What follows belongs to an exercise in optimizing a design on an open flow for small area and a short achievable clock period; a production flow would make more cautious choices.
The series may have gaps, and a smaller design here may also do less where the tests do not look.
Function was not checked in any run shown here: the RTL went through the layout flow alone.
Power and IR drop assume default switching activity.

Fig. 1: run 1, IR drop over the die
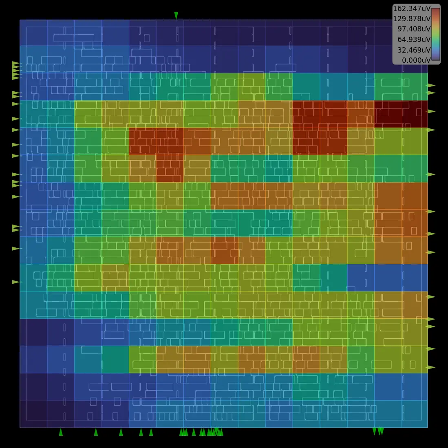
Fig. 2: run 1, ports around the boundary
Pins as bars across the die edge, other pins in grey.
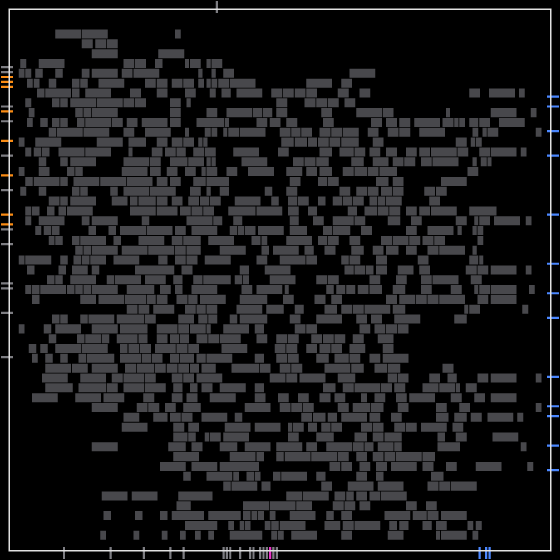
Fig. 3: run 1, M2 wires
Scale bar: 50 um.
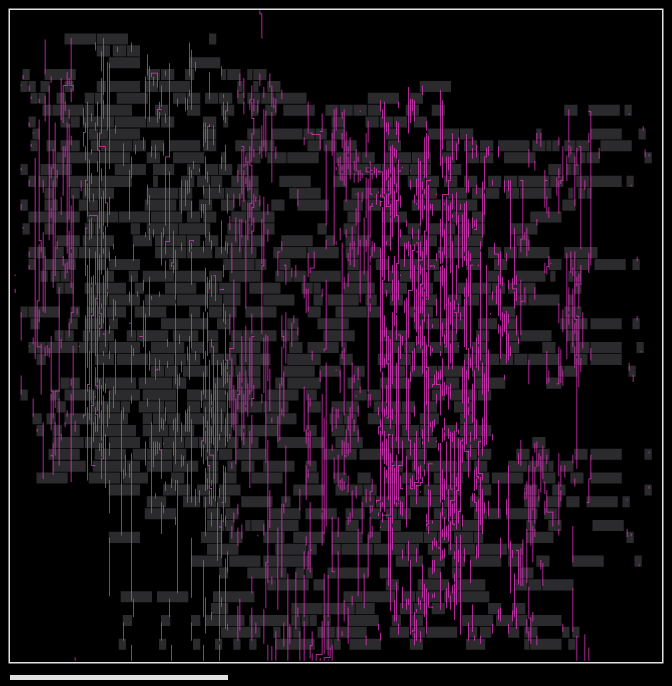
Fig. 4: run 1, clock nets
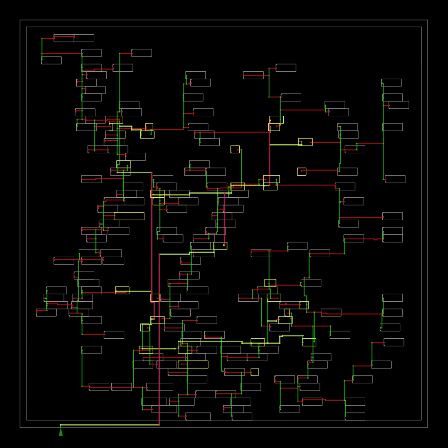
--- flow/design.v: outline only ---
// module QE_M: 815 lines
// module qe_fa: 5 lines
// module qe_fs: 5 lines
// module qe_fc: 5 lines
// module qe_x2: 5 lines
// module qe_cy: 5 lines
// module qe_ha: 5 lines
module QE_M (clk, reset, in_a, in_b, in_c, in_x, mode, valid_in, last_input, valid_out, result);
  // ...
==> flow/flow/run.sh <==
#!/bin/bash
# The standard layout, with buf_2 cells as the port buffers.
bash standard.sh "BUFFER_PORTS_ARGS=-buffer_cell sky130_fd_sc_hd__buf_2" finish > standard.log 2>&1
==> flow/standard.sh <==
#!/bin/bash
# synth_recipe.tcl (not shown) runs the flow's synth.tcl, then flattens the netlist and writes it again
# the make line also repeats each setting of config.mk as NAME=value (left out here)
make -C /OpenROAD-flow-scripts/flow DESIGN_CONFIG=/design/flow/config.mk WORK_HOME=/design/flow/orfs CLKGATE_MAP_FILE= SYNTH_SCRIPT=/design/flow/synth_recipe.tcl "${@:-finish}"
==> flow/config.mk <==
export PLATFORM = sky130hd
export DESIGN_NAME = QE_M
export DESIGN_NICKNAME = QE_M
export VERILOG_FILES = /design/flow/design.v
export SDC_FILE = /design/flow/constraint.sdc
export NUM_CORES = 4
export LEC_CHECK = 0
export CAP_MARGIN = 20
export CORE_MARGIN = 2
export CORE_UTILIZATION = 40
export CTS_BUF_LIST = sky130_fd_sc_hd__clkbuf_8
export SETUP_SLACK_MARGIN = 4
export SLEW_MARGIN = 20
export SYNTH_HIERARCHICAL = 1
==> flow/constraint.sdc <==
create_clock -name core_clock -period 6.5 [get_ports {clk}]
set_input_delay 1.3000 -clock core_clock [delete_from_list [all_inputs] [get_ports {clk}]]
set_output_delay 1.3000 -clock core_clock [all_outputs]
set_load 0.01 [all_outputs]
==> results.tsv, run 1 <==
metric	value	unit
status	no timing/DRC/antenna violations	
drt_drc_violations_left	0	
syn_inst	789	
htree_num_levels	4	
ir_worst_vdd	178	uV
boundaryPins	54	
wl_per_cell	14.7	um
synth_top_flop_cell	dfxtp_1	
finalSetupTns	0	ps
avgSynthCellArea	10.7	um2
starting_density_of_the_core	0.405	
ys_seq_area_frac	0.382	
mappedNetlistArea	8460	um2
clkTransAtPathRegs	100	ps
slowest_stage	dfxtp_2	
timing.critical_path.required	6840	ps
final_cell_mix	xor2_1, dfxtp_1, and2_1	
placedCellCount	1091	
power_leakage	4.36	nW
syn2layout_area_growth	14.4	%
detail_route.first_pass.iterations	6	
r2r.worst_path.cells	12	
setup.worst_path.end_class	register	
fp.dieH	149	um
final_layout_size_suffix_gt1_frac	0.175	
floorplan.die.width	149	um
grt_start_max_net_pins	33	
synth-adder-area-share	0.0798	
timing_max_transition_violations_final	0	
core	20900	um2
portBuffers	53	
synthMuxAreaShare	0.00266	
tritoncts	built	
maxCapViolations	0	
synth.distinct_cells	39	
yosys.area_share.xor_xnor	0.257	
yosysTopAreaCell	dfxtp_1	
layout.nets	933	
pwr_density_cell	459	nW/um2
timing_worst_slew_pin_value	985	ps
path_type_of_the_worst_min_delay_path	register to register	
timing.critical_path.fanout_max	3	
timing_worst_setup_path_type	register to register	
cp_slowest_stage_delay	350	ps
worst_skew_pair.late_latency	460	ps
dpl.hpwl	12200	um
setup_repair_after_global_routing_missed_its_margin	true	
-- Fig. 1 (at the start) --
reported net switching power: 0.00179 W
cell-internal power: 0.00266 W

-- Fig. 2 (at the start) --
Orange shows `in_x`, pins 8, direction input, edge west. Blue shows `result`, pins 16, direction output, edge 13 east, 3 south. Magenta shows `valid_out`, pins 1, direction output, edge south.
All pins by edge: 20 south, 20 west, 13 east, 1 north.

-- Fig. 3 (at the start) --
The wires run mostly vertical. The layer carries 7620 um of wire. The longest straight run is 48.6 um. 776 nets have wire on it.
Total Routed Length: 16800 um
vias after detailed routing: 5732
met2 usage in global routing: 0.251

-- Fig. 4 (at the start) --
Num Clock Sinks: 160
clock network power: 0.000760 W
clkbuf count: 17
clock buffers created by TritonCTS: 17

[run 1: synth_stat cells (18+ instances only)]
library cell	number
and2_1	78
a22o_1	65
ha_1	22
dfxtp_1	155
a222oi_1	24
fa_1	20
xor2_1	196
xnor2_1	52
clkbuf_1	25
nand2_1	18
nor2b_1	25
a22oi_1	31
[run 1: cells by family (layout without fill, tap and decap cells)]
| logic type | count (synthesis) | count (layout) |
|---|---|---|
| compound gates | 158 | 158 |
| xor+xnor | 248 | 248 |
| fa+ha+maj | 42 | 42 |
| buf+inv | 41 | 116 |
| flops | 160 | 160 |
| mux | 2 | 2 |
| other cells | 1 | 4 |
| simple gates | 137 | 137 |
[run 1: worst max-delay path: cells and delay by family, from the launching register on]
kind | cells | cell delay (ps)
AOI/OAI and AO/OA | 5 | 990
xor gates and xnor gates | 4 | 670
DFF | 1 | 350
buffers and inverters | 2 | 300
and+or+nand+nor | 1 | 210
[run 1: what timing repair did]
| item | in CTS | in global routing |
|---|---|---|
| pin swaps | 21 | 15 |
| endpoints found under the setup margin | 8 | 22 |
| setup buffers | 15 | 4 |
| resized for setup | 11 | 24 |
[run 1: power by group]
part           internal, W  switching [W]  total [W]
registers          0.00127       0.000275    0.00154
clock network     0.000355       0.000405   0.000760
logic              0.00103        0.00111    0.00214
total              0.00266        0.00179    0.00445
[run 1: layer usage]
layer | vias up | GRT usage | wire length [um]
li1 | 2866 | - | -
met5 | - | 0 | 0
met2 | 121 | 0.251 | 7620
met3 | 15 | 0.0274 | 706
met4 | 0 | 0.0533 | 196
met1 | 2730 | 0.211 | 8260
[run 1: cell type report]
| type | count | area share |
|---|---|---|
| multi-input cells | 591 | 0.540 |
| flip-flops and latches | 160 | 0.335 |
| clock buffers | 17 | 0.0242 |
| clock inverters | 15 | 0.0184 |
| well taps | 275 | 0.0355 |
| inverters | 11 | 0.00427 |
| repair buffers | 73 | 0.0429 |
[run 1: per-stage QoR]
| step | power (W) | instance area [um2] | hold WS (ps) | util | setup slack (ps) |
|---|---|---|---|---|---|
| after global placement | 0.00352 | 8980 | 311 | 0.430 | 3730 |
| after floorplan | 0.00316 | 8480 | 310 | - | 3980 |
| after global routing | 0.00480 | 9680 | 340 | 0.463 | 3710 |
| after CTS | 0.00442 | 9540 | 334 | 0.457 | 3880 |
| final | 0.00445 | 9680 | 332 | 0.463 | 3870 |
| after detailed placement | 0.00354 | 8980 | 312 | 0.430 | 3700 |
Fig. 5: run 1, wire density map
The die is cut into 30 by 30 equal tiles; black is low, pale yellow is high, scaled to the fullest tile. Values are wire area over tile area, all layers added.
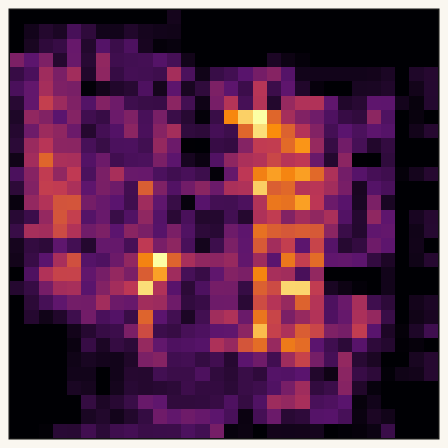

==> run 1 -> run 2 <==
--- a/flow/design.v
+++ b/flow/design.v
@@ -26,33 +26,33 @@
 qe_x2 td_cp_px0 (.a(S3a[0]), .b(S3b[0]), .y(td_cp_p[0]));
-assign td_cp_g[0] = S3a[0] & S3b[0];
+assign td_cp_g[0] = ~(S3a[0] | S3b[0]);
 qe_x2 td_cp_px1 (.a(S3a[1]), .b(S3b[1]), .y(td_cp_p[1]));
-assign td_cp_g[1] = S3a[1] & S3b[1];
+assign td_cp_g[1] = ~(S3a[1] | S3b[1]);
 qe_x2 td_cp_px2 (.a(S3a[2]), .b(S3b[2]), .y(td_cp_p[2]));
-assign td_cp_g[2] = S3a[2] & S3b[2];
+assign td_cp_g[2] = ~(S3a[2] | S3b[2]);
 qe_x2 td_cp_px3 (.a(S3a[3]), .b(S3b[3]), .y(td_cp_p[3]));
-assign td_cp_g[3] = S3a[3] & S3b[3];
+assign td_cp_g[3] = ~(S3a[3] | S3b[3]);
 qe_x2 td_cp_px4 (.a(S3a[4]), .b(S3b[4]), .y(td_cp_p[4]));
-assign td_cp_g[4] = S3a[4] & S3b[4];
+assign td_cp_g[4] = ~(S3a[4] | S3b[4]);
 qe_x2 td_cp_px5 (.a(S3a[5]), .b(S3b[5]), .y(td_cp_p[5]));
-assign td_cp_g[5] = S3a[5] & S3b[5];
+assign td_cp_g[5] = ~(S3a[5] | S3b[5]);
 qe_x2 td_cp_px6 (.a(S3a[6]), .b(S3b[6]), .y(td_cp_p[6]));
-assign td_cp_g[6] = S3a[6] & S3b[6];
+assign td_cp_g[6] = ~(S3a[6] | S3b[6]);
 qe_x2 td_cp_px7 (.a(S3a[7]), .b(S3b[7]), .y(td_cp_p[7]));
-assign td_cp_g[7] = S3a[7] & S3b[7];
+assign td_cp_g[7] = ~(S3a[7] | S3b[7]);
 qe_x2 td_cp_px8 (.a(S3a[8]), .b(S3b[8]), .y(td_cp_p[8]));
-assign td_cp_g[8] = S3a[8] & S3b[8];
+assign td_cp_g[8] = ~(S3a[8] | S3b[8]);
 qe_x2 td_cp_px9 (.a(S3a[9]), .b(S3b[9]), .y(td_cp_p[9]));
-assign td_cp_g[9] = S3a[9] & S3b[9];
+assign td_cp_g[9] = ~(S3a[9] | S3b[9]);
 qe_x2 td_cp_px10 (.a(S3a[10]), .b(S3b[10]), .y(td_cp_p[10]));
-assign td_cp_g[10] = S3a[10] & S3b[10];
+assign td_cp_g[10] = ~(S3a[10] | S3b[10]);
 qe_x2 td_cp_px11 (.a(S3a[11]), .b(S3b[11]), .y(td_cp_p[11]));
-assign td_cp_g[11] = S3a[11] & S3b[11];
+assign td_cp_g[11] = ~(S3a[11] | S3b[11]);
 qe_x2 td_cp_px12 (.a(S3a[12]), .b(S3b[12]), .y(td_cp_p[12]));
-assign td_cp_g[12] = S3a[12] & S3b[12];
+assign td_cp_g[12] = ~(S3a[12] | S3b[12]);
 qe_x2 td_cp_px13 (.a(S3a[13]), .b(S3b[13]), .y(td_cp_p[13]));
-assign td_cp_g[13] = S3a[13] & S3b[13];
+assign td_cp_g[13] = ~(S3a[13] | S3b[13]);
 qe_x2 td_cp_px14 (.a(S3a[14]), .b(S3b[14]), .y(td_cp_p[14]));
-assign td_cp_g[14] = S3a[14] & S3b[14];
+assign td_cp_g[14] = ~(S3a[14] | S3b[14]);
 qe_x2 td_cp_px15 (.a(S3a[15]), .b(S3b[15]), .y(td_cp_p[15]));
-assign td_cp_g[15] = S3a[15] & S3b[15];
+assign td_cp_g[15] = ~(S3a[15] | S3b[15]);
 wire td_cp_G0_1 = td_cp_g[1] | (td_cp_p[1] & td_cp_g[0]);
@@ -450,72 +450,72 @@
 qe_x2 te_cp_sx15 (.a(te_cp_p[15]), .b(te_cp_c[15]), .y(SBs[15]));
-assign pc_0_0 = ((bo[0] & R[0])) ^ bn[0];
-assign pc_0_1 = ((bo[0] & R[1]) | (bt[0] & R[0])) ^ bn[0];
-assign pc_0_2 = ((bo[0] & R[2]) | (bt[0] & R[1])) ^ bn[0];
-assign pc_0_3 = ((bo[0] & R[3]) | (bt[0] & R[2])) ^ bn[0];
-assign pc_0_4 = ((bo[0] & R[4]) | (bt[0] & R[3])) ^ bn[0];
-assign pc_0_5 = ((bo[0] & R[5]) | (bt[0] & R[4])) ^ bn[0];
-assign pc_0_6 = ((bo[0] & R[6]) | (bt[0] & R[5])) ^ bn[0];
-assign pc_0_7 = ((bo[0] & R[7]) | (bt[0] & R[6])) ^ bn[0];
-assign pc_0_8 = ((bo[0] & R[8]) | (bt[0] & R[7])) ^ bn[0];
-assign pc_0_9 = ((bo[0] & R[9]) | (bt[0] & R[8])) ^ bn[0];
-assign pc_0_10 = ((bo[0] & R[10]) | (bt[0] & R[9])) ^ bn[0];
-assign pc_0_11 = ((bo[0] & R[11]) | (bt[0] & R[10])) ^ bn[0];
-assign pc_0_12 = ((bo[0] & R[12]) | (bt[0] & R[11])) ^ bn[0];
-assign pc_0_13 = ((bo[0] & R[13]) | (bt[0] & R[12])) ^ bn[0];
-assign pc_0_14 = ((bo[0] & R[14]) | (bt[0] & R[13])) ^ bn[0];
-assign pc_0_15 = ((bo[0] & R[15]) | (bt[0] & R[14])) ^ bn[0];
-assign pc_neg_0 = bn[0];
-assign pc_1_2 = ((bo[1] & R[0]) | (keep2 & S3a[2])) ^ bn[1];
-assign pc_1_3 = ((bo[1] & R[1]) | (bt[1] & R[0]) | (keep2 & S3a[3])) ^ bn[1];
-assign pc_1_4 = ((bo[1] & R[2]) | (bt[1] & R[1]) | (keep2 & S3a[4])) ^ bn[1];
-assign pc_1_5 = ((bo[1] & R[3]) | (bt[1] & R[2]) | (keep2 & S3a[5])) ^ bn[1];
-assign pc_1_6 = ((bo[1] & R[4]) | (bt[1] & R[3]) | (keep2 & S3a[6])) ^ bn[1];
-assign pc_1_7 = ((bo[1] & R[5]) | (bt[1] & R[4]) | (keep2 & S3a[7])) ^ bn[1];
-assign pc_1_8 = ((bo[1] & R[6]) | (bt[1] & R[5]) | (keep2 & S3a[8])) ^ bn[1];
-assign pc_1_9 = ((bo[1] & R[7]) | (bt[1] & R[6]) | (keep2 & S3a[9])) ^ bn[1];
-assign pc_1_10 = ((bo[1] & R[8]) | (bt[1] & R[7]) | (keep2 & S3a[10])) ^ bn[1];
-assign pc_1_11 = ((bo[1] & R[9]) | (bt[1] & R[8]) | (keep2 & S3a[11])) ^ bn[1];
-assign pc_1_12 = ((bo[1] & R[10]) | (bt[1] & R[9]) | (keep2 & S3a[12])) ^ bn[1];
-assign pc_1_13 = ((bo[1] & R[11]) | (bt[1] & R[10]) | (keep2 & S3a[13])) ^ bn[1];
-assign pc_1_14 = ((bo[1] & R[12]) | (bt[1] & R[11]) | (keep2 & S3a[14])) ^ bn[1];
-assign pc_1_15 = ((bo[1] & R[13]) | (bt[1] & R[12]) | (keep2 & S3a[15])) ^ bn[1];
-assign pc_neg_1 = bn[1];
-assign pc_2_4 = ((bo[2] & R[0]) | (keep2 & S3b[4])) ^ bn[2];
-assign pc_2_5 = ((bo[2] & R[1]) | (bt[2] & R[0]) | (keep2 & S3b[5])) ^ bn[2];
-assign pc_2_6 = ((bo[2] & R[2]) | (bt[2] & R[1]) | (keep2 & S3b[6])) ^ bn[2];
-assign pc_2_7 = ((bo[2] & R[3]) | (bt[2] & R[2]) | (keep2 & S3b[7])) ^ bn[2];
-assign pc_2_8 = ((bo[2] & R[4]) | (bt[2] & R[3]) | (keep2 & S3b[8])) ^ bn[2];
-assign pc_2_9 = ((bo[2] & R[5]) | (bt[2] & R[4]) | (keep2 & S3b[9])) ^ bn[2];
-assign pc_2_10 = ((bo[2] & R[6]) | (bt[2] & R[5]) | (keep2 & S3b[10])) ^ bn[2];
-assign pc_2_11 = ((bo[2] & R[7]) | (bt[2] & R[6]) | (keep2 & S3b[11])) ^ bn[2];
-assign pc_2_12 = ((bo[2] & R[8]) | (bt[2] & R[7]) | (keep2 & S3b[12])) ^ bn[2];
-assign pc_2_13 = ((bo[2] & R[9]) | (bt[2] & R[8]) | (keep2 & S3b[13])) ^ bn[2];
-assign pc_2_14 = ((bo[2] & R[10]) | (bt[2] & R[9]) | (keep2 & S3b[14])) ^ bn[2];
-assign pc_2_15 = ((bo[2] & R[11]) | (bt[2] & R[10]) | (keep2 & S3b[15])) ^ bn[2];
-assign pc_neg_2 = bn[2];
-assign pc_3_6 = ((bo[3] & R[0])) ^ bn[3];
-assign pc_3_7 = ((bo[3] & R[1]) | (bt[3] & R[0])) ^ bn[3];
-assign pc_3_8 = ((bo[3] & R[2]) | (bt[3] & R[1])) ^ bn[3];
-assign pc_3_9 = ((bo[3] & R[3]) | (bt[3] & R[2])) ^ bn[3];
-assign pc_3_10 = ((bo[3] & R[4]) | (bt[3] & R[3])) ^ bn[3];
-assign pc_3_11 = ((bo[3] & R[5]) | (bt[3] & R[4])) ^ bn[3];
-assign pc_3_12 = ((bo[3] & R[6]) | (bt[3] & R[5])) ^ bn[3];
-assign pc_3_13 = ((bo[3] & R[7]) | (bt[3] & R[6])) ^ bn[3];
-assign pc_3_14 = ((bo[3] & R[8]) | (bt[3] & R[7])) ^ bn[3];
-assign pc_3_15 = ((bo[3] & R[9]) | (bt[3] & R[8])) ^ bn[3];
-assign pc_neg_3 = bn[3];
-assign pc_4_8 = x7 & R[0];
-assign pc_4_9 = x7 & R[1];
-assign pc_4_10 = x7 & R[2];
-assign pc_4_11 = x7 & R[3];
-assign pc_4_12 = x7 & R[4];
-assign pc_4_13 = x7 & R[5];
-assign pc_4_14 = x7 & R[6];
-assign pc_4_15 = x7 & R[7];
-assign pc_acc_1_0 = keep2 & S3a[0];
-assign pc_acc_1_1 = keep2 & S3a[1];
-assign pc_acc_2_0 = keep2 & S3b[0];
-assign pc_acc_2_1 = keep2 & S3b[1];
-assign pc_acc_2_2 = keep2 & S3b[2];
-assign pc_acc_2_3 = keep2 & S3b[3];
+assign pc_0_0 = ~(((bo[0] & R[0])) ^ bn[0]);
+assign pc_0_1 = ~(((bo[0] & R[1]) | (bt[0] & R[0])) ^ bn[0]);
+assign pc_0_2 = ~(((bo[0] & R[2]) | (bt[0] & R[1])) ^ bn[0]);
+assign pc_0_3 = ~(((bo[0] & R[3]) | (bt[0] & R[2])) ^ bn[0]);
+assign pc_0_4 = ~(((bo[0] & R[4]) | (bt[0] & R[3])) ^ bn[0]);
+assign pc_0_5 = ~(((bo[0] & R[5]) | (bt[0] & R[4])) ^ bn[0]);
+assign pc_0_6 = ~(((bo[0] & R[6]) | (bt[0] & R[5])) ^ bn[0]);
+assign pc_0_7 = ~(((bo[0] & R[7]) | (bt[0] & R[6])) ^ bn[0]);
+assign pc_0_8 = ~(((bo[0] & R[8]) | (bt[0] & R[7])) ^ bn[0]);
+assign pc_0_9 = ~(((bo[0] & R[9]) | (bt[0] & R[8])) ^ bn[0]);
+assign pc_0_10 = ~(((bo[0] & R[10]) | (bt[0] & R[9])) ^ bn[0]);
+assign pc_0_11 = ~(((bo[0] & R[11]) | (bt[0] & R[10])) ^ bn[0]);
+assign pc_0_12 = ~(((bo[0] & R[12]) | (bt[0] & R[11])) ^ bn[0]);
+assign pc_0_13 = ~(((bo[0] & R[13]) | (bt[0] & R[12])) ^ bn[0]);
+assign pc_0_14 = ~(((bo[0] & R[14]) | (bt[0] & R[13])) ^ bn[0]);
+assign pc_0_15 = ~(((bo[0] & R[15]) | (bt[0] & R[14])) ^ bn[0]);
+assign pc_neg_0 = ~bn[0];
+assign pc_1_2 = ~(((bo[1] & R[0]) | (keep2 & ~S3a[2])) ^ bn[1]);
+assign pc_1_3 = ~(((bo[1] & R[1]) | (bt[1] & R[0]) | (keep2 & ~S3a[3])) ^ bn[1]);
+assign pc_1_4 = ~(((bo[1] & R[2]) | (bt[1] & R[1]) | (keep2 & ~S3a[4])) ^ bn[1]);
+assign pc_1_5 = ~(((bo[1] & R[3]) | (bt[1] & R[2]) | (keep2 & ~S3a[5])) ^ bn[1]);
+assign pc_1_6 = ~(((bo[1] & R[4]) | (bt[1] & R[3]) | (keep2 & ~S3a[6])) ^ bn[1]);
+assign pc_1_7 = ~(((bo[1] & R[5]) | (bt[1] & R[4]) | (keep2 & ~S3a[7])) ^ bn[1]);
+assign pc_1_8 = ~(((bo[1] & R[6]) | (bt[1] & R[5]) | (keep2 & ~S3a[8])) ^ bn[1]);
+assign pc_1_9 = ~(((bo[1] & R[7]) | (bt[1] & R[6]) | (keep2 & ~S3a[9])) ^ bn[1]);
+assign pc_1_10 = ~(((bo[1] & R[8]) | (bt[1] & R[7]) | (keep2 & ~S3a[10])) ^ bn[1]);
+assign pc_1_11 = ~(((bo[1] & R[9]) | (bt[1] & R[8]) | (keep2 & ~S3a[11])) ^ bn[1]);
+assign pc_1_12 = ~(((bo[1] & R[10]) | (bt[1] & R[9]) | (keep2 & ~S3a[12])) ^ bn[1]);
+assign pc_1_13 = ~(((bo[1] & R[11]) | (bt[1] & R[10]) | (keep2 & ~S3a[13])) ^ bn[1]);
+assign pc_1_14 = ~(((bo[1] & R[12]) | (bt[1] & R[11]) | (keep2 & ~S3a[14])) ^ bn[1]);
+assign pc_1_15 = ~(((bo[1] & R[13]) | (bt[1] & R[12]) | (keep2 & ~S3a[15])) ^ bn[1]);
+assign pc_neg_1 = ~bn[1];
+assign pc_2_4 = ~(((bo[2] & R[0]) | (keep2 & ~S3b[4])) ^ bn[2]);
+assign pc_2_5 = ~(((bo[2] & R[1]) | (bt[2] & R[0]) | (keep2 & ~S3b[5])) ^ bn[2]);
+assign pc_2_6 = ~(((bo[2] & R[2]) | (bt[2] & R[1]) | (keep2 & ~S3b[6])) ^ bn[2]);
+assign pc_2_7 = ~(((bo[2] & R[3]) | (bt[2] & R[2]) | (keep2 & ~S3b[7])) ^ bn[2]);
+assign pc_2_8 = ~(((bo[2] & R[4]) | (bt[2] & R[3]) | (keep2 & ~S3b[8])) ^ bn[2]);
+assign pc_2_9 = ~(((bo[2] & R[5]) | (bt[2] & R[4]) | (keep2 & ~S3b[9])) ^ bn[2]);
+assign pc_2_10 = ~(((bo[2] & R[6]) | (bt[2] & R[5]) | (keep2 & ~S3b[10])) ^ bn[2]);
+assign pc_2_11 = ~(((bo[2] & R[7]) | (bt[2] & R[6]) | (keep2 & ~S3b[11])) ^ bn[2]);
+assign pc_2_12 = ~(((bo[2] & R[8]) | (bt[2] & R[7]) | (keep2 & ~S3b[12])) ^ bn[2]);
+assign pc_2_13 = ~(((bo[2] & R[9]) | (bt[2] & R[8]) | (keep2 & ~S3b[13])) ^ bn[2]);
+assign pc_2_14 = ~(((bo[2] & R[10]) | (bt[2] & R[9]) | (keep2 & ~S3b[14])) ^ bn[2]);
+assign pc_2_15 = ~(((bo[2] & R[11]) | (bt[2] & R[10]) | (keep2 & ~S3b[15])) ^ bn[2]);
+assign pc_neg_2 = ~bn[2];
+assign pc_3_6 = ~(((bo[3] & R[0])) ^ bn[3]);
+assign pc_3_7 = ~(((bo[3] & R[1]) | (bt[3] & R[0])) ^ bn[3]);
+assign pc_3_8 = ~(((bo[3] & R[2]) | (bt[3] & R[1])) ^ bn[3]);
+assign pc_3_9 = ~(((bo[3] & R[3]) | (bt[3] & R[2])) ^ bn[3]);
+assign pc_3_10 = ~(((bo[3] & R[4]) | (bt[3] & R[3])) ^ bn[3]);
+assign pc_3_11 = ~(((bo[3] & R[5]) | (bt[3] & R[4])) ^ bn[3]);
+assign pc_3_12 = ~(((bo[3] & R[6]) | (bt[3] & R[5])) ^ bn[3]);
+assign pc_3_13 = ~(((bo[3] & R[7]) | (bt[3] & R[6])) ^ bn[3]);
+assign pc_3_14 = ~(((bo[3] & R[8]) | (bt[3] & R[7])) ^ bn[3]);
+assign pc_3_15 = ~(((bo[3] & R[9]) | (bt[3] & R[8])) ^ bn[3]);
+assign pc_neg_3 = ~bn[3];
+assign pc_4_8 = ~(x7 & R[0]);
+assign pc_4_9 = ~(x7 & R[1]);
+assign pc_4_10 = ~(x7 & R[2]);
+assign pc_4_11 = ~(x7 & R[3]);
+assign pc_4_12 = ~(x7 & R[4]);
+assign pc_4_13 = ~(x7 & R[5]);
+assign pc_4_14 = ~(x7 & R[6]);
+assign pc_4_15 = ~(x7 & R[7]);
+assign pc_acc_1_0 = ~(keep2 & ~S3a[0]);
+assign pc_acc_1_1 = ~(keep2 & ~S3a[1]);
+assign pc_acc_2_0 = ~(keep2 & ~S3b[0]);
+assign pc_acc_2_1 = ~(keep2 & ~S3b[1]);
+assign pc_acc_2_2 = ~(keep2 & ~S3b[2]);
+assign pc_acc_2_3 = ~(keep2 & ~S3b[3]);
 wire tc_1, tc_2, tc_3, tc_4, tc_5, tc_6, tc_7, tc_8;
@@ -540,6 +540,6 @@
 wire tc_153, tc_154, tc_155, tc_156, tc_157, tc_158;
-assign tc_1 = pc_neg_0 ^ C2[0];
-assign tc_2 = pc_neg_0 & C2[0];
-assign tc_3 = C2[1] ^ pc_acc_1_1;
-assign tc_4 = C2[1] & pc_acc_1_1;
+assign tc_1 = ~(pc_neg_0 ^ C2[0]);
+assign tc_2 = pc_neg_0 | C2[0];
+assign tc_3 = ~(C2[1] ^ pc_acc_1_1);
+assign tc_4 = C2[1] | pc_acc_1_1;
 qe_x2 tc_xp0 (.a(pc_neg_1), .b(C2[2]), .y(tc_7));
@@ -547,4 +547,4 @@
 qe_cy tc_cy0 (.a(pc_neg_1), .b(C2[2]), .c(pc_acc_2_2), .p(tc_7), .co(tc_6));
-assign tc_8 = C2[3] ^ pc_acc_2_3;
-assign tc_9 = C2[3] & pc_acc_2_3;
+assign tc_8 = ~(C2[3] ^ pc_acc_2_3);
+assign tc_9 = C2[3] | pc_acc_2_3;
 qe_x2 tc_xp1 (.a(pc_neg_2), .b(C2[4]), .y(tc_12));
@@ -552,4 +552,4 @@
 qe_cy tc_cy1 (.a(pc_neg_2), .b(C2[4]), .c(pc_0_4), .p(tc_12), .co(tc_11));
-assign tc_13 = C2[5] ^ pc_0_5;
-assign tc_14 = C2[5] & pc_0_5;
+assign tc_13 = ~(C2[5] ^ pc_0_5);
+assign tc_14 = C2[5] | pc_0_5;
 qe_x2 tc_xp2 (.a(pc_neg_3), .b(C2[6]), .y(tc_17));
@@ -557,4 +557,4 @@
 qe_cy tc_cy2 (.a(pc_neg_3), .b(C2[6]), .c(pc_0_6), .p(tc_17), .co(tc_16));
-assign tc_18 = pc_1_6 ^ pc_2_6;
-assign tc_19 = pc_1_6 & pc_2_6;
+assign tc_18 = ~(pc_1_6 ^ pc_2_6);
+assign tc_19 = pc_1_6 | pc_2_6;
 qe_x2 tc_xp3 (.a(C2[7]), .b(pc_0_7), .y(tc_22));
@@ -562,4 +562,4 @@
 qe_cy tc_cy3 (.a(C2[7]), .b(pc_0_7), .c(pc_1_7), .p(tc_22), .co(tc_21));
-assign tc_23 = pc_2_7 ^ pc_3_7;
-assign tc_24 = pc_2_7 & pc_3_7;
+assign tc_23 = ~(pc_2_7 ^ pc_3_7);
+assign tc_24 = pc_2_7 | pc_3_7;
 qe_x2 tc_xp4 (.a(pc_4_8), .b(pc_0_8), .y(tc_27));
@@ -567,4 +567,4 @@
 qe_cy tc_cy4 (.a(pc_4_8), .b(pc_0_8), .c(pc_1_8), .p(tc_27), .co(tc_26));
-assign tc_28 = pc_2_8 ^ pc_3_8;
-assign tc_29 = pc_2_8 & pc_3_8;
+assign tc_28 = ~(pc_2_8 ^ pc_3_8);
+assign tc_29 = pc_2_8 | pc_3_8;
 qe_x2 tc_xp5 (.a(pc_4_9), .b(pc_0_9), .y(tc_32));
@@ -572,4 +572,4 @@
 qe_cy tc_cy5 (.a(pc_4_9), .b(pc_0_9), .c(pc_1_9), .p(tc_32), .co(tc_31));
-assign tc_33 = pc_2_9 ^ pc_3_9;
-assign tc_34 = pc_2_9 & pc_3_9;
+assign tc_33 = ~(pc_2_9 ^ pc_3_9);
+assign tc_34 = pc_2_9 | pc_3_9;
 qe_x2 tc_xp6 (.a(pc_4_10), .b(pc_0_10), .y(tc_37));
@@ -577,4 +577,4 @@
 qe_cy tc_cy6 (.a(pc_4_10), .b(pc_0_10), .c(pc_1_10), .p(tc_37), .co(tc_36));
-assign tc_38 = pc_2_10 ^ pc_3_10;
-assign tc_39 = pc_2_10 & pc_3_10;
+assign tc_38 = ~(pc_2_10 ^ pc_3_10);
+assign tc_39 = pc_2_10 | pc_3_10;
 qe_x2 tc_xp7 (.a(pc_4_11), .b(pc_0_11), .y(tc_42));
@@ -582,4 +582,4 @@
 qe_cy tc_cy7 (.a(pc_4_11), .b(pc_0_11), .c(pc_1_11), .p(tc_42), .co(tc_41));
-assign tc_43 = pc_2_11 ^ pc_3_11;
-assign tc_44 = pc_2_11 & pc_3_11;
+assign tc_43 = ~(pc_2_11 ^ pc_3_11);
+assign tc_44 = pc_2_11 | pc_3_11;
 qe_x2 tc_xp8 (.a(pc_4_12), .b(pc_0_12), .y(tc_47));
@@ -587,4 +587,4 @@
 qe_cy tc_cy8 (.a(pc_4_12), .b(pc_0_12), .c(pc_1_12), .p(tc_47), .co(tc_46));
-assign tc_48 = pc_2_12 ^ pc_3_12;
-assign tc_49 = pc_2_12 & pc_3_12;
+assign tc_48 = ~(pc_2_12 ^ pc_3_12);
+assign tc_49 = pc_2_12 | pc_3_12;
 qe_x2 tc_xp9 (.a(pc_4_13), .b(pc_0_13), .y(tc_52));
@@ -592,4 +592,4 @@
 qe_cy tc_cy9 (.a(pc_4_13), .b(pc_0_13), .c(pc_1_13), .p(tc_52), .co(tc_51));
-assign tc_53 = pc_2_13 ^ pc_3_13;
-assign tc_54 = pc_2_13 & pc_3_13;
+assign tc_53 = ~(pc_2_13 ^ pc_3_13);
+assign tc_54 = pc_2_13 | pc_3_13;
 qe_x2 tc_xp10 (.a(pc_4_14), .b(pc_0_14), .y(tc_57));
@@ -597,4 +597,4 @@
 qe_cy tc_cy10 (.a(pc_4_14), .b(pc_0_14), .c(pc_1_14), .p(tc_57), .co(tc_56));
-assign tc_58 = pc_2_14 ^ pc_3_14;
-assign tc_59 = pc_2_14 & pc_3_14;
+assign tc_58 = ~(pc_2_14 ^ pc_3_14);
+assign tc_59 = pc_2_14 | pc_3_14;
 qe_x2 tc_xp11 (.a(pc_4_15), .b(pc_0_15), .y(tc_62));
@@ -602,6 +602,6 @@
 qe_cy tc_cy11 (.a(pc_4_15), .b(pc_0_15), .c(pc_1_15), .p(tc_62), .co(tc_61));
-assign tc_63 = pc_2_15 ^ pc_3_15;
-assign tc_64 = pc_2_15 & pc_3_15;
-assign tc_65 = pc_acc_1_0 ^ pc_acc_2_0;
-assign tc_66 = pc_acc_1_0 & pc_acc_2_0;
+assign tc_63 = ~(pc_2_15 ^ pc_3_15);
+assign tc_64 = pc_2_15 | pc_3_15;
+assign tc_65 = ~(pc_acc_1_0 ^ pc_acc_2_0);
+assign tc_66 = pc_acc_1_0 | pc_acc_2_0;
 qe_x2 tc_xp12 (.a(pc_acc_2_1), .b(tc_2), .y(tc_69));
@@ -651,4 +651,4 @@
 qe_cy tc_cy26 (.a(tc_59), .b(tc_63), .c(tc_56), .p(tc_111), .co(tc_110));
-assign tc_112 = pc_0_0 ^ tc_1;
-assign tc_113 = pc_0_0 & tc_1;
+assign tc_112 = ~(pc_0_0 ^ tc_1);
+assign tc_113 = pc_0_0 | tc_1;
 qe_x2 tc_xp27 (.a(tc_66), .b(tc_3), .y(tc_116));
@@ -752,3 +752,3 @@
 	X1 <= mode ? {7'd0, valid_in} : in_x;
-	C1 <= in_c & {8{~mode}};
+	C1 <= ~(in_c & {8{~mode}});
 	m1 <= mode;
Fig. 6: run 2, wire density map
The die is cut into 30 by 30 equal tiles; black is low, pale yellow is high, scaled to the fullest tile. Values are wire area over tile area, all layers added.
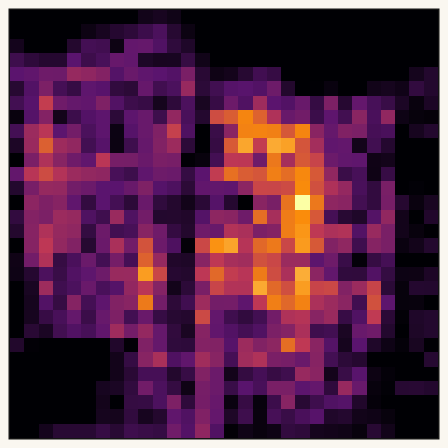
The densest ninth of the die: centre. The fullest tile reaches 0.54. The mean over all tiles is 0.12. 9.1% of the tiles are over half the peak.
GRT Total Usage: 0.156
Total Routed Length: 17000 um

Fig. 7: run 2, ports around the boundary
Pins as bars across the die edge, other pins in grey.
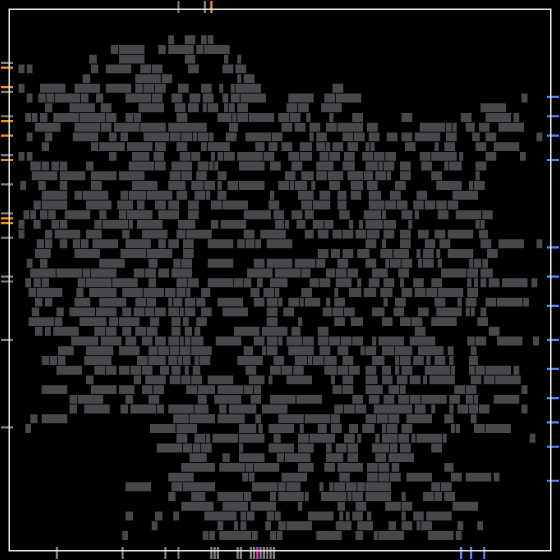
Blue shows `result`, pins 16, direction output, edge 13 east, 3 south. Orange shows `in_x`, pins 8, direction input, edge 7 west, 1 north. Magenta shows `valid_out`, pins 1, direction output, edge south.

==> run 2 against run 1 <==
- final cell count up 6.2%
- cell area increased by 1.6%
- combinational power increased by 9.3%
- via count increased by 4.4%
- critical path depth is the same
- largest power group unchanged
- highest routed layer unchanged
==> results.tsv, run 2 <==
metric	value	unit
maxCapViolations	0	
placer_s_final_routability_congestion_estimate	0.786	
grt_remaining_overflow	0	
timing.critical_path.required	6830	ps
portBuffers	53	
grt_start_max_net_pins	33	
final_cell_mix	xor2_1, dfxtp_1, inv_1	
startpoint_type	register	
ir_worst_vdd	141	uV
final_layout_size_suffix_gt1_frac	0.152	
floorplan.die.width	151	um
timing_worst_setup_path_type	register to register	
buffer_type_at_the_clock_tree_root	clkbuf_8	
finalSetupTns	0	ps
boundaryPins	54	
cts_hold_buffers	0	
timing.final.crit_period	2740	ps
synth_enable_flop_cells	0	
hold_viol_final	0	
cts_made_buffers	17	
placed_area	9190	um2
synth_top_flop_cell	dfxtp_1	
syn_inst	858	
pwr-share-comb	0.511	
tritoncts	built	
clkSinkCount	160	
layout.nets	1005	
wl_per_cell	14.0	um
worst_hold_path.num_cells	0	
worstPathArrival	3070	ps
critical_path.top_delay_family	compound AO/OA/AOI/OAI gates	
synth.cells.most_frequent	xor2_1, dfxtp_1, inv_1	
tcrit_tclk_final	0.422	
placedCellCount	1161	
slowest_stage	a211o_1	
setup_repair_after_global_routing_missed_its_margin	true	
dpl.hpwl	12300	um
r2r.worst_path.cells	12	
avgSynthCellArea	10.1	um2
pwr_density_cell	467	nW/um2
grt_first_pass_wirelength	28000	um
yosys.area.top_type_share	0.358	
power.net_switching	0.00185	W
drt_drc_violations_left	0	
vias_in_the_first_global_route	5773	
clkTransAtPathRegs	90	ps
fmax	0.364	GHz
yosysTopAreaCell	dfxtp_1	
synth.distinct_cells	48	
floorplan.die_area	22800	um2
timing_max_transition_violations_final	0	
n_fill_cell	2028	
htree_num_levels	4	
cell_internal_power	0.00274	W
clock_power_share	0.155	
timing.critical_path.fanout_max	3	
detail_route.first_pass.iterations	6	
starting_density_of_the_core	0.409	
layout.cells.most_common	xor2_1	
status	no timing/DRC/antenna violations	
cts-root-to-sink-buffers	2	
netSwitchingFraction	0.404	
worst-path-buf-inv	2	
cp.depth	12	
fp.dieH	151	um
power_leakage	4.48	nW
synth_most_common_cell	xor2_1	
syn2layout_area_growth	13.6	%
setup.worst_path.end_class	register	
drt_iter0_drc	441	
ys_seq_area_frac	0.373	
path_type_of_the_worst_min_delay_path	register to register	
postLayoutCellArea	9830	um2
core	21200	um2
mappedNetlistArea	8660	um2
routed_via_density	4.94	
final-setup-viol-count	0	
cp_slowest_stage_delay	350	ps
worst_setup_slack_for_register_to_register_paths	3760	ps
ys_async_sr_fraction	0.0313	
power.share.sequential	0.335	
timing_worst_slew_pin_value	654	ps
synth.top_cells.by_area	dfxtp_1, xor2_1, a22o_1, and2_1, fa_1	
Fig. 8: run 2, clock nets
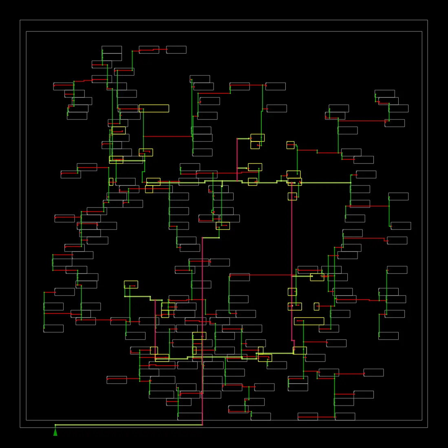
Clk Latency, worst-skew pair: 450 ps
Setup Skew: 12.7 ps
flip-flop and latch count: 160

Fig. 9: run 2, signal wires on met3
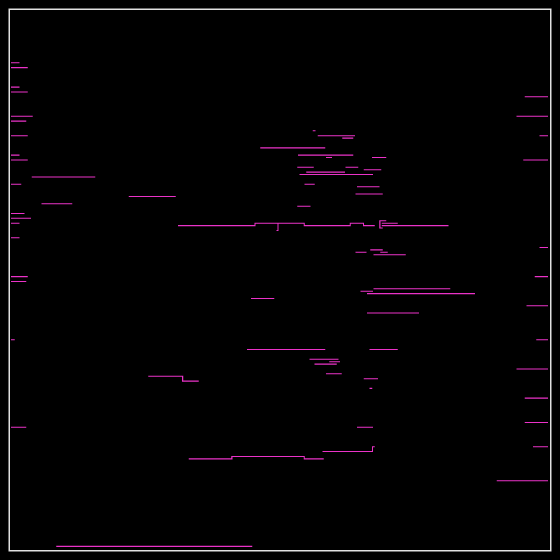
The wires run mostly horizontal. The longest straight run is 54.5 um. The layer holds 3.8% of the routed length. 58 nets have wire on it. The layer carries 650 um of wire.
global-route track usage on met3: 0.0277
vias after detailed routing: 5987

-- run 2: layout make-up --
cell class	instances	area, um2	area share
multi-input combinational	601	5170	0.525
sequential	160	3240	0.330
tap	275	344	0.0350
timing repair buffer	75	434	0.0442
clock buffer	17	234	0.0238
inverter	71	270	0.0275
clock inverter	14	143	0.0145
-- run 2: logic make-up (layout without fill, tap and decap cells) --
family	after synthesis	in the layout	share of synthesized area
muxes	2	2	0.00260
buffers and inverters	100	177	0.0439
other	1	4	0.000433
DFF	160	160	0.373
xor gates and xnor gates	248	248	0.251
adders and majority gates	42	42	0.0780
and+or+nand+nor	148	148	0.0989
AOI/OAI and AO/OA	157	157	0.152
-- run 2: layer usage --
| layer | track usage | vias to the layer above | part of all wire |
|---|---|---|---|
| met5 | 0 | - | 0 |
| li1 | - | 3007 | - |
| met3 | 0.0277 | 13 | 0.038 |
| met2 | 0.258 | 124 | 0.47 |
| met1 | 0.210 | 2843 | 0.48 |
| met4 | 0.0463 | 0 | 0.011 |
-- run 2: stage by stage --
step / power (W) / hold slack, ps / utilization / setup WS, ps
2_1_floorplan: 0.00334 / 310 / - / 3880
3_3_place_gp: 0.00373 / 311 / 0.434 / 3680
3_5_place_dp: 0.00376 / 312 / 0.434 / 3590
4_1_cts: 0.00457 / 333 / 0.458 / 3810
5_1_grt: 0.00499 / 342 / 0.465 / 3610
6_report: 0.00459 / 331 / 0.465 / 3760
-- run 2: what timing repair did --
item / 4_1_cts / 5_1_grt
resized for setup: 3 / 19
endpoints found under the setup margin: 8 / 27
hold endpoints to repair: 0 / 0
buffers inserted: 16 / 5
pin swaps: 12 / 20
-- run 2: power by group through the flow --
stage | combinational, W | sequential, W | clock [W]
final | 0.00234 | 0.00154 | 0.000710
after global routing | 0.00264 | 0.00157 | 0.000776
after CTS | 0.00230 | 0.00153 | 0.000737
after detailed placement | 0.00220 | 0.00156 | 0
after global placement | 0.00217 | 0.00155 | 0
after floorplan | 0.00188 | 0.00145 | 0
-- run 2: worst register-to-register path: stages, from the launching register on --
cell and delay [ps]:
dfxtp_2 340, xor2_2 180, a22o_1 230, xor2_2 160, a22o_1 230, xor2_1 160
buf_4 150, a32oi_2 180, o21ai_1 80, a211o_1 350, buf_4 170, a31o_2 240
xor2_1 160
Fig. 10: run 2, M2 wires
Scale bar: 50 um.
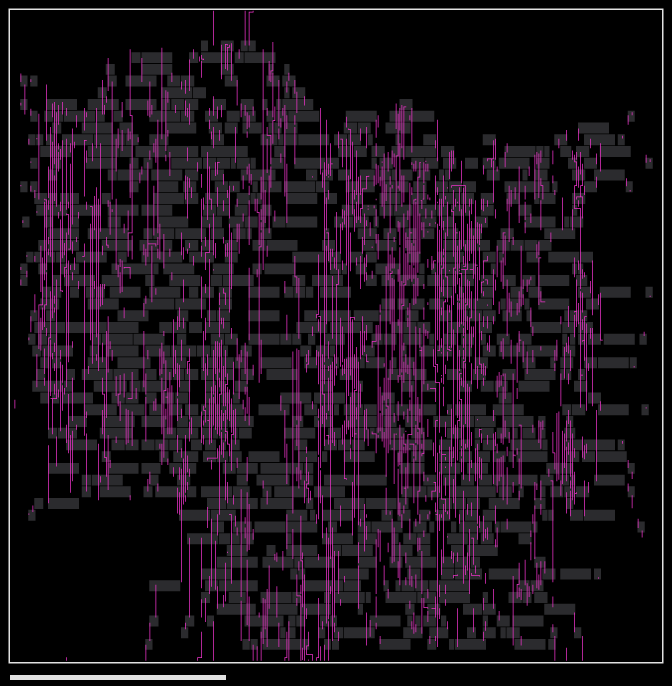

==> run 2 -> run 3 <==
--- a/flow/design.v
+++ b/flow/design.v
@@ -138,3 +138,3 @@
 qe_x2 td_cp_sx15 (.a(td_cp_p[15]), .b(td_cp_c[15]), .y(S3s[15]));
-wire [7:0] bg = in_b & {8{~mode}};
+wire [7:0] bg = ~(in_b & {8{~mode}});
 wire pa_0_0, pa_0_1, pa_0_2, pa_0_3, pa_0_4, pa_0_5, pa_0_6, pa_0_7;
@@ -156,66 +156,66 @@
 wire pc_acc_1_0, pc_acc_1_1, pc_acc_2_0, pc_acc_2_1, pc_acc_2_2, pc_acc_2_3;
-assign pa_0_0 = in_a[0] & in_x[0];
-assign pa_0_1 = in_a[0] & in_x[1];
-assign pa_0_2 = in_a[0] & in_x[2];
-assign pa_0_3 = in_a[0] & in_x[3];
-assign pa_0_4 = in_a[0] & in_x[4];
-assign pa_0_5 = in_a[0] & in_x[5];
-assign pa_0_6 = in_a[0] & in_x[6];
-assign pa_0_7 = in_a[0] & in_x[7];
-assign pa_1_0 = in_a[1] & in_x[0];
-assign pa_1_1 = in_a[1] & in_x[1];
-assign pa_1_2 = in_a[1] & in_x[2];
-assign pa_1_3 = in_a[1] & in_x[3];
-assign pa_1_4 = in_a[1] & in_x[4];
-assign pa_1_5 = in_a[1] & in_x[5];
-assign pa_1_6 = in_a[1] & in_x[6];
-assign pa_1_7 = in_a[1] & in_x[7];
-assign pa_2_0 = in_a[2] & in_x[0];
-assign pa_2_1 = in_a[2] & in_x[1];
-assign pa_2_2 = in_a[2] & in_x[2];
-assign pa_2_3 = in_a[2] & in_x[3];
-assign pa_2_4 = in_a[2] & in_x[4];
-assign pa_2_5 = in_a[2] & in_x[5];
-assign pa_2_6 = in_a[2] & in_x[6];
-assign pa_2_7 = in_a[2] & in_x[7];
-assign pa_3_0 = in_a[3] & in_x[0];
-assign pa_3_1 = in_a[3] & in_x[1];
-assign pa_3_2 = in_a[3] & in_x[2];
-assign pa_3_3 = in_a[3] & in_x[3];
-assign pa_3_4 = in_a[3] & in_x[4];
-assign pa_3_5 = in_a[3] & in_x[5];
-assign pa_3_6 = in_a[3] & in_x[6];
-assign pa_3_7 = in_a[3] & in_x[7];
-assign pa_4_0 = in_a[4] & in_x[0];
-assign pa_4_1 = in_a[4] & in_x[1];
-assign pa_4_2 = in_a[4] & in_x[2];
-assign pa_4_3 = in_a[4] & in_x[3];
-assign pa_4_4 = in_a[4] & in_x[4];
-assign pa_4_5 = in_a[4] & in_x[5];
-assign pa_4_6 = in_a[4] & in_x[6];
-assign pa_4_7 = in_a[4] & in_x[7];
-assign pa_5_0 = in_a[5] & in_x[0];
-assign pa_5_1 = in_a[5] & in_x[1];
-assign pa_5_2 = in_a[5] & in_x[2];
-assign pa_5_3 = in_a[5] & in_x[3];
-assign pa_5_4 = in_a[5] & in_x[4];
-assign pa_5_5 = in_a[5] & in_x[5];
-assign pa_5_6 = in_a[5] & in_x[6];
-assign pa_5_7 = in_a[5] & in_x[7];
-assign pa_6_0 = in_a[6] & in_x[0];
-assign pa_6_1 = in_a[6] & in_x[1];
-assign pa_6_2 = in_a[6] & in_x[2];
-assign pa_6_3 = in_a[6] & in_x[3];
-assign pa_6_4 = in_a[6] & in_x[4];
-assign pa_6_5 = in_a[6] & in_x[5];
-assign pa_6_6 = in_a[6] & in_x[6];
-assign pa_6_7 = in_a[6] & in_x[7];
-assign pa_7_0 = in_a[7] & in_x[0];
-assign pa_7_1 = in_a[7] & in_x[1];
-assign pa_7_2 = in_a[7] & in_x[2];
-assign pa_7_3 = in_a[7] & in_x[3];
-assign pa_7_4 = in_a[7] & in_x[4];
-assign pa_7_5 = in_a[7] & in_x[5];
-assign pa_7_6 = in_a[7] & in_x[6];
-assign pa_7_7 = in_a[7] & in_x[7];
+assign pa_0_0 = ~(in_a[0] & in_x[0]);
+assign pa_0_1 = ~(in_a[0] & in_x[1]);
+assign pa_0_2 = ~(in_a[0] & in_x[2]);
+assign pa_0_3 = ~(in_a[0] & in_x[3]);
+assign pa_0_4 = ~(in_a[0] & in_x[4]);
+assign pa_0_5 = ~(in_a[0] & in_x[5]);
+assign pa_0_6 = ~(in_a[0] & in_x[6]);
+assign pa_0_7 = ~(in_a[0] & in_x[7]);
+assign pa_1_0 = ~(in_a[1] & in_x[0]);
+assign pa_1_1 = ~(in_a[1] & in_x[1]);
+assign pa_1_2 = ~(in_a[1] & in_x[2]);
+assign pa_1_3 = ~(in_a[1] & in_x[3]);
+assign pa_1_4 = ~(in_a[1] & in_x[4]);
+assign pa_1_5 = ~(in_a[1] & in_x[5]);
+assign pa_1_6 = ~(in_a[1] & in_x[6]);
+assign pa_1_7 = ~(in_a[1] & in_x[7]);
+assign pa_2_0 = ~(in_a[2] & in_x[0]);
+assign pa_2_1 = ~(in_a[2] & in_x[1]);
+assign pa_2_2 = ~(in_a[2] & in_x[2]);
+assign pa_2_3 = ~(in_a[2] & in_x[3]);
+assign pa_2_4 = ~(in_a[2] & in_x[4]);
+assign pa_2_5 = ~(in_a[2] & in_x[5]);
+assign pa_2_6 = ~(in_a[2] & in_x[6]);
+assign pa_2_7 = ~(in_a[2] & in_x[7]);
+assign pa_3_0 = ~(in_a[3] & in_x[0]);
+assign pa_3_1 = ~(in_a[3] & in_x[1]);
+assign pa_3_2 = ~(in_a[3] & in_x[2]);
+assign pa_3_3 = ~(in_a[3] & in_x[3]);
+assign pa_3_4 = ~(in_a[3] & in_x[4]);
+assign pa_3_5 = ~(in_a[3] & in_x[5]);
+assign pa_3_6 = ~(in_a[3] & in_x[6]);
+assign pa_3_7 = ~(in_a[3] & in_x[7]);
+assign pa_4_0 = ~(in_a[4] & in_x[0]);
+assign pa_4_1 = ~(in_a[4] & in_x[1]);
+assign pa_4_2 = ~(in_a[4] & in_x[2]);
+assign pa_4_3 = ~(in_a[4] & in_x[3]);
+assign pa_4_4 = ~(in_a[4] & in_x[4]);
+assign pa_4_5 = ~(in_a[4] & in_x[5]);
+assign pa_4_6 = ~(in_a[4] & in_x[6]);
+assign pa_4_7 = ~(in_a[4] & in_x[7]);
+assign pa_5_0 = ~(in_a[5] & in_x[0]);
+assign pa_5_1 = ~(in_a[5] & in_x[1]);
+assign pa_5_2 = ~(in_a[5] & in_x[2]);
+assign pa_5_3 = ~(in_a[5] & in_x[3]);
+assign pa_5_4 = ~(in_a[5] & in_x[4]);
+assign pa_5_5 = ~(in_a[5] & in_x[5]);
+assign pa_5_6 = ~(in_a[5] & in_x[6]);
+assign pa_5_7 = ~(in_a[5] & in_x[7]);
+assign pa_6_0 = ~(in_a[6] & in_x[0]);
+assign pa_6_1 = ~(in_a[6] & in_x[1]);
+assign pa_6_2 = ~(in_a[6] & in_x[2]);
+assign pa_6_3 = ~(in_a[6] & in_x[3]);
+assign pa_6_4 = ~(in_a[6] & in_x[4]);
+assign pa_6_5 = ~(in_a[6] & in_x[5]);
+assign pa_6_6 = ~(in_a[6] & in_x[6]);
+assign pa_6_7 = ~(in_a[6] & in_x[7]);
+assign pa_7_0 = ~(in_a[7] & in_x[0]);
+assign pa_7_1 = ~(in_a[7] & in_x[1]);
+assign pa_7_2 = ~(in_a[7] & in_x[2]);
+assign pa_7_3 = ~(in_a[7] & in_x[3]);
+assign pa_7_4 = ~(in_a[7] & in_x[4]);
+assign pa_7_5 = ~(in_a[7] & in_x[5]);
+assign pa_7_6 = ~(in_a[7] & in_x[6]);
+assign pa_7_7 = ~(in_a[7] & in_x[7]);
 wire ta_1, ta_2, ta_3, ta_4, ta_5, ta_6, ta_7, ta_8;
@@ -227,8 +227,11 @@
 wire ta_49, ta_50;
-qe_ha ta_ha0 (.a(pa_0_5), .b(pa_1_4), .s(ta_1), .co(ta_2));
+assign ta_1 = ~(pa_0_5 ^ pa_1_4);
+assign ta_2 = pa_0_5 | pa_1_4;
 qe_fa ta_fa0 (.a(pa_0_6), .b(pa_1_5), .c(pa_2_4), .s(ta_3), .co(ta_4));
-qe_ha ta_ha1 (.a(pa_3_3), .b(pa_4_2), .s(ta_5), .co(ta_6));
+assign ta_5 = ~(pa_3_3 ^ pa_4_2);
+assign ta_6 = pa_3_3 | pa_4_2;
 qe_fa ta_fa1 (.a(pa_0_7), .b(pa_1_6), .c(pa_2_5), .s(ta_7), .co(ta_8));
 qe_fa ta_fa2 (.a(pa_3_4), .b(pa_4_3), .c(pa_5_2), .s(ta_9), .co(ta_10));
-qe_ha ta_ha2 (.a(pa_6_1), .b(pa_7_0), .s(ta_11), .co(ta_12));
+assign ta_11 = ~(pa_6_1 ^ pa_7_0);
+assign ta_12 = pa_6_1 | pa_7_0;
 qe_fa ta_fa3 (.a(pa_1_7), .b(pa_2_6), .c(pa_3_5), .s(ta_13), .co(ta_14));
@@ -236,5 +239,7 @@
 qe_fa ta_fa5 (.a(pa_2_7), .b(pa_3_6), .c(pa_4_5), .s(ta_17), .co(ta_18));
-qe_ha ta_ha3 (.a(pa_0_3), .b(pa_1_2), .s(ta_19), .co(ta_20));
+assign ta_19 = ~(pa_0_3 ^ pa_1_2);
+assign ta_20 = pa_0_3 | pa_1_2;
 qe_fa ta_fa6 (.a(pa_0_4), .b(pa_1_3), .c(pa_2_2), .s(ta_21), .co(ta_22));
-qe_ha ta_ha4 (.a(pa_3_1), .b(pa_4_0), .s(ta_23), .co(ta_24));
+assign ta_23 = ~(pa_3_1 ^ pa_4_0);
+assign ta_24 = pa_3_1 | pa_4_0;
 qe_fa ta_fa7 (.a(pa_2_3), .b(pa_3_2), .c(pa_4_1), .s(ta_25), .co(ta_26));
@@ -263,4 +268,4 @@
 wire tb_65, tb_66, tb_67, tb_68, tb_69, tb_70;
-assign tb_1 = T1a2 ^ T1b2;
-assign tb_2 = T1a2 & T1b2;
+assign tb_1 = ~(T1a2 ^ T1b2);
+assign tb_2 = T1a2 | T1b2;
 qe_x2 tb_xp0 (.a(T1a3), .b(T1b3), .y(tb_5));
@@ -295,4 +300,4 @@
 qe_cy tb_cy9 (.a(T1a12), .b(T1b12), .c(T1c12), .p(tb_32), .co(tb_31));
-assign tb_33 = T1a1 ^ T1b1;
-assign tb_34 = T1a1 & T1b1;
+assign tb_33 = ~(T1a1 ^ T1b1);
+assign tb_34 = T1a1 | T1b1;
 qe_x2 tb_xp10 (.a(T1c2), .b(T1d2), .y(tb_37));
@@ -333,4 +338,4 @@
 qe_cy tb_cy21 (.a(T1a13), .b(T1b13), .c(tb_31), .p(tb_70), .co(tb_69));
-wire [15:0] SBa = {1'b0, T1a14, tb_66, tb_63, tb_60, tb_57, tb_54, tb_51, tb_48, tb_45, tb_42, tb_39, tb_36, tb_34, T1c1, T1a0};
-wire [15:0] SBb = {1'b0, tb_69, tb_68, tb_65, tb_62, tb_59, tb_56, tb_53, tb_50, tb_47, tb_44, tb_41, tb_38, tb_35, tb_33, T1b0};
+wire [15:0] SBa = {1'b1, T1a14, tb_66, tb_63, tb_60, tb_57, tb_54, tb_51, tb_48, tb_45, tb_42, tb_39, tb_36, tb_34, T1c1, T1a0};
+wire [15:0] SBb = {1'b1, tb_69, tb_68, tb_65, tb_62, tb_59, tb_56, tb_53, tb_50, tb_47, tb_44, tb_41, tb_38, tb_35, tb_33, T1b0};
 wire [15:0] SBs;
@@ -338,33 +343,33 @@
 qe_x2 te_cp_px0 (.a(SBa[0]), .b(SBb[0]), .y(te_cp_p[0]));
-assign te_cp_g[0] = SBa[0] & SBb[0];
+assign te_cp_g[0] = ~(SBa[0] | SBb[0]);
 qe_x2 te_cp_px1 (.a(SBa[1]), .b(SBb[1]), .y(te_cp_p[1]));
-assign te_cp_g[1] = SBa[1] & SBb[1];
+assign te_cp_g[1] = ~(SBa[1] | SBb[1]);
 qe_x2 te_cp_px2 (.a(SBa[2]), .b(SBb[2]), .y(te_cp_p[2]));
-assign te_cp_g[2] = SBa[2] & SBb[2];
+assign te_cp_g[2] = ~(SBa[2] | SBb[2]);
 qe_x2 te_cp_px3 (.a(SBa[3]), .b(SBb[3]), .y(te_cp_p[3]));
-assign te_cp_g[3] = SBa[3] & SBb[3];
+assign te_cp_g[3] = ~(SBa[3] | SBb[3]);
 qe_x2 te_cp_px4 (.a(SBa[4]), .b(SBb[4]), .y(te_cp_p[4]));
-assign te_cp_g[4] = SBa[4] & SBb[4];
+assign te_cp_g[4] = ~(SBa[4] | SBb[4]);
 qe_x2 te_cp_px5 (.a(SBa[5]), .b(SBb[5]), .y(te_cp_p[5]));
-assign te_cp_g[5] = SBa[5] & SBb[5];
+assign te_cp_g[5] = ~(SBa[5] | SBb[5]);
 qe_x2 te_cp_px6 (.a(SBa[6]), .b(SBb[6]), .y(te_cp_p[6]));
-assign te_cp_g[6] = SBa[6] & SBb[6];
+assign te_cp_g[6] = ~(SBa[6] | SBb[6]);
 qe_x2 te_cp_px7 (.a(SBa[7]), .b(SBb[7]), .y(te_cp_p[7]));
-assign te_cp_g[7] = SBa[7] & SBb[7];
+assign te_cp_g[7] = ~(SBa[7] | SBb[7]);
 qe_x2 te_cp_px8 (.a(SBa[8]), .b(SBb[8]), .y(te_cp_p[8]));
-assign te_cp_g[8] = SBa[8] & SBb[8];
+assign te_cp_g[8] = ~(SBa[8] | SBb[8]);
 qe_x2 te_cp_px9 (.a(SBa[9]), .b(SBb[9]), .y(te_cp_p[9]));
-assign te_cp_g[9] = SBa[9] & SBb[9];
+assign te_cp_g[9] = ~(SBa[9] | SBb[9]);
 qe_x2 te_cp_px10 (.a(SBa[10]), .b(SBb[10]), .y(te_cp_p[10]));
-assign te_cp_g[10] = SBa[10] & SBb[10];
+assign te_cp_g[10] = ~(SBa[10] | SBb[10]);
 qe_x2 te_cp_px11 (.a(SBa[11]), .b(SBb[11]), .y(te_cp_p[11]));
-assign te_cp_g[11] = SBa[11] & SBb[11];
+assign te_cp_g[11] = ~(SBa[11] | SBb[11]);
 qe_x2 te_cp_px12 (.a(SBa[12]), .b(SBb[12]), .y(te_cp_p[12]));
-assign te_cp_g[12] = SBa[12] & SBb[12];
+assign te_cp_g[12] = ~(SBa[12] | SBb[12]);
 qe_x2 te_cp_px13 (.a(SBa[13]), .b(SBb[13]), .y(te_cp_p[13]));
-assign te_cp_g[13] = SBa[13] & SBb[13];
+assign te_cp_g[13] = ~(SBa[13] | SBb[13]);
 qe_x2 te_cp_px14 (.a(SBa[14]), .b(SBb[14]), .y(te_cp_p[14]));
-assign te_cp_g[14] = SBa[14] & SBb[14];
+assign te_cp_g[14] = ~(SBa[14] | SBb[14]);
 qe_x2 te_cp_px15 (.a(SBa[15]), .b(SBb[15]), .y(te_cp_p[15]));
-assign te_cp_g[15] = SBa[15] & SBb[15];
+assign te_cp_g[15] = ~(SBa[15] | SBb[15]);
 wire te_cp_G0_1 = te_cp_g[1] | (te_cp_p[1] & te_cp_g[0]);
Fig. 11: run 3, M2 wires
Scale bar: 50 um.
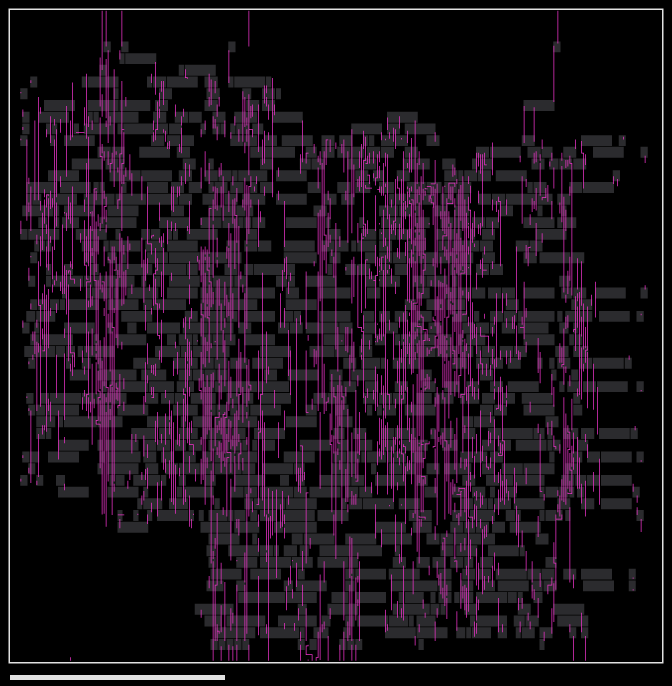
The layer carries 8280 um of wire. 850 nets have wire on it. The layer holds 47% of the routed length. The longest straight run is 54.4 um. The wires run mostly vertical.

Fig. 12: run 3, IR drop over the die
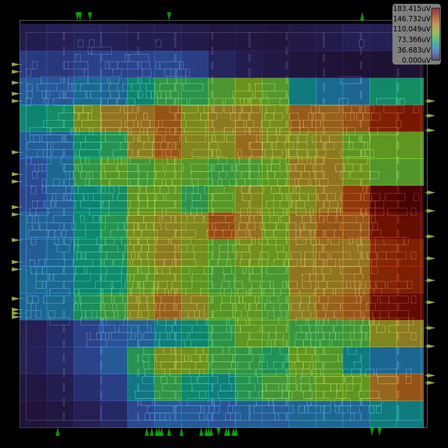
reported net switching power: 0.00200 W
overall power consumption: 0.00487 W
cell-internal power: 0.00287 W

Fig. 13: run 3, signal wires on met3
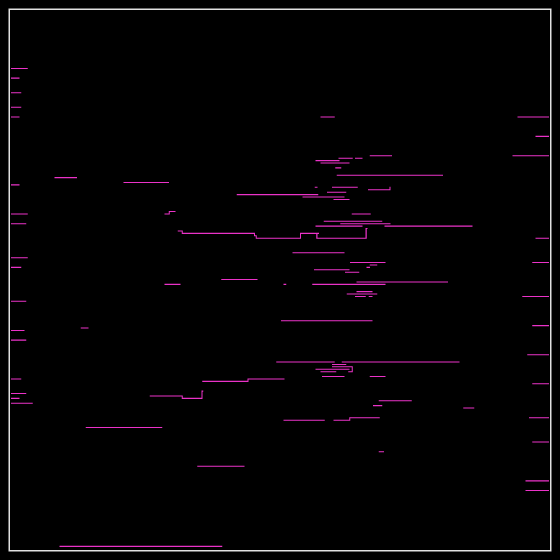
70 nets have wire on it. The layer holds 4.5% of the routed length.

Fig. 14: run 3, wire density map
The die is cut into 30 by 30 equal tiles; black is low, pale yellow is high, scaled to the fullest tile. Values are wire area over tile area, all layers added.
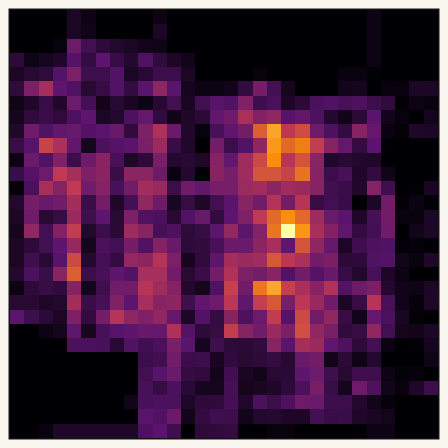
24% of the tiles are nearly empty. The mean over all tiles is 0.12. The densest ninth of the die: centre. 4.4% of the tiles are over half the peak. The fullest tile reaches 0.69.
mean routed wirelength per cell: 14.2 um
GRT Total Usage: 0.161

==> run 3 against run 2 <==
- synthesized area rose by 0.33%
- fmax shrank 7.1%
- via count increased by 2.0%
- clock power increased by 7.3%
- hold slack lost 2.2 ps
- critical endpoint is now R[13]
==> results.tsv, run 3 <==
metric	value	unit
status	no timing/DRC/antenna violations	
layout.nets	1029	
buffer_type_at_the_clock_tree_root	clkbuf_8	
synth_most_common_cell	xor2_1	
sequential_cell_area	3250	um2
grt_remaining_overflow	0	
cts-root-to-sink-buffers	2	
worstPathArrival	3290	ps
timing_max_transition_violations_final	0	
boundaryPins	54	
layout.cells.most_common	xor2_1	
yosysTopAreaCell	dfxtp_1	
setup.worst_path.end_class	register	
worst_skew_pair.late_latency	460	ps
avgSynthCellArea	9.75	um2
placed_area	9210	um2
globalRouteMet2Util	0.265	
finalSetupTns	0	ps
power.share.sequential	0.317	
drt_wl_total	17500	um
path_type_of_the_worst_min_delay_path	register to register	
portBuffers	53	
synth.distinct_cells	51	
syn2layout_area_growth	14.3	%
vias_in_the_first_global_route	5779	
timing_worst_slew_pin_value	663	ps
ys_async_sr_fraction	0.0313	
grt_first_pass_wirelength	28700	um
syn_inst	891	
grt_busiest_layer	met2	
drt_drc_violations_left	0	
fmax	0.339	GHz
multi_input_comb_area	5140	um2
tritoncts	built	
mappedNetlistArea	8690	um2
clock_power_share	0.157	
ir_worst_vdd	153	uV
pwr_density_cell	490	nW/um2
timing.critical_path.required	6840	ps
grt_start_max_net_pins	33	
ys_seq_area_frac	0.372	
n_fill_cell	1988	
final-setup-viol-count	0	
dpl.hpwl	12300	um
synth_enable_flop_cells	0	
fp.dieH	151	um
detail_route.first_pass.iterations	6	
r2r.worst_path.cells	16	
postLayoutCellArea	9930	um2
drt_iter0_drc	509	
worst_setup_slack_for_register_to_register_paths	3550	ps
yosys.area.top_type_share	0.357	
grt_util_met1	0.214	
hold-worst-slack	329	ps
core	21200	um2
startpoint_type	register	
maxCapViolations	0	
cts_made_buffers	17	
utilization_after_layout	0.470	
timing.critical_path.fanout_max	3	
cts_hold_buffers	0	
worst_hold_path.num_cells	0	
clkTransAtPathRegs	90	ps
final_cell_mix	xor2_1, dfxtp_1, inv_1	
placer_s_final_routability_congestion_estimate	0.790	
power_leakage	4.32	nW
synth.cells.most_frequent	xor2_1, dfxtp_1, inv_1	
[run 3: repair_timing]
item                       4_1_cts  5_1_grt
cloned                           0        0
gates resized for setup          8       22
pin swaps                        5       15
setup buffers                   16        9
setup endpoints to repair        8       32
[run 3: cells by family (layout without fill, tap and decap cells)]
logic type                 after synthesis  after routing  synth area share
AOI/OAI and AO/OA                      157            157             0.155
buffers and inverters                  127            197            0.0550
muxes                                    2              2           0.00259
xor gates and xnor gates               248            248             0.250
and+or+nand+nor                        153            153            0.0864
other                                    2              4          0.000865
adders and majority gates               42             42            0.0778
DFF                                    160            160             0.372
[run 3: critical path, cell delays in order, from the launching register on]
cell and delay [ps]:
dfxtp_2 350, xor2_2 180, a22o_1 260, xor2_2 170, xor2_1 280, buf_4 170, buf_4 90, buf_4 90
buf_4 100, o22ai_2 90, o221a_4 250, o41ai_4 200, buf_4 180, o21bai_4 70, nand2_2 80, o21ai_0 100
xor2_1 170
[run 3: routing by layer]
layer | vias up | wire length [um]
li1 | 3064 | -
met1 | 2883 | 8290
met2 | 149 | 8280
met3 | 13 | 788
met4 | 0 | 161
met5 | - | 0
[run 3: stage by stage]
step | total power [W] | std cells | setup slack (ps)
floorplan | 0.00347 | 893 | 3830
global placement | 0.00387 | 1181 | 3660
detailed placement | 0.00389 | 1181 | 3590
CTS | 0.00481 | 1229 | 3700
global route | 0.00528 | 1238 | 3360
finish | 0.00487 | 1238 | 3550
[run 3: cell type report]
cell class,count,share of cell area
clock buffers,17,0.0236
clock inverters,15,0.0174
inverters,86,0.0329
multi-input cells,606,0.518
flip-flops and latches,160,0.327
well taps,275,0.0346
repair buffers,79,0.0467
[run 3: power groups by stage]
stage	registers (W)	logic, W	clock network (W)
floorplan	0.00146	0.00201	0
global placement	0.00156	0.00231	0
detailed placement	0.00156	0.00233	0
CTS	0.00154	0.00249	0.000787
global route	0.00158	0.00288	0.000826
finish	0.00154	0.00256	0.000762
Fig. 15: run 3, clock nets
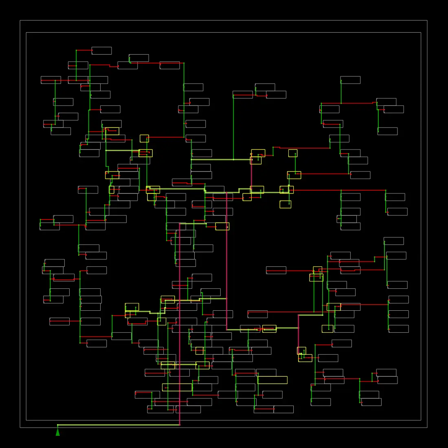

==> run 4: too many edits to list; what changed since run 3 <==
flow/design.v: 850 -> 882 lines; modules unchanged: 6
  QE_M: edited, 820 -> 852 lines
Fig. 16: run 4, clock nets
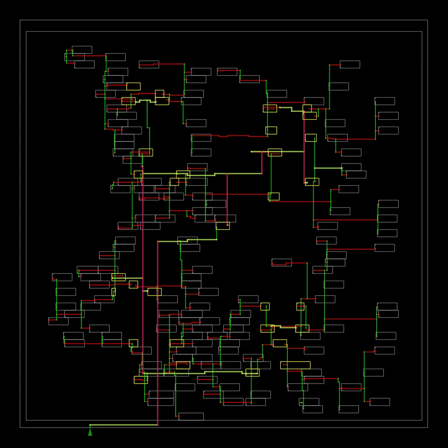
Setup Skew: 12.5 ps
flip-flop and latch count: 150

Fig. 17: run 4, M2 wires
Scale bar: 50 um.
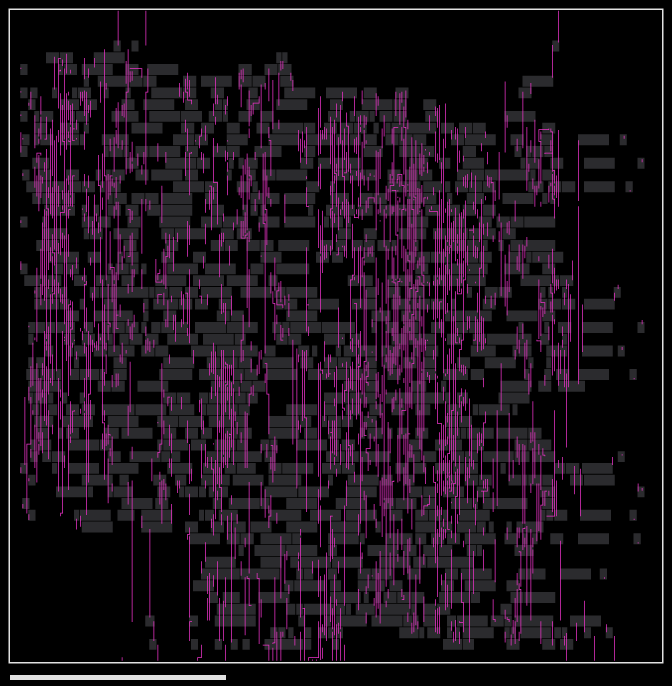
The longest straight run is 56.4 um. 848 nets have wire on it. The layer holds 47% of the routed length.
Total Routed Length: 17400 um
met2 usage in global routing: 0.269

==> run 4 against run 3 <==
- flip-flop and latch count shrank 10
- critical path depth shrank 8
- first-iteration DRC count shrank 20%
- routed wire length shrank 0.65%
- sequential share of layout area shrank 1.8 points
- die area shrank 0.30%
- total power is essentially flat
- via count grew 2.2%
- clock-buffer cell count grew 2
- clock power shrank 4.9%
- synthesized area shrank 0.30%
- critical path type is now input port to register
- largest cell class unchanged
==> results.tsv, run 4 <==
metric	value	unit
placer_s_final_routability_congestion_estimate	0.798	
grt_remaining_overflow	0	
tritoncts	built	
r2r.worst_path.cells	9	
timing_worst_slew_pin_value	692	ps
floorplan.die_area	22800	um2
timing.final.crit_period	2470	ps
grt_first_pass_wirelength	29000	um
dr_total_vias	6241	
synth_most_common_cell	xor2_1	
syn_inst	919	
worstPathArrival	2860	ps
cts_hold_buffers	0	
ys_async_sr_fraction	0.0333	
maxCapViolations	0	
cts-root-to-sink-buffers	2	
worst_skew_pair.late_latency	460	ps
power_leakage	4.28	nW
hold_viol_final	0	
boundaryPins	54	
final-setup-viol-count	0	
setup_repair_after_global_routing_missed_its_margin	false	
yosys.area.top_type_share	0.335	
timing_worst_setup_path_type	input port to register	
ys_seq_area_frac	0.350	
core	21200	um2
timing.critical_path.required	6890	ps
synth_top_flop_cell	dfxtp_1	
detail_route.first_pass.iterations	7	
final_layout_size_suffix_gt1_frac	0.162	
clkSinkCount	150	
grt_use_total	0.161	
avgSynthCellArea	9.42	um2
final_cell_mix	xor2_1, dfxtp_1, a22o_1	
ir_worst_vdd	161	uV
pwr_density_cell	495	nW/um2
fmax	0.405	GHz
worst_hold_path.num_cells	0	
worst_setup_slack_for_register_to_register_paths	4110	ps
drt_iter0_drc	405	
layout.cells.most_common	xor2_1	
syn2layout_area_growth	13.5	%
finalSetupTns	0	ps
timing_max_transition_violations_final	0	
pwr-share-comb	0.538	
grt_start_max_net_pins	33	
starting_density_of_the_core	0.409	
clkTransAtPathRegs	90	ps
dpl.hpwl	12800	um
mappedNetlistArea	8660	um2
startpoint_type	input port	
netSwitchingFraction	0.418	
wl_per_cell	13.9	um
buffer_type_at_the_clock_tree_root	clkbuf_8	
htree_num_levels	4	
layout.nets	1021	
setup.worst_path.end_class	register	
synth.distinct_cells	50	
tcrit_tclk_final	0.380	
vias_in_the_first_global_route	6024	
drt_drc_violations_left	0	
status	no timing/DRC/antenna violations	
hold-worst-slack	333	ps
routed_via_density	4.99	
utilization_after_layout	0.464	
cts_made_buffers	17	
power.share.sequential	0.313	
power.net_switching	0.00204	W
synth_enable_flop_cells	0	
synth.top_cells.by_area	dfxtp_1, xor2_1, a22o_1, xnor2_1, inv_1	
postLayoutCellArea	9820	um2
clock_power_share	0.149	
Fig. 18: run 4, ports around the boundary
Pins as bars across the die edge, other pins in grey.
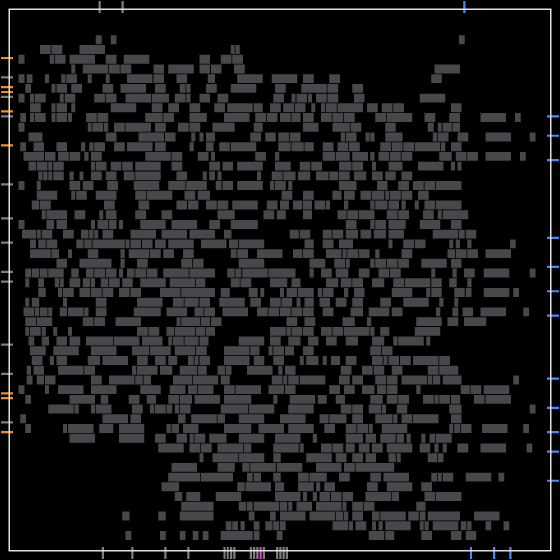
Blue shows `result`, pins 16, direction output, edge 12 east, 3 south, 1 north. Magenta shows `valid_out`, pins 1, direction output, edge south. Orange shows `in_x`, pins 8, direction input, edge west.
All pins by edge: 20 south, 19 west, 12 east, 3 north.
die width: 151 um
Die Span Y: 151 um
Port Buf Inserts: 53

Fig. 19: run 4, IR drop over the die
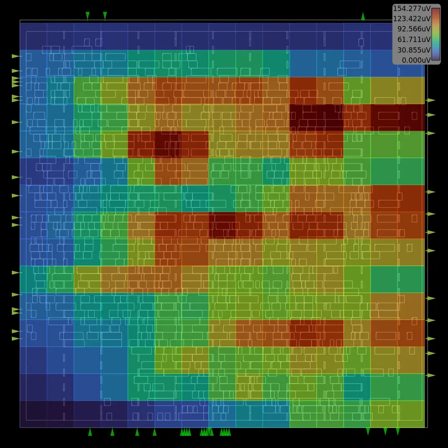
overall power consumption: 0.00486 W
cell-internal power: 0.00283 W

[run 4: layout make-up]
type / count / area (um2) / share of cell area
repair buffers: 63 / 340 / 0.0346
flip-flops and latches: 150 / 3040 / 0.309
clock buffers: 19 / 262 / 0.0266
multi-input cells: 650 / 5400 / 0.550
inverters: 80 / 304 / 0.0309
well taps: 275 / 344 / 0.0350
clock inverters: 13 / 136 / 0.0139
[run 4: metal layers]
layer  global-route usage  vias to the layer above  part of all wire
met5                    0                        -                 0
met4               0.0547                        0             0.011
met3               0.0292                       14             0.037
met2                0.269                      124              0.47
met1                0.209                     2930              0.48
li1                     -                     3173                 -
[run 4: power by group through the flow]
stage	clock network (W)	registers, W	logic (W)
floorplan	0	0.00144	0.00214
global placement	0	0.00153	0.00245
detailed placement	0	0.00154	0.00248
CTS	0.000751	0.00152	0.00250
global route	0.000792	0.00156	0.00295
finish	0.000725	0.00152	0.00262
[run 4: per-stage QoR]
step	total power [W]	setup slack, ps	std cells
3_3_place_gp	0.00398	3620	1209
3_5_place_dp	0.00402	3560	1209
4_1_cts	0.00477	4000	1242
5_1_grt	0.00531	3960	1250
6_report	0.00486	4030	1250
2_1_floorplan	0.00357	3790	921
[run 4: logic make-up (layout without fill, tap and decap cells)]
kind of cell	Yosys count	count (layout)	share of synthesized area
compound gates	176	176	0.177
xor+xnor	288	288	0.291
fa+ha+maj	22	22	0.0318
buf+inv	121	175	0.0530
flops	150	150	0.350
mux	2	2	0.00260
other cells	2	4	0.000867
simple gates	158	158	0.0938
[run 4: timing repair]
item | in CTS | in global routing
buffers inserted | 1 | 8
endpoints found under the setup margin | 1 | 30
pin swaps | 1 | 14
resized for setup | 0 | 26
[run 4: critical path, cell delays in order]
cell and delay (ps):
buf_2 200, nand2_2 110, xor2_2 230, xor2_2 190
xor2_1 230, a22o_1 220, xor2_1 220, xor2_1 160
==> run 4 -> run 5 <==
--- a/flow/config.mk
+++ b/flow/config.mk
@@ -11,2 +11,4 @@
 export CTS_BUF_LIST = sky130_fd_sc_hd__clkbuf_8
+export CTS_CLUSTER_DIAMETER = 100
+export CTS_CLUSTER_SIZE = 40
 export SETUP_SLACK_MARGIN = 4
Fig. 20: run 5, signal wires on met3
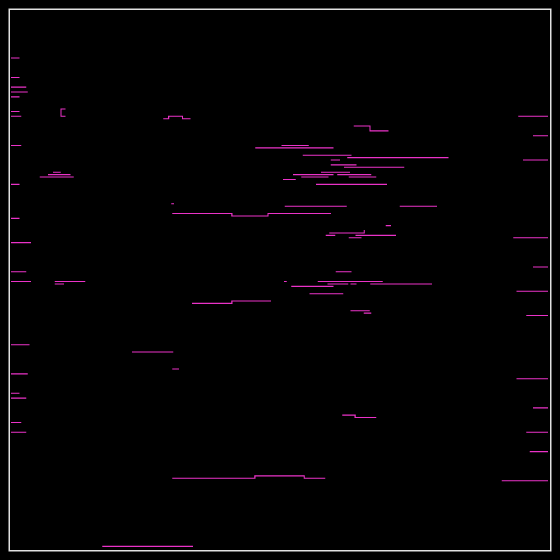
65 nets have wire on it. The longest straight run is 28.1 um.

==> run 5 against run 4 <==
- sequential power about the same
- first-iteration DRC count unchanged
- non-clock buffer count unchanged
- worst setup slack unchanged
- largest cell class unchanged
- cell area unchanged
- core utilization unchanged
- critical endpoint unchanged
- die area unchanged
- fmax unchanged
- total power unchanged
==> results.tsv, run 5 <==
metric	value	unit
slowest_stage	xor2_2	
grt_start_max_net_pins	33	
path_type_of_the_worst_min_delay_path	register to register	
status	no timing/DRC/antenna violations	
finClkSkew	12.5	ps
worst_setup_slack_for_register_to_register_paths	4110	ps
drt_drc_violations_left	0	
layout.nets	1021	
mappedNetlistArea	8660	um2
cp_cell_sequence	buf_2 -> nand2_2 -> xor2_2 -> xor2_2 -> xor2_1 -> a22o_1 -> xor2_1 -> xor2_1	
startpoint_type	input port	
routed_via_density	4.99	
critical_path.top_delay_family	XOR/XNOR gates	
ys_async_sr_fraction	0.0333	
layout.cells.most_common	xor2_1	
yosys.area.top_type_share	0.335	
final-setup-viol-count	0	
syn2layout_area_growth	13.5	%
portBuffers	53	
cp.depth	8	
fmax	0.405	GHz
dpl.hpwl	12800	um
critPathMostFrequentCell	xor2_1	
grt_remaining_overflow	0	
worst-path-buf-inv	1	
cts-root-to-sink-buffers	2	
ys_seq_area_frac	0.350	
grt_first_pass_wirelength	29000	um
grt_use_total	0.161	
timing_worst_slew_pin_value	692	ps
yosysTopAreaCell	dfxtp_1	
drt_iter0_drc	405	
starting_density_of_the_core	0.409	
synth_enable_flop_cells	0	
maxCapViolations	0	
setup.worst_path.end_class	register	
setup_repair_after_global_routing_missed_its_margin	false	
fin_ws	4030	ps
timing.critical_path.fanout_max	9	
r2r.worst_path.cells	9	
placed_area	9220	um2
final_cell_mix	xor2_1, dfxtp_1, a22o_1	
timing.final.crit_period	2470	ps
floorplan.die.width	151	um
tcrit_tclk_final	0.380	
avgSynthCellArea	9.42	um2
drt_wl_total	17400	um
floorplan.die_area	22800	um2
timing_max_transition_violations_final	0	
syn_inst	919	
clkTransAtPathRegs	90	ps
ir_worst_vdd	161	uV
pre_cts_setup_slack	3560	ps
tritoncts	built	
buffer_type_at_the_clock_tree_root	clkbuf_8	
hold_viol_final	0	
cp_slowest_stage_delay	230	ps
htree_num_levels	4	
cts_made_buffers	17	
synth.top_cells.by_area	dfxtp_1, xor2_1, a22o_1, xnor2_1, inv_1	
wl_per_cell	13.9	um
worst_skew_pair.late_latency	460	ps
timing_worst_setup_path_type	input port to register	
core	21200	um2
power_leakage	4.28	nW
placer_s_final_routability_congestion_estimate	0.798	
clkSinkCount	150	
timing.critical_path.required	6890	ps
worstPathArrival	2860	ps
synth_top_flop_cell	dfxtp_1	
Fig. 21: run 5, wire density map
The die is cut into 30 by 30 equal tiles; black is low, pale yellow is high, scaled to the fullest tile. Values are wire area over tile area, all layers added.
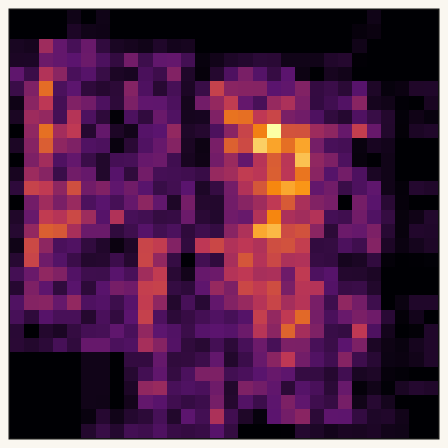
8.3% of the tiles are over half the peak. The mean over all tiles is 0.12. The fullest tile reaches 0.59. 20% of the tiles are nearly empty. The emptiest ninth of the die: north-east. The densest ninth of the die: centre.

[run 5: cell counts after synthesis]
No cell type changed its count.
[run 5: what timing repair did]
action                     CTS  global route
setup buffers                1             8
gates resized for setup      0            26
hold buffers                 0             0
setup endpoints to repair    1            30
pin swaps                    1            14
[run 5: kinds of logic (layout without fill, tap and decap cells)]
group / count (synthesis) / count (layout) / synth area share
buffers and inverters: 121 / 175 / 0.0530
flip-flops: 150 / 150 / 0.350
XOR/XNOR: 288 / 288 / 0.291
AND/OR/NAND/NOR: 158 / 158 / 0.0938
adder cells (fa/ha/maj): 22 / 22 / 0.0318
multiplexers: 2 / 2 / 0.00260
AO/OA/AOI/OAI: 176 / 176 / 0.177
other: 2 / 4 / 0.000867
[run 5: metrics by stage]
step                cells  total power, W   util  hold WS, ps
floorplan             921         0.00357      -          310
global placement     1209         0.00398  0.436          310
detailed placement   1209         0.00402  0.436          314
CTS                  1242         0.00477  0.455          335
global route         1250         0.00531  0.464          342
finish               1250         0.00486  0.464          333
[run 5: final cells by class]
class                      count  area, um2
fill                        2031      11300
multi-input combinational    650       5400
sequential                   150       3040
tap                          275        344
timing repair buffer          63        340
inverter                      80        304
clock buffer                  19        262
clock inverter                13        136
[run 5: where the power goes]
group | internal (W) | leakage [nW] | switching [W]
Clock | 0.000336 | 0.205 | 0.000389
Sequential | 0.00125 | 1.28 | 0.000271
Combinational | 0.00124 | 2.80 | 0.00138
[run 5: per-layer routing]
layer / GRT usage / vias to the layer above / share of wire
met5: 0 / - / 0
li1: - / 3173 / -
met2: 0.269 / 124 / 0.47
met4: 0.0547 / 0 / 0.011
met1: 0.209 / 2930 / 0.48
met3: 0.0292 / 14 / 0.037
==> run 5 -> run 6 <==
--- a/flow/design.v
+++ b/flow/design.v
@@ -233,3 +233,3 @@
 wire ta_97, ta_98, ta_99, ta_100, ta_101, ta_102;
-assign ta_1 = ~(pa_0_5 ^ pa_1_4);
+qe_xn ta_hx0 (.a(pa_0_5), .b(pa_1_4), .y(ta_1));
 assign ta_2 = pa_0_5 | pa_1_4;
@@ -238,3 +238,3 @@
 qe_cy ta_cy0 (.a(pa_0_6), .b(pa_1_5), .c(pa_2_4), .p(ta_5), .co(ta_4));
-assign ta_6 = ~(pa_3_3 ^ pa_4_2);
+qe_xn ta_hx1 (.a(pa_3_3), .b(pa_4_2), .y(ta_6));
 assign ta_7 = pa_3_3 | pa_4_2;
@@ -246,3 +246,3 @@
 qe_cy ta_cy2 (.a(pa_3_4), .b(pa_4_3), .c(pa_5_2), .p(ta_13), .co(ta_12));
-assign ta_14 = ~(pa_6_1 ^ pa_7_0);
+qe_xn ta_hx2 (.a(pa_6_1), .b(pa_7_0), .y(ta_14));
 assign ta_15 = pa_6_1 | pa_7_0;
@@ -257,3 +257,3 @@
 qe_cy ta_cy5 (.a(pa_2_7), .b(pa_3_6), .c(pa_4_5), .p(ta_24), .co(ta_23));
-assign ta_25 = ~(pa_0_3 ^ pa_1_2);
+qe_xn ta_hx3 (.a(pa_0_3), .b(pa_1_2), .y(ta_25));
 assign ta_26 = pa_0_3 | pa_1_2;
@@ -262,3 +262,3 @@
 qe_cy ta_cy6 (.a(pa_0_4), .b(pa_1_3), .c(pa_2_2), .p(ta_29), .co(ta_28));
-assign ta_30 = ~(pa_3_1 ^ pa_4_0);
+qe_xn ta_hx4 (.a(pa_3_1), .b(pa_4_0), .y(ta_30));
 assign ta_31 = pa_3_1 | pa_4_0;
@@ -303,3 +303,3 @@
 qe_cy ta_cy19 (.a(pa_4_7), .b(pa_5_6), .c(pa_6_5), .p(ta_70), .co(ta_69));
-assign ta_71 = ~(pa_0_2 ^ pa_1_1);
+qe_xn ta_hx5 (.a(pa_0_2), .b(pa_1_1), .y(ta_71));
 assign ta_72 = pa_0_2 | pa_1_1;
@@ -342,3 +342,3 @@
 wire tb_33, tb_34, tb_35, tb_36, tb_37, tb_38;
-assign tb_1 = ~(T1a1 ^ T1b1);
+qe_xn tb_hx0 (.a(T1a1), .b(T1b1), .y(tb_1));
 assign tb_2 = T1a1 | T1b1;
@@ -587,5 +587,5 @@
 wire tc_153, tc_154, tc_155, tc_156, tc_157, tc_158;
-assign tc_1 = ~(pc_neg_0 ^ C2[0]);
+qe_xn tc_hx0 (.a(pc_neg_0), .b(C2[0]), .y(tc_1));
 assign tc_2 = pc_neg_0 | C2[0];
-assign tc_3 = ~(C2[1] ^ pc_acc_1_1);
+qe_xn tc_hx1 (.a(C2[1]), .b(pc_acc_1_1), .y(tc_3));
 assign tc_4 = C2[1] | pc_acc_1_1;
@@ -594,3 +594,3 @@
 qe_cy tc_cy0 (.a(pc_neg_1), .b(C2[2]), .c(pc_acc_2_2), .p(tc_7), .co(tc_6));
-assign tc_8 = ~(C2[3] ^ pc_acc_2_3);
+qe_xn tc_hx2 (.a(C2[3]), .b(pc_acc_2_3), .y(tc_8));
 assign tc_9 = C2[3] | pc_acc_2_3;
@@ -599,3 +599,3 @@
 qe_cy tc_cy1 (.a(pc_neg_2), .b(C2[4]), .c(pc_0_4), .p(tc_12), .co(tc_11));
-assign tc_13 = ~(C2[5] ^ pc_0_5);
+qe_xn tc_hx3 (.a(C2[5]), .b(pc_0_5), .y(tc_13));
 assign tc_14 = C2[5] | pc_0_5;
@@ -604,3 +604,3 @@
 qe_cy tc_cy2 (.a(pc_neg_3), .b(C2[6]), .c(pc_0_6), .p(tc_17), .co(tc_16));
-assign tc_18 = ~(pc_1_6 ^ pc_2_6);
+qe_xn tc_hx4 (.a(pc_1_6), .b(pc_2_6), .y(tc_18));
 assign tc_19 = pc_1_6 | pc_2_6;
@@ -609,3 +609,3 @@
 qe_cy tc_cy3 (.a(C2[7]), .b(pc_0_7), .c(pc_1_7), .p(tc_22), .co(tc_21));
-assign tc_23 = ~(pc_2_7 ^ pc_3_7);
+qe_xn tc_hx5 (.a(pc_2_7), .b(pc_3_7), .y(tc_23));
 assign tc_24 = pc_2_7 | pc_3_7;
@@ -614,3 +614,3 @@
 qe_cy tc_cy4 (.a(pc_4_8), .b(pc_0_8), .c(pc_1_8), .p(tc_27), .co(tc_26));
-assign tc_28 = ~(pc_2_8 ^ pc_3_8);
+qe_xn tc_hx6 (.a(pc_2_8), .b(pc_3_8), .y(tc_28));
 assign tc_29 = pc_2_8 | pc_3_8;
@@ -619,3 +619,3 @@
 qe_cy tc_cy5 (.a(pc_4_9), .b(pc_0_9), .c(pc_1_9), .p(tc_32), .co(tc_31));
-assign tc_33 = ~(pc_2_9 ^ pc_3_9);
+qe_xn tc_hx7 (.a(pc_2_9), .b(pc_3_9), .y(tc_33));
 assign tc_34 = pc_2_9 | pc_3_9;
@@ -624,3 +624,3 @@
 qe_cy tc_cy6 (.a(pc_4_10), .b(pc_0_10), .c(pc_1_10), .p(tc_37), .co(tc_36));
-assign tc_38 = ~(pc_2_10 ^ pc_3_10);
+qe_xn tc_hx8 (.a(pc_2_10), .b(pc_3_10), .y(tc_38));
 assign tc_39 = pc_2_10 | pc_3_10;
@@ -629,3 +629,3 @@
 qe_cy tc_cy7 (.a(pc_4_11), .b(pc_0_11), .c(pc_1_11), .p(tc_42), .co(tc_41));
-assign tc_43 = ~(pc_2_11 ^ pc_3_11);
+qe_xn tc_hx9 (.a(pc_2_11), .b(pc_3_11), .y(tc_43));
 assign tc_44 = pc_2_11 | pc_3_11;
@@ -634,3 +634,3 @@
 qe_cy tc_cy8 (.a(pc_4_12), .b(pc_0_12), .c(pc_1_12), .p(tc_47), .co(tc_46));
-assign tc_48 = ~(pc_2_12 ^ pc_3_12);
+qe_xn tc_hx10 (.a(pc_2_12), .b(pc_3_12), .y(tc_48));
 assign tc_49 = pc_2_12 | pc_3_12;
@@ -639,3 +639,3 @@
 qe_cy tc_cy9 (.a(pc_4_13), .b(pc_0_13), .c(pc_1_13), .p(tc_52), .co(tc_51));
-assign tc_53 = ~(pc_2_13 ^ pc_3_13);
+qe_xn tc_hx11 (.a(pc_2_13), .b(pc_3_13), .y(tc_53));
 assign tc_54 = pc_2_13 | pc_3_13;
@@ -644,3 +644,3 @@
 qe_cy tc_cy10 (.a(pc_4_14), .b(pc_0_14), .c(pc_1_14), .p(tc_57), .co(tc_56));
-assign tc_58 = ~(pc_2_14 ^ pc_3_14);
+qe_xn tc_hx12 (.a(pc_2_14), .b(pc_3_14), .y(tc_58));
 assign tc_59 = pc_2_14 | pc_3_14;
@@ -649,5 +649,5 @@
 qe_cy tc_cy11 (.a(pc_4_15), .b(pc_0_15), .c(pc_1_15), .p(tc_62), .co(tc_61));
-assign tc_63 = ~(pc_2_15 ^ pc_3_15);
+qe_xn tc_hx13 (.a(pc_2_15), .b(pc_3_15), .y(tc_63));
 assign tc_64 = pc_2_15 | pc_3_15;
-assign tc_65 = ~(pc_acc_1_0 ^ pc_acc_2_0);
+qe_xn tc_hx14 (.a(pc_acc_1_0), .b(pc_acc_2_0), .y(tc_65));
 assign tc_66 = pc_acc_1_0 | pc_acc_2_0;
@@ -698,3 +698,3 @@
 qe_cy tc_cy26 (.a(tc_59), .b(tc_63), .c(tc_56), .p(tc_111), .co(tc_110));
-assign tc_112 = ~(pc_0_0 ^ tc_1);
+qe_xn tc_hx15 (.a(pc_0_0), .b(tc_1), .y(tc_112));
 assign tc_113 = pc_0_0 | tc_1;
@@ -872,2 +872,7 @@
 endmodule
+module qe_xn (a, b, y);
+input wire a, b;
+output wire y;
+assign y = ~(a ^ b);
+endmodule
 module qe_cy (a, b, c, p, co);
--- a/flow/config.mk
+++ b/flow/config.mk
@@ -11,4 +11,2 @@
 export CTS_BUF_LIST = sky130_fd_sc_hd__clkbuf_8
-export CTS_CLUSTER_DIAMETER = 100
-export CTS_CLUSTER_SIZE = 40
 export SETUP_SLACK_MARGIN = 4
Fig. 22: run 6, IR drop over the die
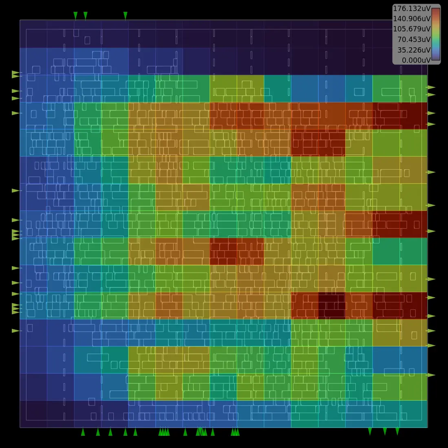
overall power consumption: 0.00484 W
reported net switching power: 0.00199 W

Fig. 23: run 6, signal wires on met3
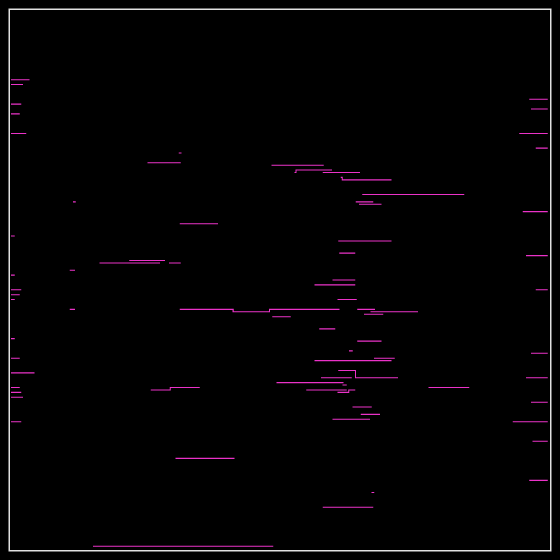
The longest straight run is 49.9 um. The layer carries 589 um of wire.
vias after detailed routing: 6224
Total Routed Length: 17300 um

Fig. 24: run 6, clock nets
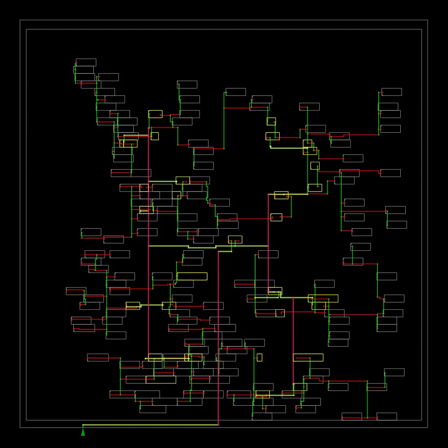
Setup Skew: 12.2 ps
Num Clock Sinks: 150
Clk Latency, worst-skew pair: 460 ps

Fig. 25: run 6, M2 wires
Scale bar: 50 um.
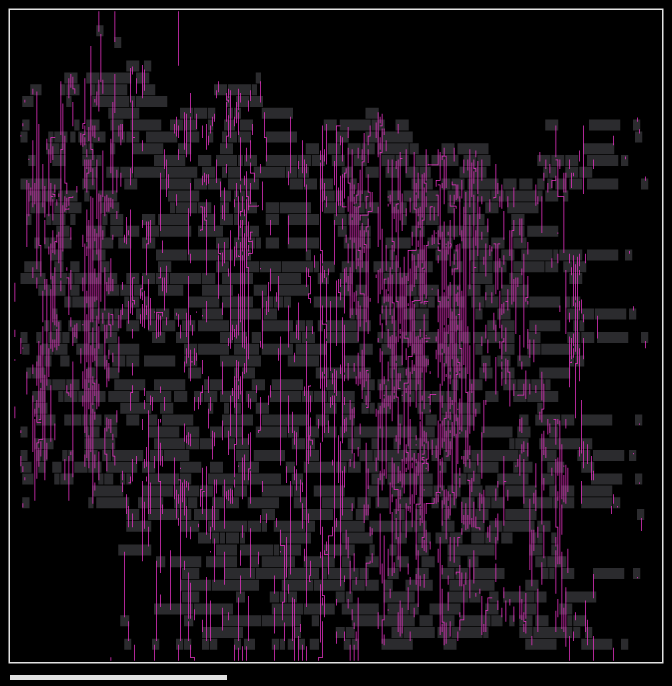
The wires run mostly vertical. The longest straight run is 61.2 um. The layer holds 46% of the routed length. 828 nets have wire on it. The layer carries 7890 um of wire.

==> run 6 against run 5 <==
- register-to-register slack worse by 20 ps
- core utilization down 0.43 points
- sequential power about the same
- cell area down 1.6%
- die area down 1.1%
- critical path depth unchanged
- via count down 0.27%
- clock-buffer cell count down 2
- clock skew about the same
- synthesized cell count unchanged
- largest cell class unchanged
==> results.tsv, run 6 <==
metric	value	unit
worstPathArrival	2840	ps
fmax	0.408	GHz
setup.worst_path.end_class	register	
grt_first_pass_wirelength	28000	um
maxCapViolations	0	
syn_inst	919	
synth.cells.most_frequent	xor2_1, dfxtp_1, nand2_1	
timing_worst_slew_pin_value	661	ps
placer_s_final_routability_congestion_estimate	0.823	
cts_made_buffers	17	
yosysTopAreaCell	dfxtp_1	
clkTransAtPathRegs	80	ps
vias_in_the_first_global_route	5757	
core	21000	um2
final_cell_mix	xor2_1, dfxtp_1, nand2_1	
critPathMostFrequentCell	xor2_1	
largest_family_of_logic_cells_by_synthesized_area	XOR/XNOR gates	
avgSynthCellArea	9.32	um2
portBuffers	53	
grt_start_max_net_pins	27	
wl_per_cell	13.8	um
worst_hold_path.num_cells	0	
synth.distinct_cells	52	
ir_worst_vdd	141	uV
grt_use_total	0.157	
starting_density_of_the_core	0.407	
synth_most_common_cell	xor2_1	
floorplan.die_area	22600	um2
floorplan.die.width	150	um
cp_cell_sequence	clkbuf_4 -> nand2_2 -> xor2_2 -> xor2_1 -> xor2_1 -> a22o_1 -> xor2_2 -> xor2_1	
n_fill_cell	2031	
layout.nets	996	
cts-root-to-sink-buffers	2	
detail_route.first_pass.iterations	5	
tritoncts	built	
final_layout_size_suffix_gt1_frac	0.164	
startpoint_type	input port	
layout.cells.most_common	xor2_1	
r2r.worst_path.cells	9	
hold_viol_final	0	
multi_input_comb_area	5440	um2
grt_remaining_overflow	0	
drt_drc_violations_left	0	
met3WireLength	588	um
buffer_type_at_the_clock_tree_root	clkbuf_8	
routed_via_density	4.99	
timing_max_transition_violations_final	0	
synth-simple-area-share	0.117	
mappedNetlistArea	8560	um2
slowest_stage	xor2_1	
cp_slowest_stage_delay	240	ps
setup_repair_after_global_routing_missed_its_margin	true	
sequential_cell_area	3040	um2
cts_hold_buffers	0	
syn2layout_area_growth	13.0	%
power_leakage	3.87	nW
final-setup-viol-count	0	
ys_seq_area_frac	0.354	
boundaryPins	54	
timing_worst_setup_path_type	input port to register	
htree_num_levels	4	
wl_met2	7890	um
fp.dieH	150	um
dpl.hpwl	12700	um
timing.critical_path.required	6890	ps
worst_setup_slack_for_register_to_register_paths	4090	ps
timing.critical_path.fanout_max	11	
synth-adder-area-share	0	
status	no timing/DRC/antenna violations	
slew-limit-headroom	0.559	
route.top_layer_used	met4	
synth_enable_flop_cells	0	
timing.final.crit_period	2450	ps
synth-compound-area-share	0.183	
synthMuxAreaShare	0.00263	
## run 6: cell count changes in the layout (fill, tap and decap cells not counted), sizes merged, moves of 22 or more
cell,change
nand2,+28
xnor2,+36
a222oi,-24
inv,-71
o21ai,+25
ha,-22
## run 6: repair_timing
item | in CTS | in global routing
buffers inserted | 2 | 5
resized for setup | 7 | 24
pin swaps | 5 | 6
endpoints found under the setup margin | 22 | 33
gates cloned | 1 | 1
## run 6: report_power, final
group	total [W]	internal (W)	switching, W
clock	0.000787	0.000422	0.000365
combinational	0.00252	0.00117	0.00134
sequential	0.00154	0.00125	0.000287
total	0.00484	0.00285	0.00199
## run 6: stage by stage
step / setup WS (ps) / std cells / power, W / hold slack [ps] / area [um2]
after floorplan: 3790 / 921 / 0.00362 / 310 / 8760
after global placement: 3590 / 1206 / 0.00400 / 312 / 9050
after detailed placement: 3520 / 1206 / 0.00404 / 312 / 9050
after CTS: 4020 / 1241 / 0.00484 / 332 / 9530
after global routing: 3940 / 1247 / 0.00525 / 338 / 9670
final: 4050 / 1247 / 0.00484 / 329 / 9670
## run 6: area by class of cell
| class | instances | share of cell area |
|---|---|---|
| clock buffer | 17 | 0.0242 |
| clock inverter | 15 | 0.0211 |
| inverter | 14 | 0.00660 |
| multi-input combinational | 714 | 0.562 |
| sequential | 150 | 0.314 |
| tap | 275 | 0.0356 |
| timing repair buffer | 60 | 0.0342 |
| timing repair inverter | 2 | 0.00155 |
## run 6: logic make-up (layout without fill, tap and decap cells)
logic type,after synthesis,count (layout)
compound gates,199,199
xor+xnor,310,310
mux,2,2
simple gates,199,199
buf+inv,57,108
flops,150,150
other cells,2,4
## run 6: metal layers
metal	up-vias	global-route usage
li1	3186	-
met2	120	0.248
met1	2899	0.213
met4	0	0.0599
met3	19	0.0285
met5	-	0
## run 6: worst max-delay path: cells and delay by family
kind / cells / cell delay [ps]
AOI/OAI and AO/OA: 1 / 230
xor gates and xnor gates: 5 / 1000
buffers and inverters: 1 / 200
and+or+nand+nor: 1 / 100
Fig. 26: run 6, wire density map
The die is cut into 30 by 30 equal tiles; black is low, pale yellow is high, scaled to the fullest tile. Values are wire area over tile area, all layers added.
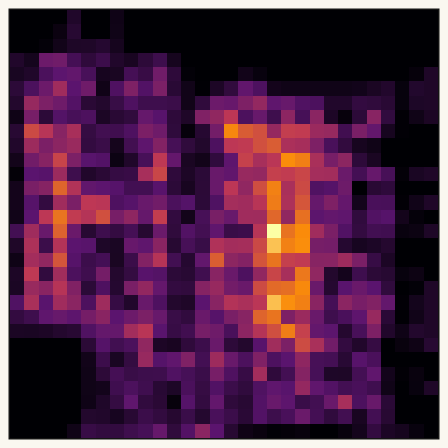

==> run 6 -> run 7 <==
--- a/flow/config.mk
+++ b/flow/config.mk
@@ -9,3 +9,3 @@
 export CORE_MARGIN = 2
-export CORE_UTILIZATION = 40
+export CORE_UTILIZATION = 60
 export CTS_BUF_LIST = sky130_fd_sc_hd__clkbuf_8
Fig. 27: run 7, wire density map
The die is cut into 25 by 25 equal tiles; black is low, pale yellow is high, scaled to the fullest tile. Values are wire area over tile area, all layers added.
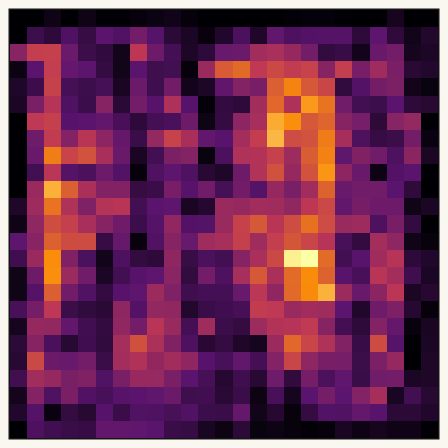
6.6% of the tiles are nearly empty. The mean over all tiles is 0.18. 13% of the tiles are over half the peak.
vias after detailed routing: 6405
mean routed wirelength per cell: 15.2 um
Total Routed Length: 17600 um
GRT Total Usage: 0.240

Fig. 28: run 7, IR drop over the die
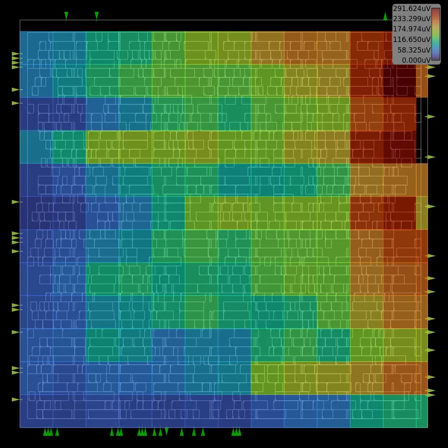
cell-internal power: 0.00282 W
overall power consumption: 0.00486 W
reported net switching power: 0.00205 W
P per Cell Area: 508 nW/um2

==> run 7 against run 6 <==
- global-route usage grew 8.3 points
- highest routed layer unchanged
- routed wire length grew 1.8%
- still clean on timing, DRC and antenna
- critical path depth grew 2
- largest cell class unchanged
- synthesized area is the same
- fmax shrank 3.9%
- final cell count shrank 7.4%
- combinational power grew 3%
- via count grew 2.9%
==> results.tsv, run 7 <==
metric	value	unit
htree_num_levels	4	
cts_hold_buffers	0	
syn_inst	919	
layout.cells.most_common	xor2_1	
placedCellCount	1111	
timing.critical_path.fanout_max	4	
power_leakage	3.88	nW
final_cell_mix	xor2_1, dfxtp_1, nand2_1	
syn2layout_area_growth	11.8	%
tritoncts	built	
synth.cells.most_frequent	xor2_1, dfxtp_1, nand2_1	
postLayoutCellArea	9570	um2
worst_setup_slack_for_register_to_register_paths	3950	ps
clkSinkCount	150	
placed_area	8930	um2
final_layout_size_suffix_gt1_frac	0.167	
detail_route.first_pass.iterations	5	
fmax	0.393	GHz
final-setup-viol-count	0	
setup_repair_after_global_routing_missed_its_margin	true	
worstPathArrival	2930	ps
synth.distinct_cells	52	
cts_made_buffers	17	
synth.top_cells.by_area	dfxtp_1, xor2_1, a22o_1, xnor2_1, nand2_1	
synth_enable_flop_cells	0	
avgSynthCellArea	9.32	um2
timing_max_transition_violations_final	0	
instances_no_fill	1155	
sequential_cell_area	3040	um2
yosysTopAreaCell	dfxtp_1	
worst_hold_path.num_cells	0	
synth_most_common_cell	xor2_1	
yosys.area.top_type_share	0.339	
clkTransAtPathRegs	90	ps
timing_worst_setup_path_type	register to register	
startpoint_type	register	
slew-limit-headroom	0.523	
hold-worst-slack	332	ps
dpl.hpwl	12700	um
setup.worst_path.end_class	register	
finalSetupTns	0	ps
synth_top_flop_cell	dfxtp_1	
buffer_type_at_the_clock_tree_root	clkbuf_8	
status	no timing/DRC/antenna violations	
cts-root-to-sink-buffers	2	
tcrit_tclk_final	0.392	
grt_first_pass_wirelength	28700	um
n_fill_cell	1134	
Fig. 29: run 7, ports around the boundary
Pins as bars across the die edge, other pins in grey.
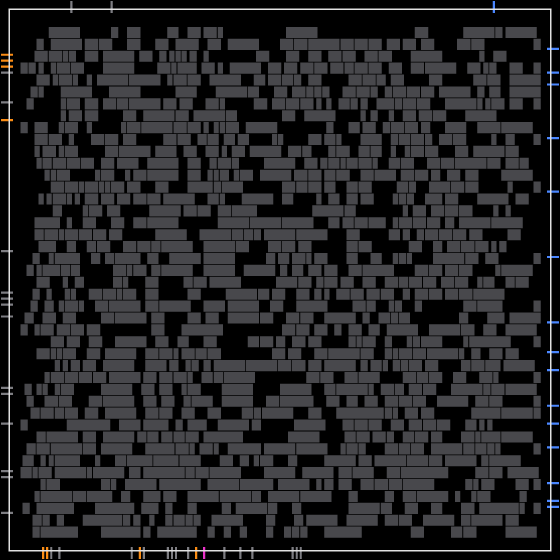
Orange shows `in_x`, pins 8, direction input, edge 4 south, 4 west. Magenta shows `valid_out`, pins 1, direction output, edge south. Blue shows `result`, pins 16, direction output, edge 15 east, 1 north.
die width: 123 um
Die Span Y: 123 um

Fig. 30: run 7, M2 wires
Scale bar: 20 um.
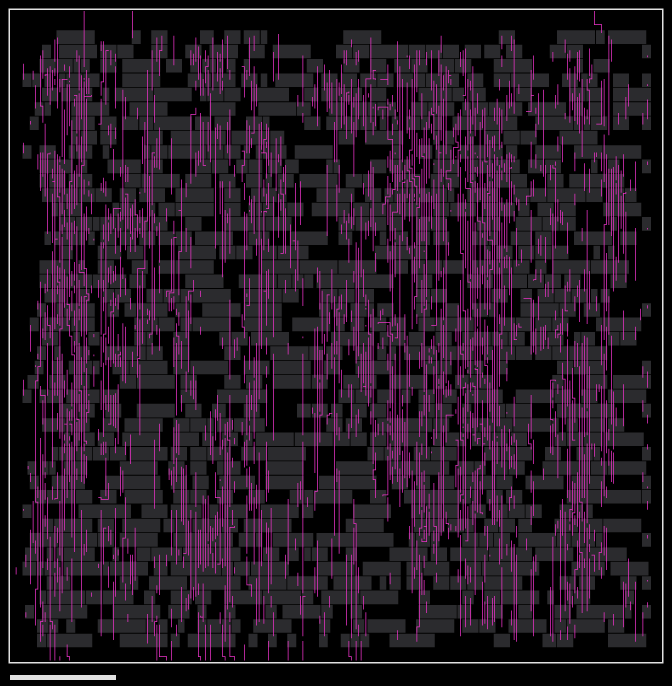
855 nets have wire on it. The layer carries 8840 um of wire. The longest straight run is 70.0 um. The layer holds 50% of the routed length. The wires run mostly vertical.

[run 7: final cells by class]
| cell class | instances | share of cell area |
|---|---|---|
| Multi-Input combinational cell | 714 | 0.570 |
| Clock inverter | 14 | 0.0173 |
| Clock buffer | 18 | 0.0259 |
| Tap cell | 180 | 0.0235 |
| Inverter | 14 | 0.00667 |
| Timing Repair inverter | 1 | 0.000785 |
| Timing Repair Buffer | 64 | 0.0371 |
| Sequential cell | 150 | 0.318 |
[run 7: through the flow]
stage               utilization  setup WS (ps)
floorplan                     -           3790
global route              0.687           3820
global placement          0.641           3610
finish                    0.687           3950
CTS                       0.675           3920
detailed placement        0.641           3540
[run 7: report_power, final]
part | leakage (nW) | total [W] | switching, W | internal (W)
Sequential | 1.28 | 0.00153 | 0.000286 | 0.00125
Combinational | 2.40 | 0.00259 | 0.00139 | 0.00121
Clock | 0.202 | 0.000736 | 0.000373 | 0.000363
[run 7: critical path, cell delays in order (launching register included)]
cell and delay, ps:
dfxtp_1 350, xor2_1 280, xor2_2 310, xor2_1 320, o21bai_1 210, o311ai_4 180, o221ai_4 280, buf_4 170
a21oi_1 70, o22ai_1 160, xor2_1 160
[run 7: logic make-up (layout without fill, tap and decap cells)]
| kind of cell | after synthesis | in the layout | synth area share |
|---|---|---|---|
| AND/OR/NAND/NOR | 199 | 199 | 0.117 |
| XOR/XNOR | 310 | 310 | 0.317 |
| other | 2 | 4 | 0.000877 |
| AO/OA/AOI/OAI | 199 | 199 | 0.183 |
| buffers and inverters | 57 | 111 | 0.0260 |
| flip-flops | 150 | 150 | 0.354 |
| multiplexers | 2 | 2 | 0.00263 |
[run 7: what timing repair did]
| action | CTS | global route |
|---|---|---|
| pin swaps | 8 | 15 |
| endpoints found under the setup margin | 22 | 27 |
| cloned | 1 | 0 |
| endpoints found under the hold margin | 0 | 0 |
| buffers inserted | 3 | 8 |
| gates resized for setup | 10 | 22 |
[run 7: per-layer routing]
layer  vias to the layer above  wire length, um  GRT usage
li1                       3182                -          -
met1                      3061             7890      0.295
met2                       146             8840      0.418
met3                        16              663     0.0512
met4                         0              178     0.0781
met5                         -                0          0
Fig. 31: run 7, signal wires on met3
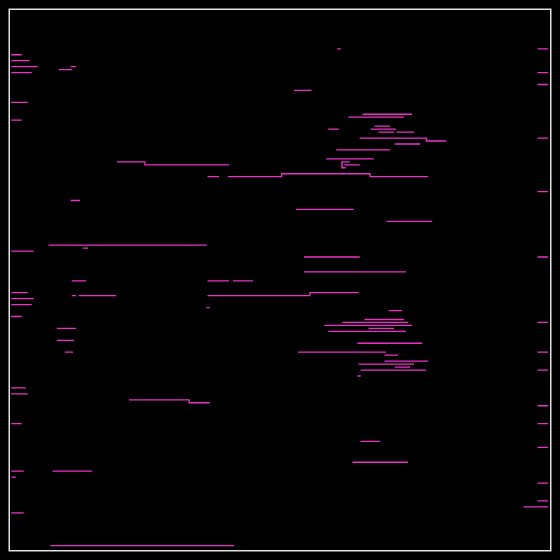

--- run 8: outline of the changes from run 7 ---
flow/design.v: 887 -> 887 lines; modules unchanged: 7
  QE_M: edited, 852 -> 852 lines
--- a/flow/config.mk
+++ b/flow/config.mk
@@ -8,5 +8,5 @@
 export CAP_MARGIN = 20
 export CORE_MARGIN = 2
-export CORE_UTILIZATION = 60
+export CORE_UTILIZATION = 40
 export CTS_BUF_LIST = sky130_fd_sc_hd__clkbuf_8
 export SETUP_SLACK_MARGIN = 4
Fig. 32: run 8, signal wires on met3
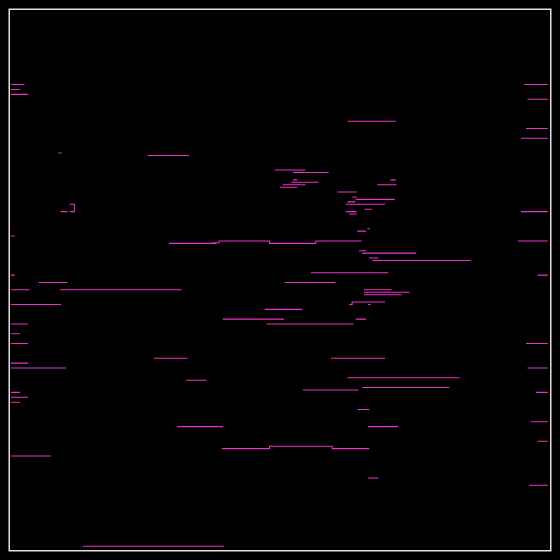
66 nets have wire on it. The layer carries 736 um of wire. The layer holds 4.2% of the routed length. The longest straight run is 38.9 um.
vias after detailed routing: 6298
global-route track usage on met3: 0.0358
Total Routed Length: 17500 um

Fig. 33: run 8, ports around the boundary
Pins as bars across the die edge, other pins in grey.
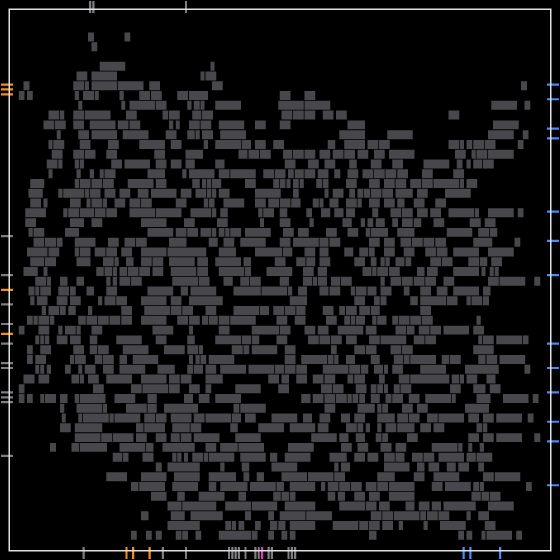
Blue shows `result`, pins 16, direction output, edge 13 east, 3 south. Magenta shows `valid_out`, pins 1, direction output, edge south. Orange shows `in_x`, pins 8, direction input, edge 5 west, 3 south.
All pins by edge: 22 south, 16 west, 13 east, 3 north.

==> run 8 against run 7 <==
- combinational power is essentially flat
- still clean
- global-route usage shrank 7.8 points
- critical path type unchanged
- non-clock buffer count grew 1
- register-to-register slack gained 130 ps
- clock-buffer cell count is the same
- synthesized area is the same
- die area grew 48%
- highest routed layer unchanged
==> results.tsv, run 8 <==
metric	value	unit
status	no timing/DRC/antenna violations	
boundaryPins	54	
timing.critical_path.required	6850	ps
finClkSkew	16.5	ps
slew-limit-headroom	0.598	
avgSynthCellArea	9.32	um2
finalSetupTns	0	ps
worstPathArrival	2760	ps
htree_num_levels	4	
worst_hold_path.num_cells	0	
synth_enable_flop_cells	0	
setup_repair_after_global_routing_missed_its_margin	true	
tritoncts	built	
grt_remaining_overflow	0	
yosys.area.top_type_share	0.339	
floorplan.die_area	22600	um2
slowest_stage	dfxtp_4	
grt_start_max_net_pins	27	
worst_setup_slack_for_register_to_register_paths	4090	ps
wl_per_cell	14.0	um
final_layout_size_suffix_gt1_frac	0.171	
path_type_of_the_worst_min_delay_path	register to register	
syn_inst	919	
hold-worst-slack	328	ps
yosysTopAreaCell	dfxtp_1	
critical_path.top_delay_family	compound AO/OA/AOI/OAI gates	
vias_in_the_first_global_route	6012	
dpl.hpwl	12800	um
synth.distinct_cells	52	
timing.final.crit_period	2410	ps
grt_first_pass_wirelength	29100	um
pwr_density_cell	498	nW/um2
timing_worst_setup_path_type	register to register	
hold_viol_final	0	
synth_top_flop_cell	dfxtp_1	
setup.worst_path.end_class	register	
clkSinkCount	150	
cp.depth	9	
floorplan.die.width	150	um
core	21000	um2
drt_iter0_drc	376	
timing_worst_slew_pin_value	603	ps
syn2layout_area_growth	13.4	%
n_fill_cell	2059	
cts_made_buffers	17	
final-setup-viol-count	0	
starting_density_of_the_core	0.407	
layout.cells.most_common	xor2_1	
cts-root-to-sink-buffers	2	
fmax	0.414	GHz
cp_cell_sequence	clkinvlp_4 -> buf_4 -> o21ai_0 -> xnor2_1 -> or2_2 -> xor2_1 -> a22o_1 -> xor2_1 -> a22o_1	
placer_s_final_routability_congestion_estimate	0.812	
grt_use_total	0.162	
worst-path-buf-inv	2	
synth_most_common_cell	xor2_1	
Fig. 34: run 8, clock nets
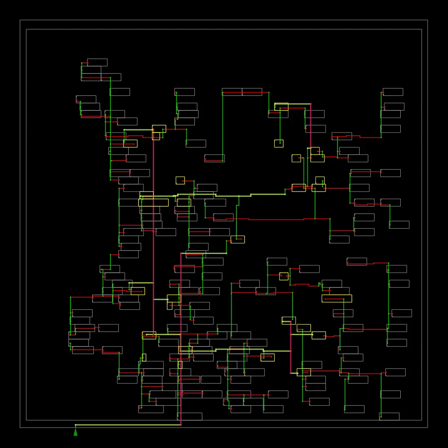
Clk Latency, worst-skew pair: 450 ps
clkbuf count: 18

Fig. 35: run 8, M2 wires
Scale bar: 50 um.
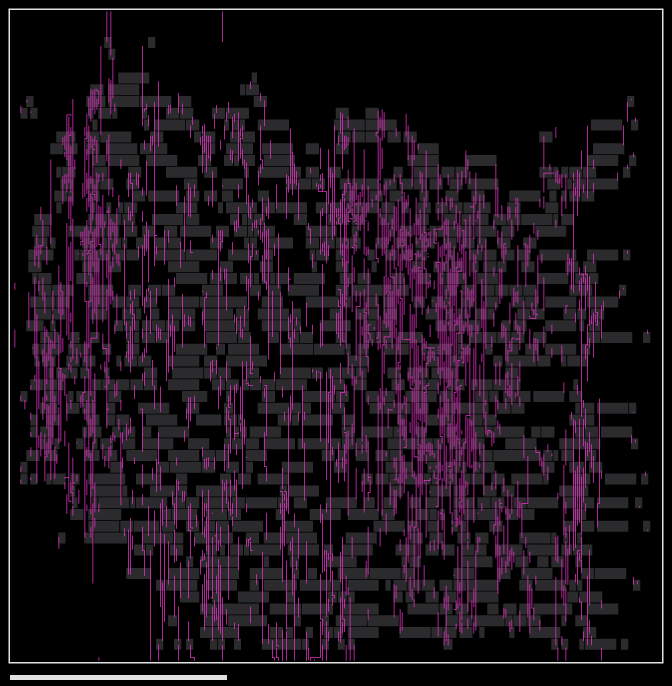
The wires run mostly vertical. 849 nets have wire on it. The layer holds 46% of the routed length.
met2 usage in global routing: 0.261

-- run 8: repair_timing --
| item | CTS | global route |
|---|---|---|
| buffers inserted | 4 | 8 |
| pin swaps | 6 | 10 |
| hold buffers | 0 | 0 |
| endpoints found under the setup margin | 21 | 32 |
| gates cloned | 1 | 1 |
| resized for setup | 4 | 24 |
-- run 8: kinds of logic (layout without fill, tap and decap cells) --
group                     after synthesis  count (layout)  share of synthesized area
AOI/OAI and AO/OA                     199             199                      0.183
xor gates and xnor gates              310             310                      0.317
buffers and inverters                  57             111                     0.0260
DFF                                   150             150                      0.354
muxes                                   2               2                    0.00263
other                                   2               4                   0.000877
and+or+nand+nor                       199             199                      0.117
-- run 8: worst register-to-register path, cell delays in order (launching register included) --
cell and delay, ps:
dfxtp_4 470, clkinvlp_4 230, buf_4 190, o21ai_0 190
xnor2_1 130, or2_2 340, xor2_1 190, a22o_1 220
xor2_1 180, a22o_1 190
-- run 8: cell type report --
cell class              count  area, um2  area share
multi-input cells         714       5490       0.566
flip-flops and latches    150       3040       0.313
clock buffers              18        248      0.0255
inverters                  14       63.8     0.00657
well taps                 275        344      0.0354
repair inverters            2       15.0     0.00155
repair buffers             65        368      0.0379
clock inverters            12        133      0.0137
-- run 8: report_power, final --
part / total [W] / switching (W) / internal [W]
Combinational: 0.00260 / 0.00138 / 0.00122
Clock: 0.000698 / 0.000349 / 0.000349
Sequential: 0.00154 / 0.000291 / 0.00125
-- run 8: through the flow --
step	setup slack (ps)	total power, W	area [um2]
2_1_floorplan	3980	0.00369	8820
3_5_place_dp	3680	0.00411	9100
4_1_cts	4000	0.00484	9530
5_1_grt	3930	0.00524	9710
3_3_place_gp	3740	0.00406	9100
6_report	4090	0.00483	9710
-- run 8: per-layer routing --
metal | vias up | track usage | part of all wire
li1 | 3181 | - | -
met1 | 2973 | 0.215 | 0.49
met2 | 123 | 0.261 | 0.46
met3 | 21 | 0.0358 | 0.042
met4 | 0 | 0.0542 | 0.013
met5 | - | 0 | 0

re-timing with driven ports:
The results above use ideal ports. As a check the final layouts listed here were re-extracted and re-timed, cells and wires unchanged. Step 1, drivers: a clkbuf_16 drives clk and a buf_2 each remaining input, both assumed. Step 2 times the ports against the registers' clock, not the clock port: input delays grow and output delays shrink by t, the midpoint of the rising clock arrivals with the driver on. a / b / c = no drivers / after step 1 / after step 2; a / b = the first two.
run | t, ns | setup slack, ns | hold WS [ns]
run 1 | 0.486 | 3.872 / 3.872 / 3.757 | 0.332 / 0.332 / 0.332
run 2 | 0.483 | 3.755 / 3.755 / 3.755 | 0.331 / 0.331 / 0.331
run 3 | 0.489 | 3.546 / 3.546 / 3.546 | 0.329 / 0.329 / 0.329
run 4 | 0.492 | 4.032 / 4.048 / 3.556 | 0.333 / 0.333 / 0.333
run 5 | 0.492 | 4.032 / 4.048 / 3.556 | 0.333 / 0.333 / 0.333
run 6 | 0.489 | 4.051 / 4.065 / 3.576 | 0.329 / 0.329 / 0.329
run 7 | 0.479 | 3.952 / 3.952 / 3.549 | 0.332 / 0.332 / 0.332
run 8 | 0.479 | 4.087 / 4.087 / 3.681 | 0.328 / 0.328 / 0.328
After both steps setup and hold are still met in every run listed.
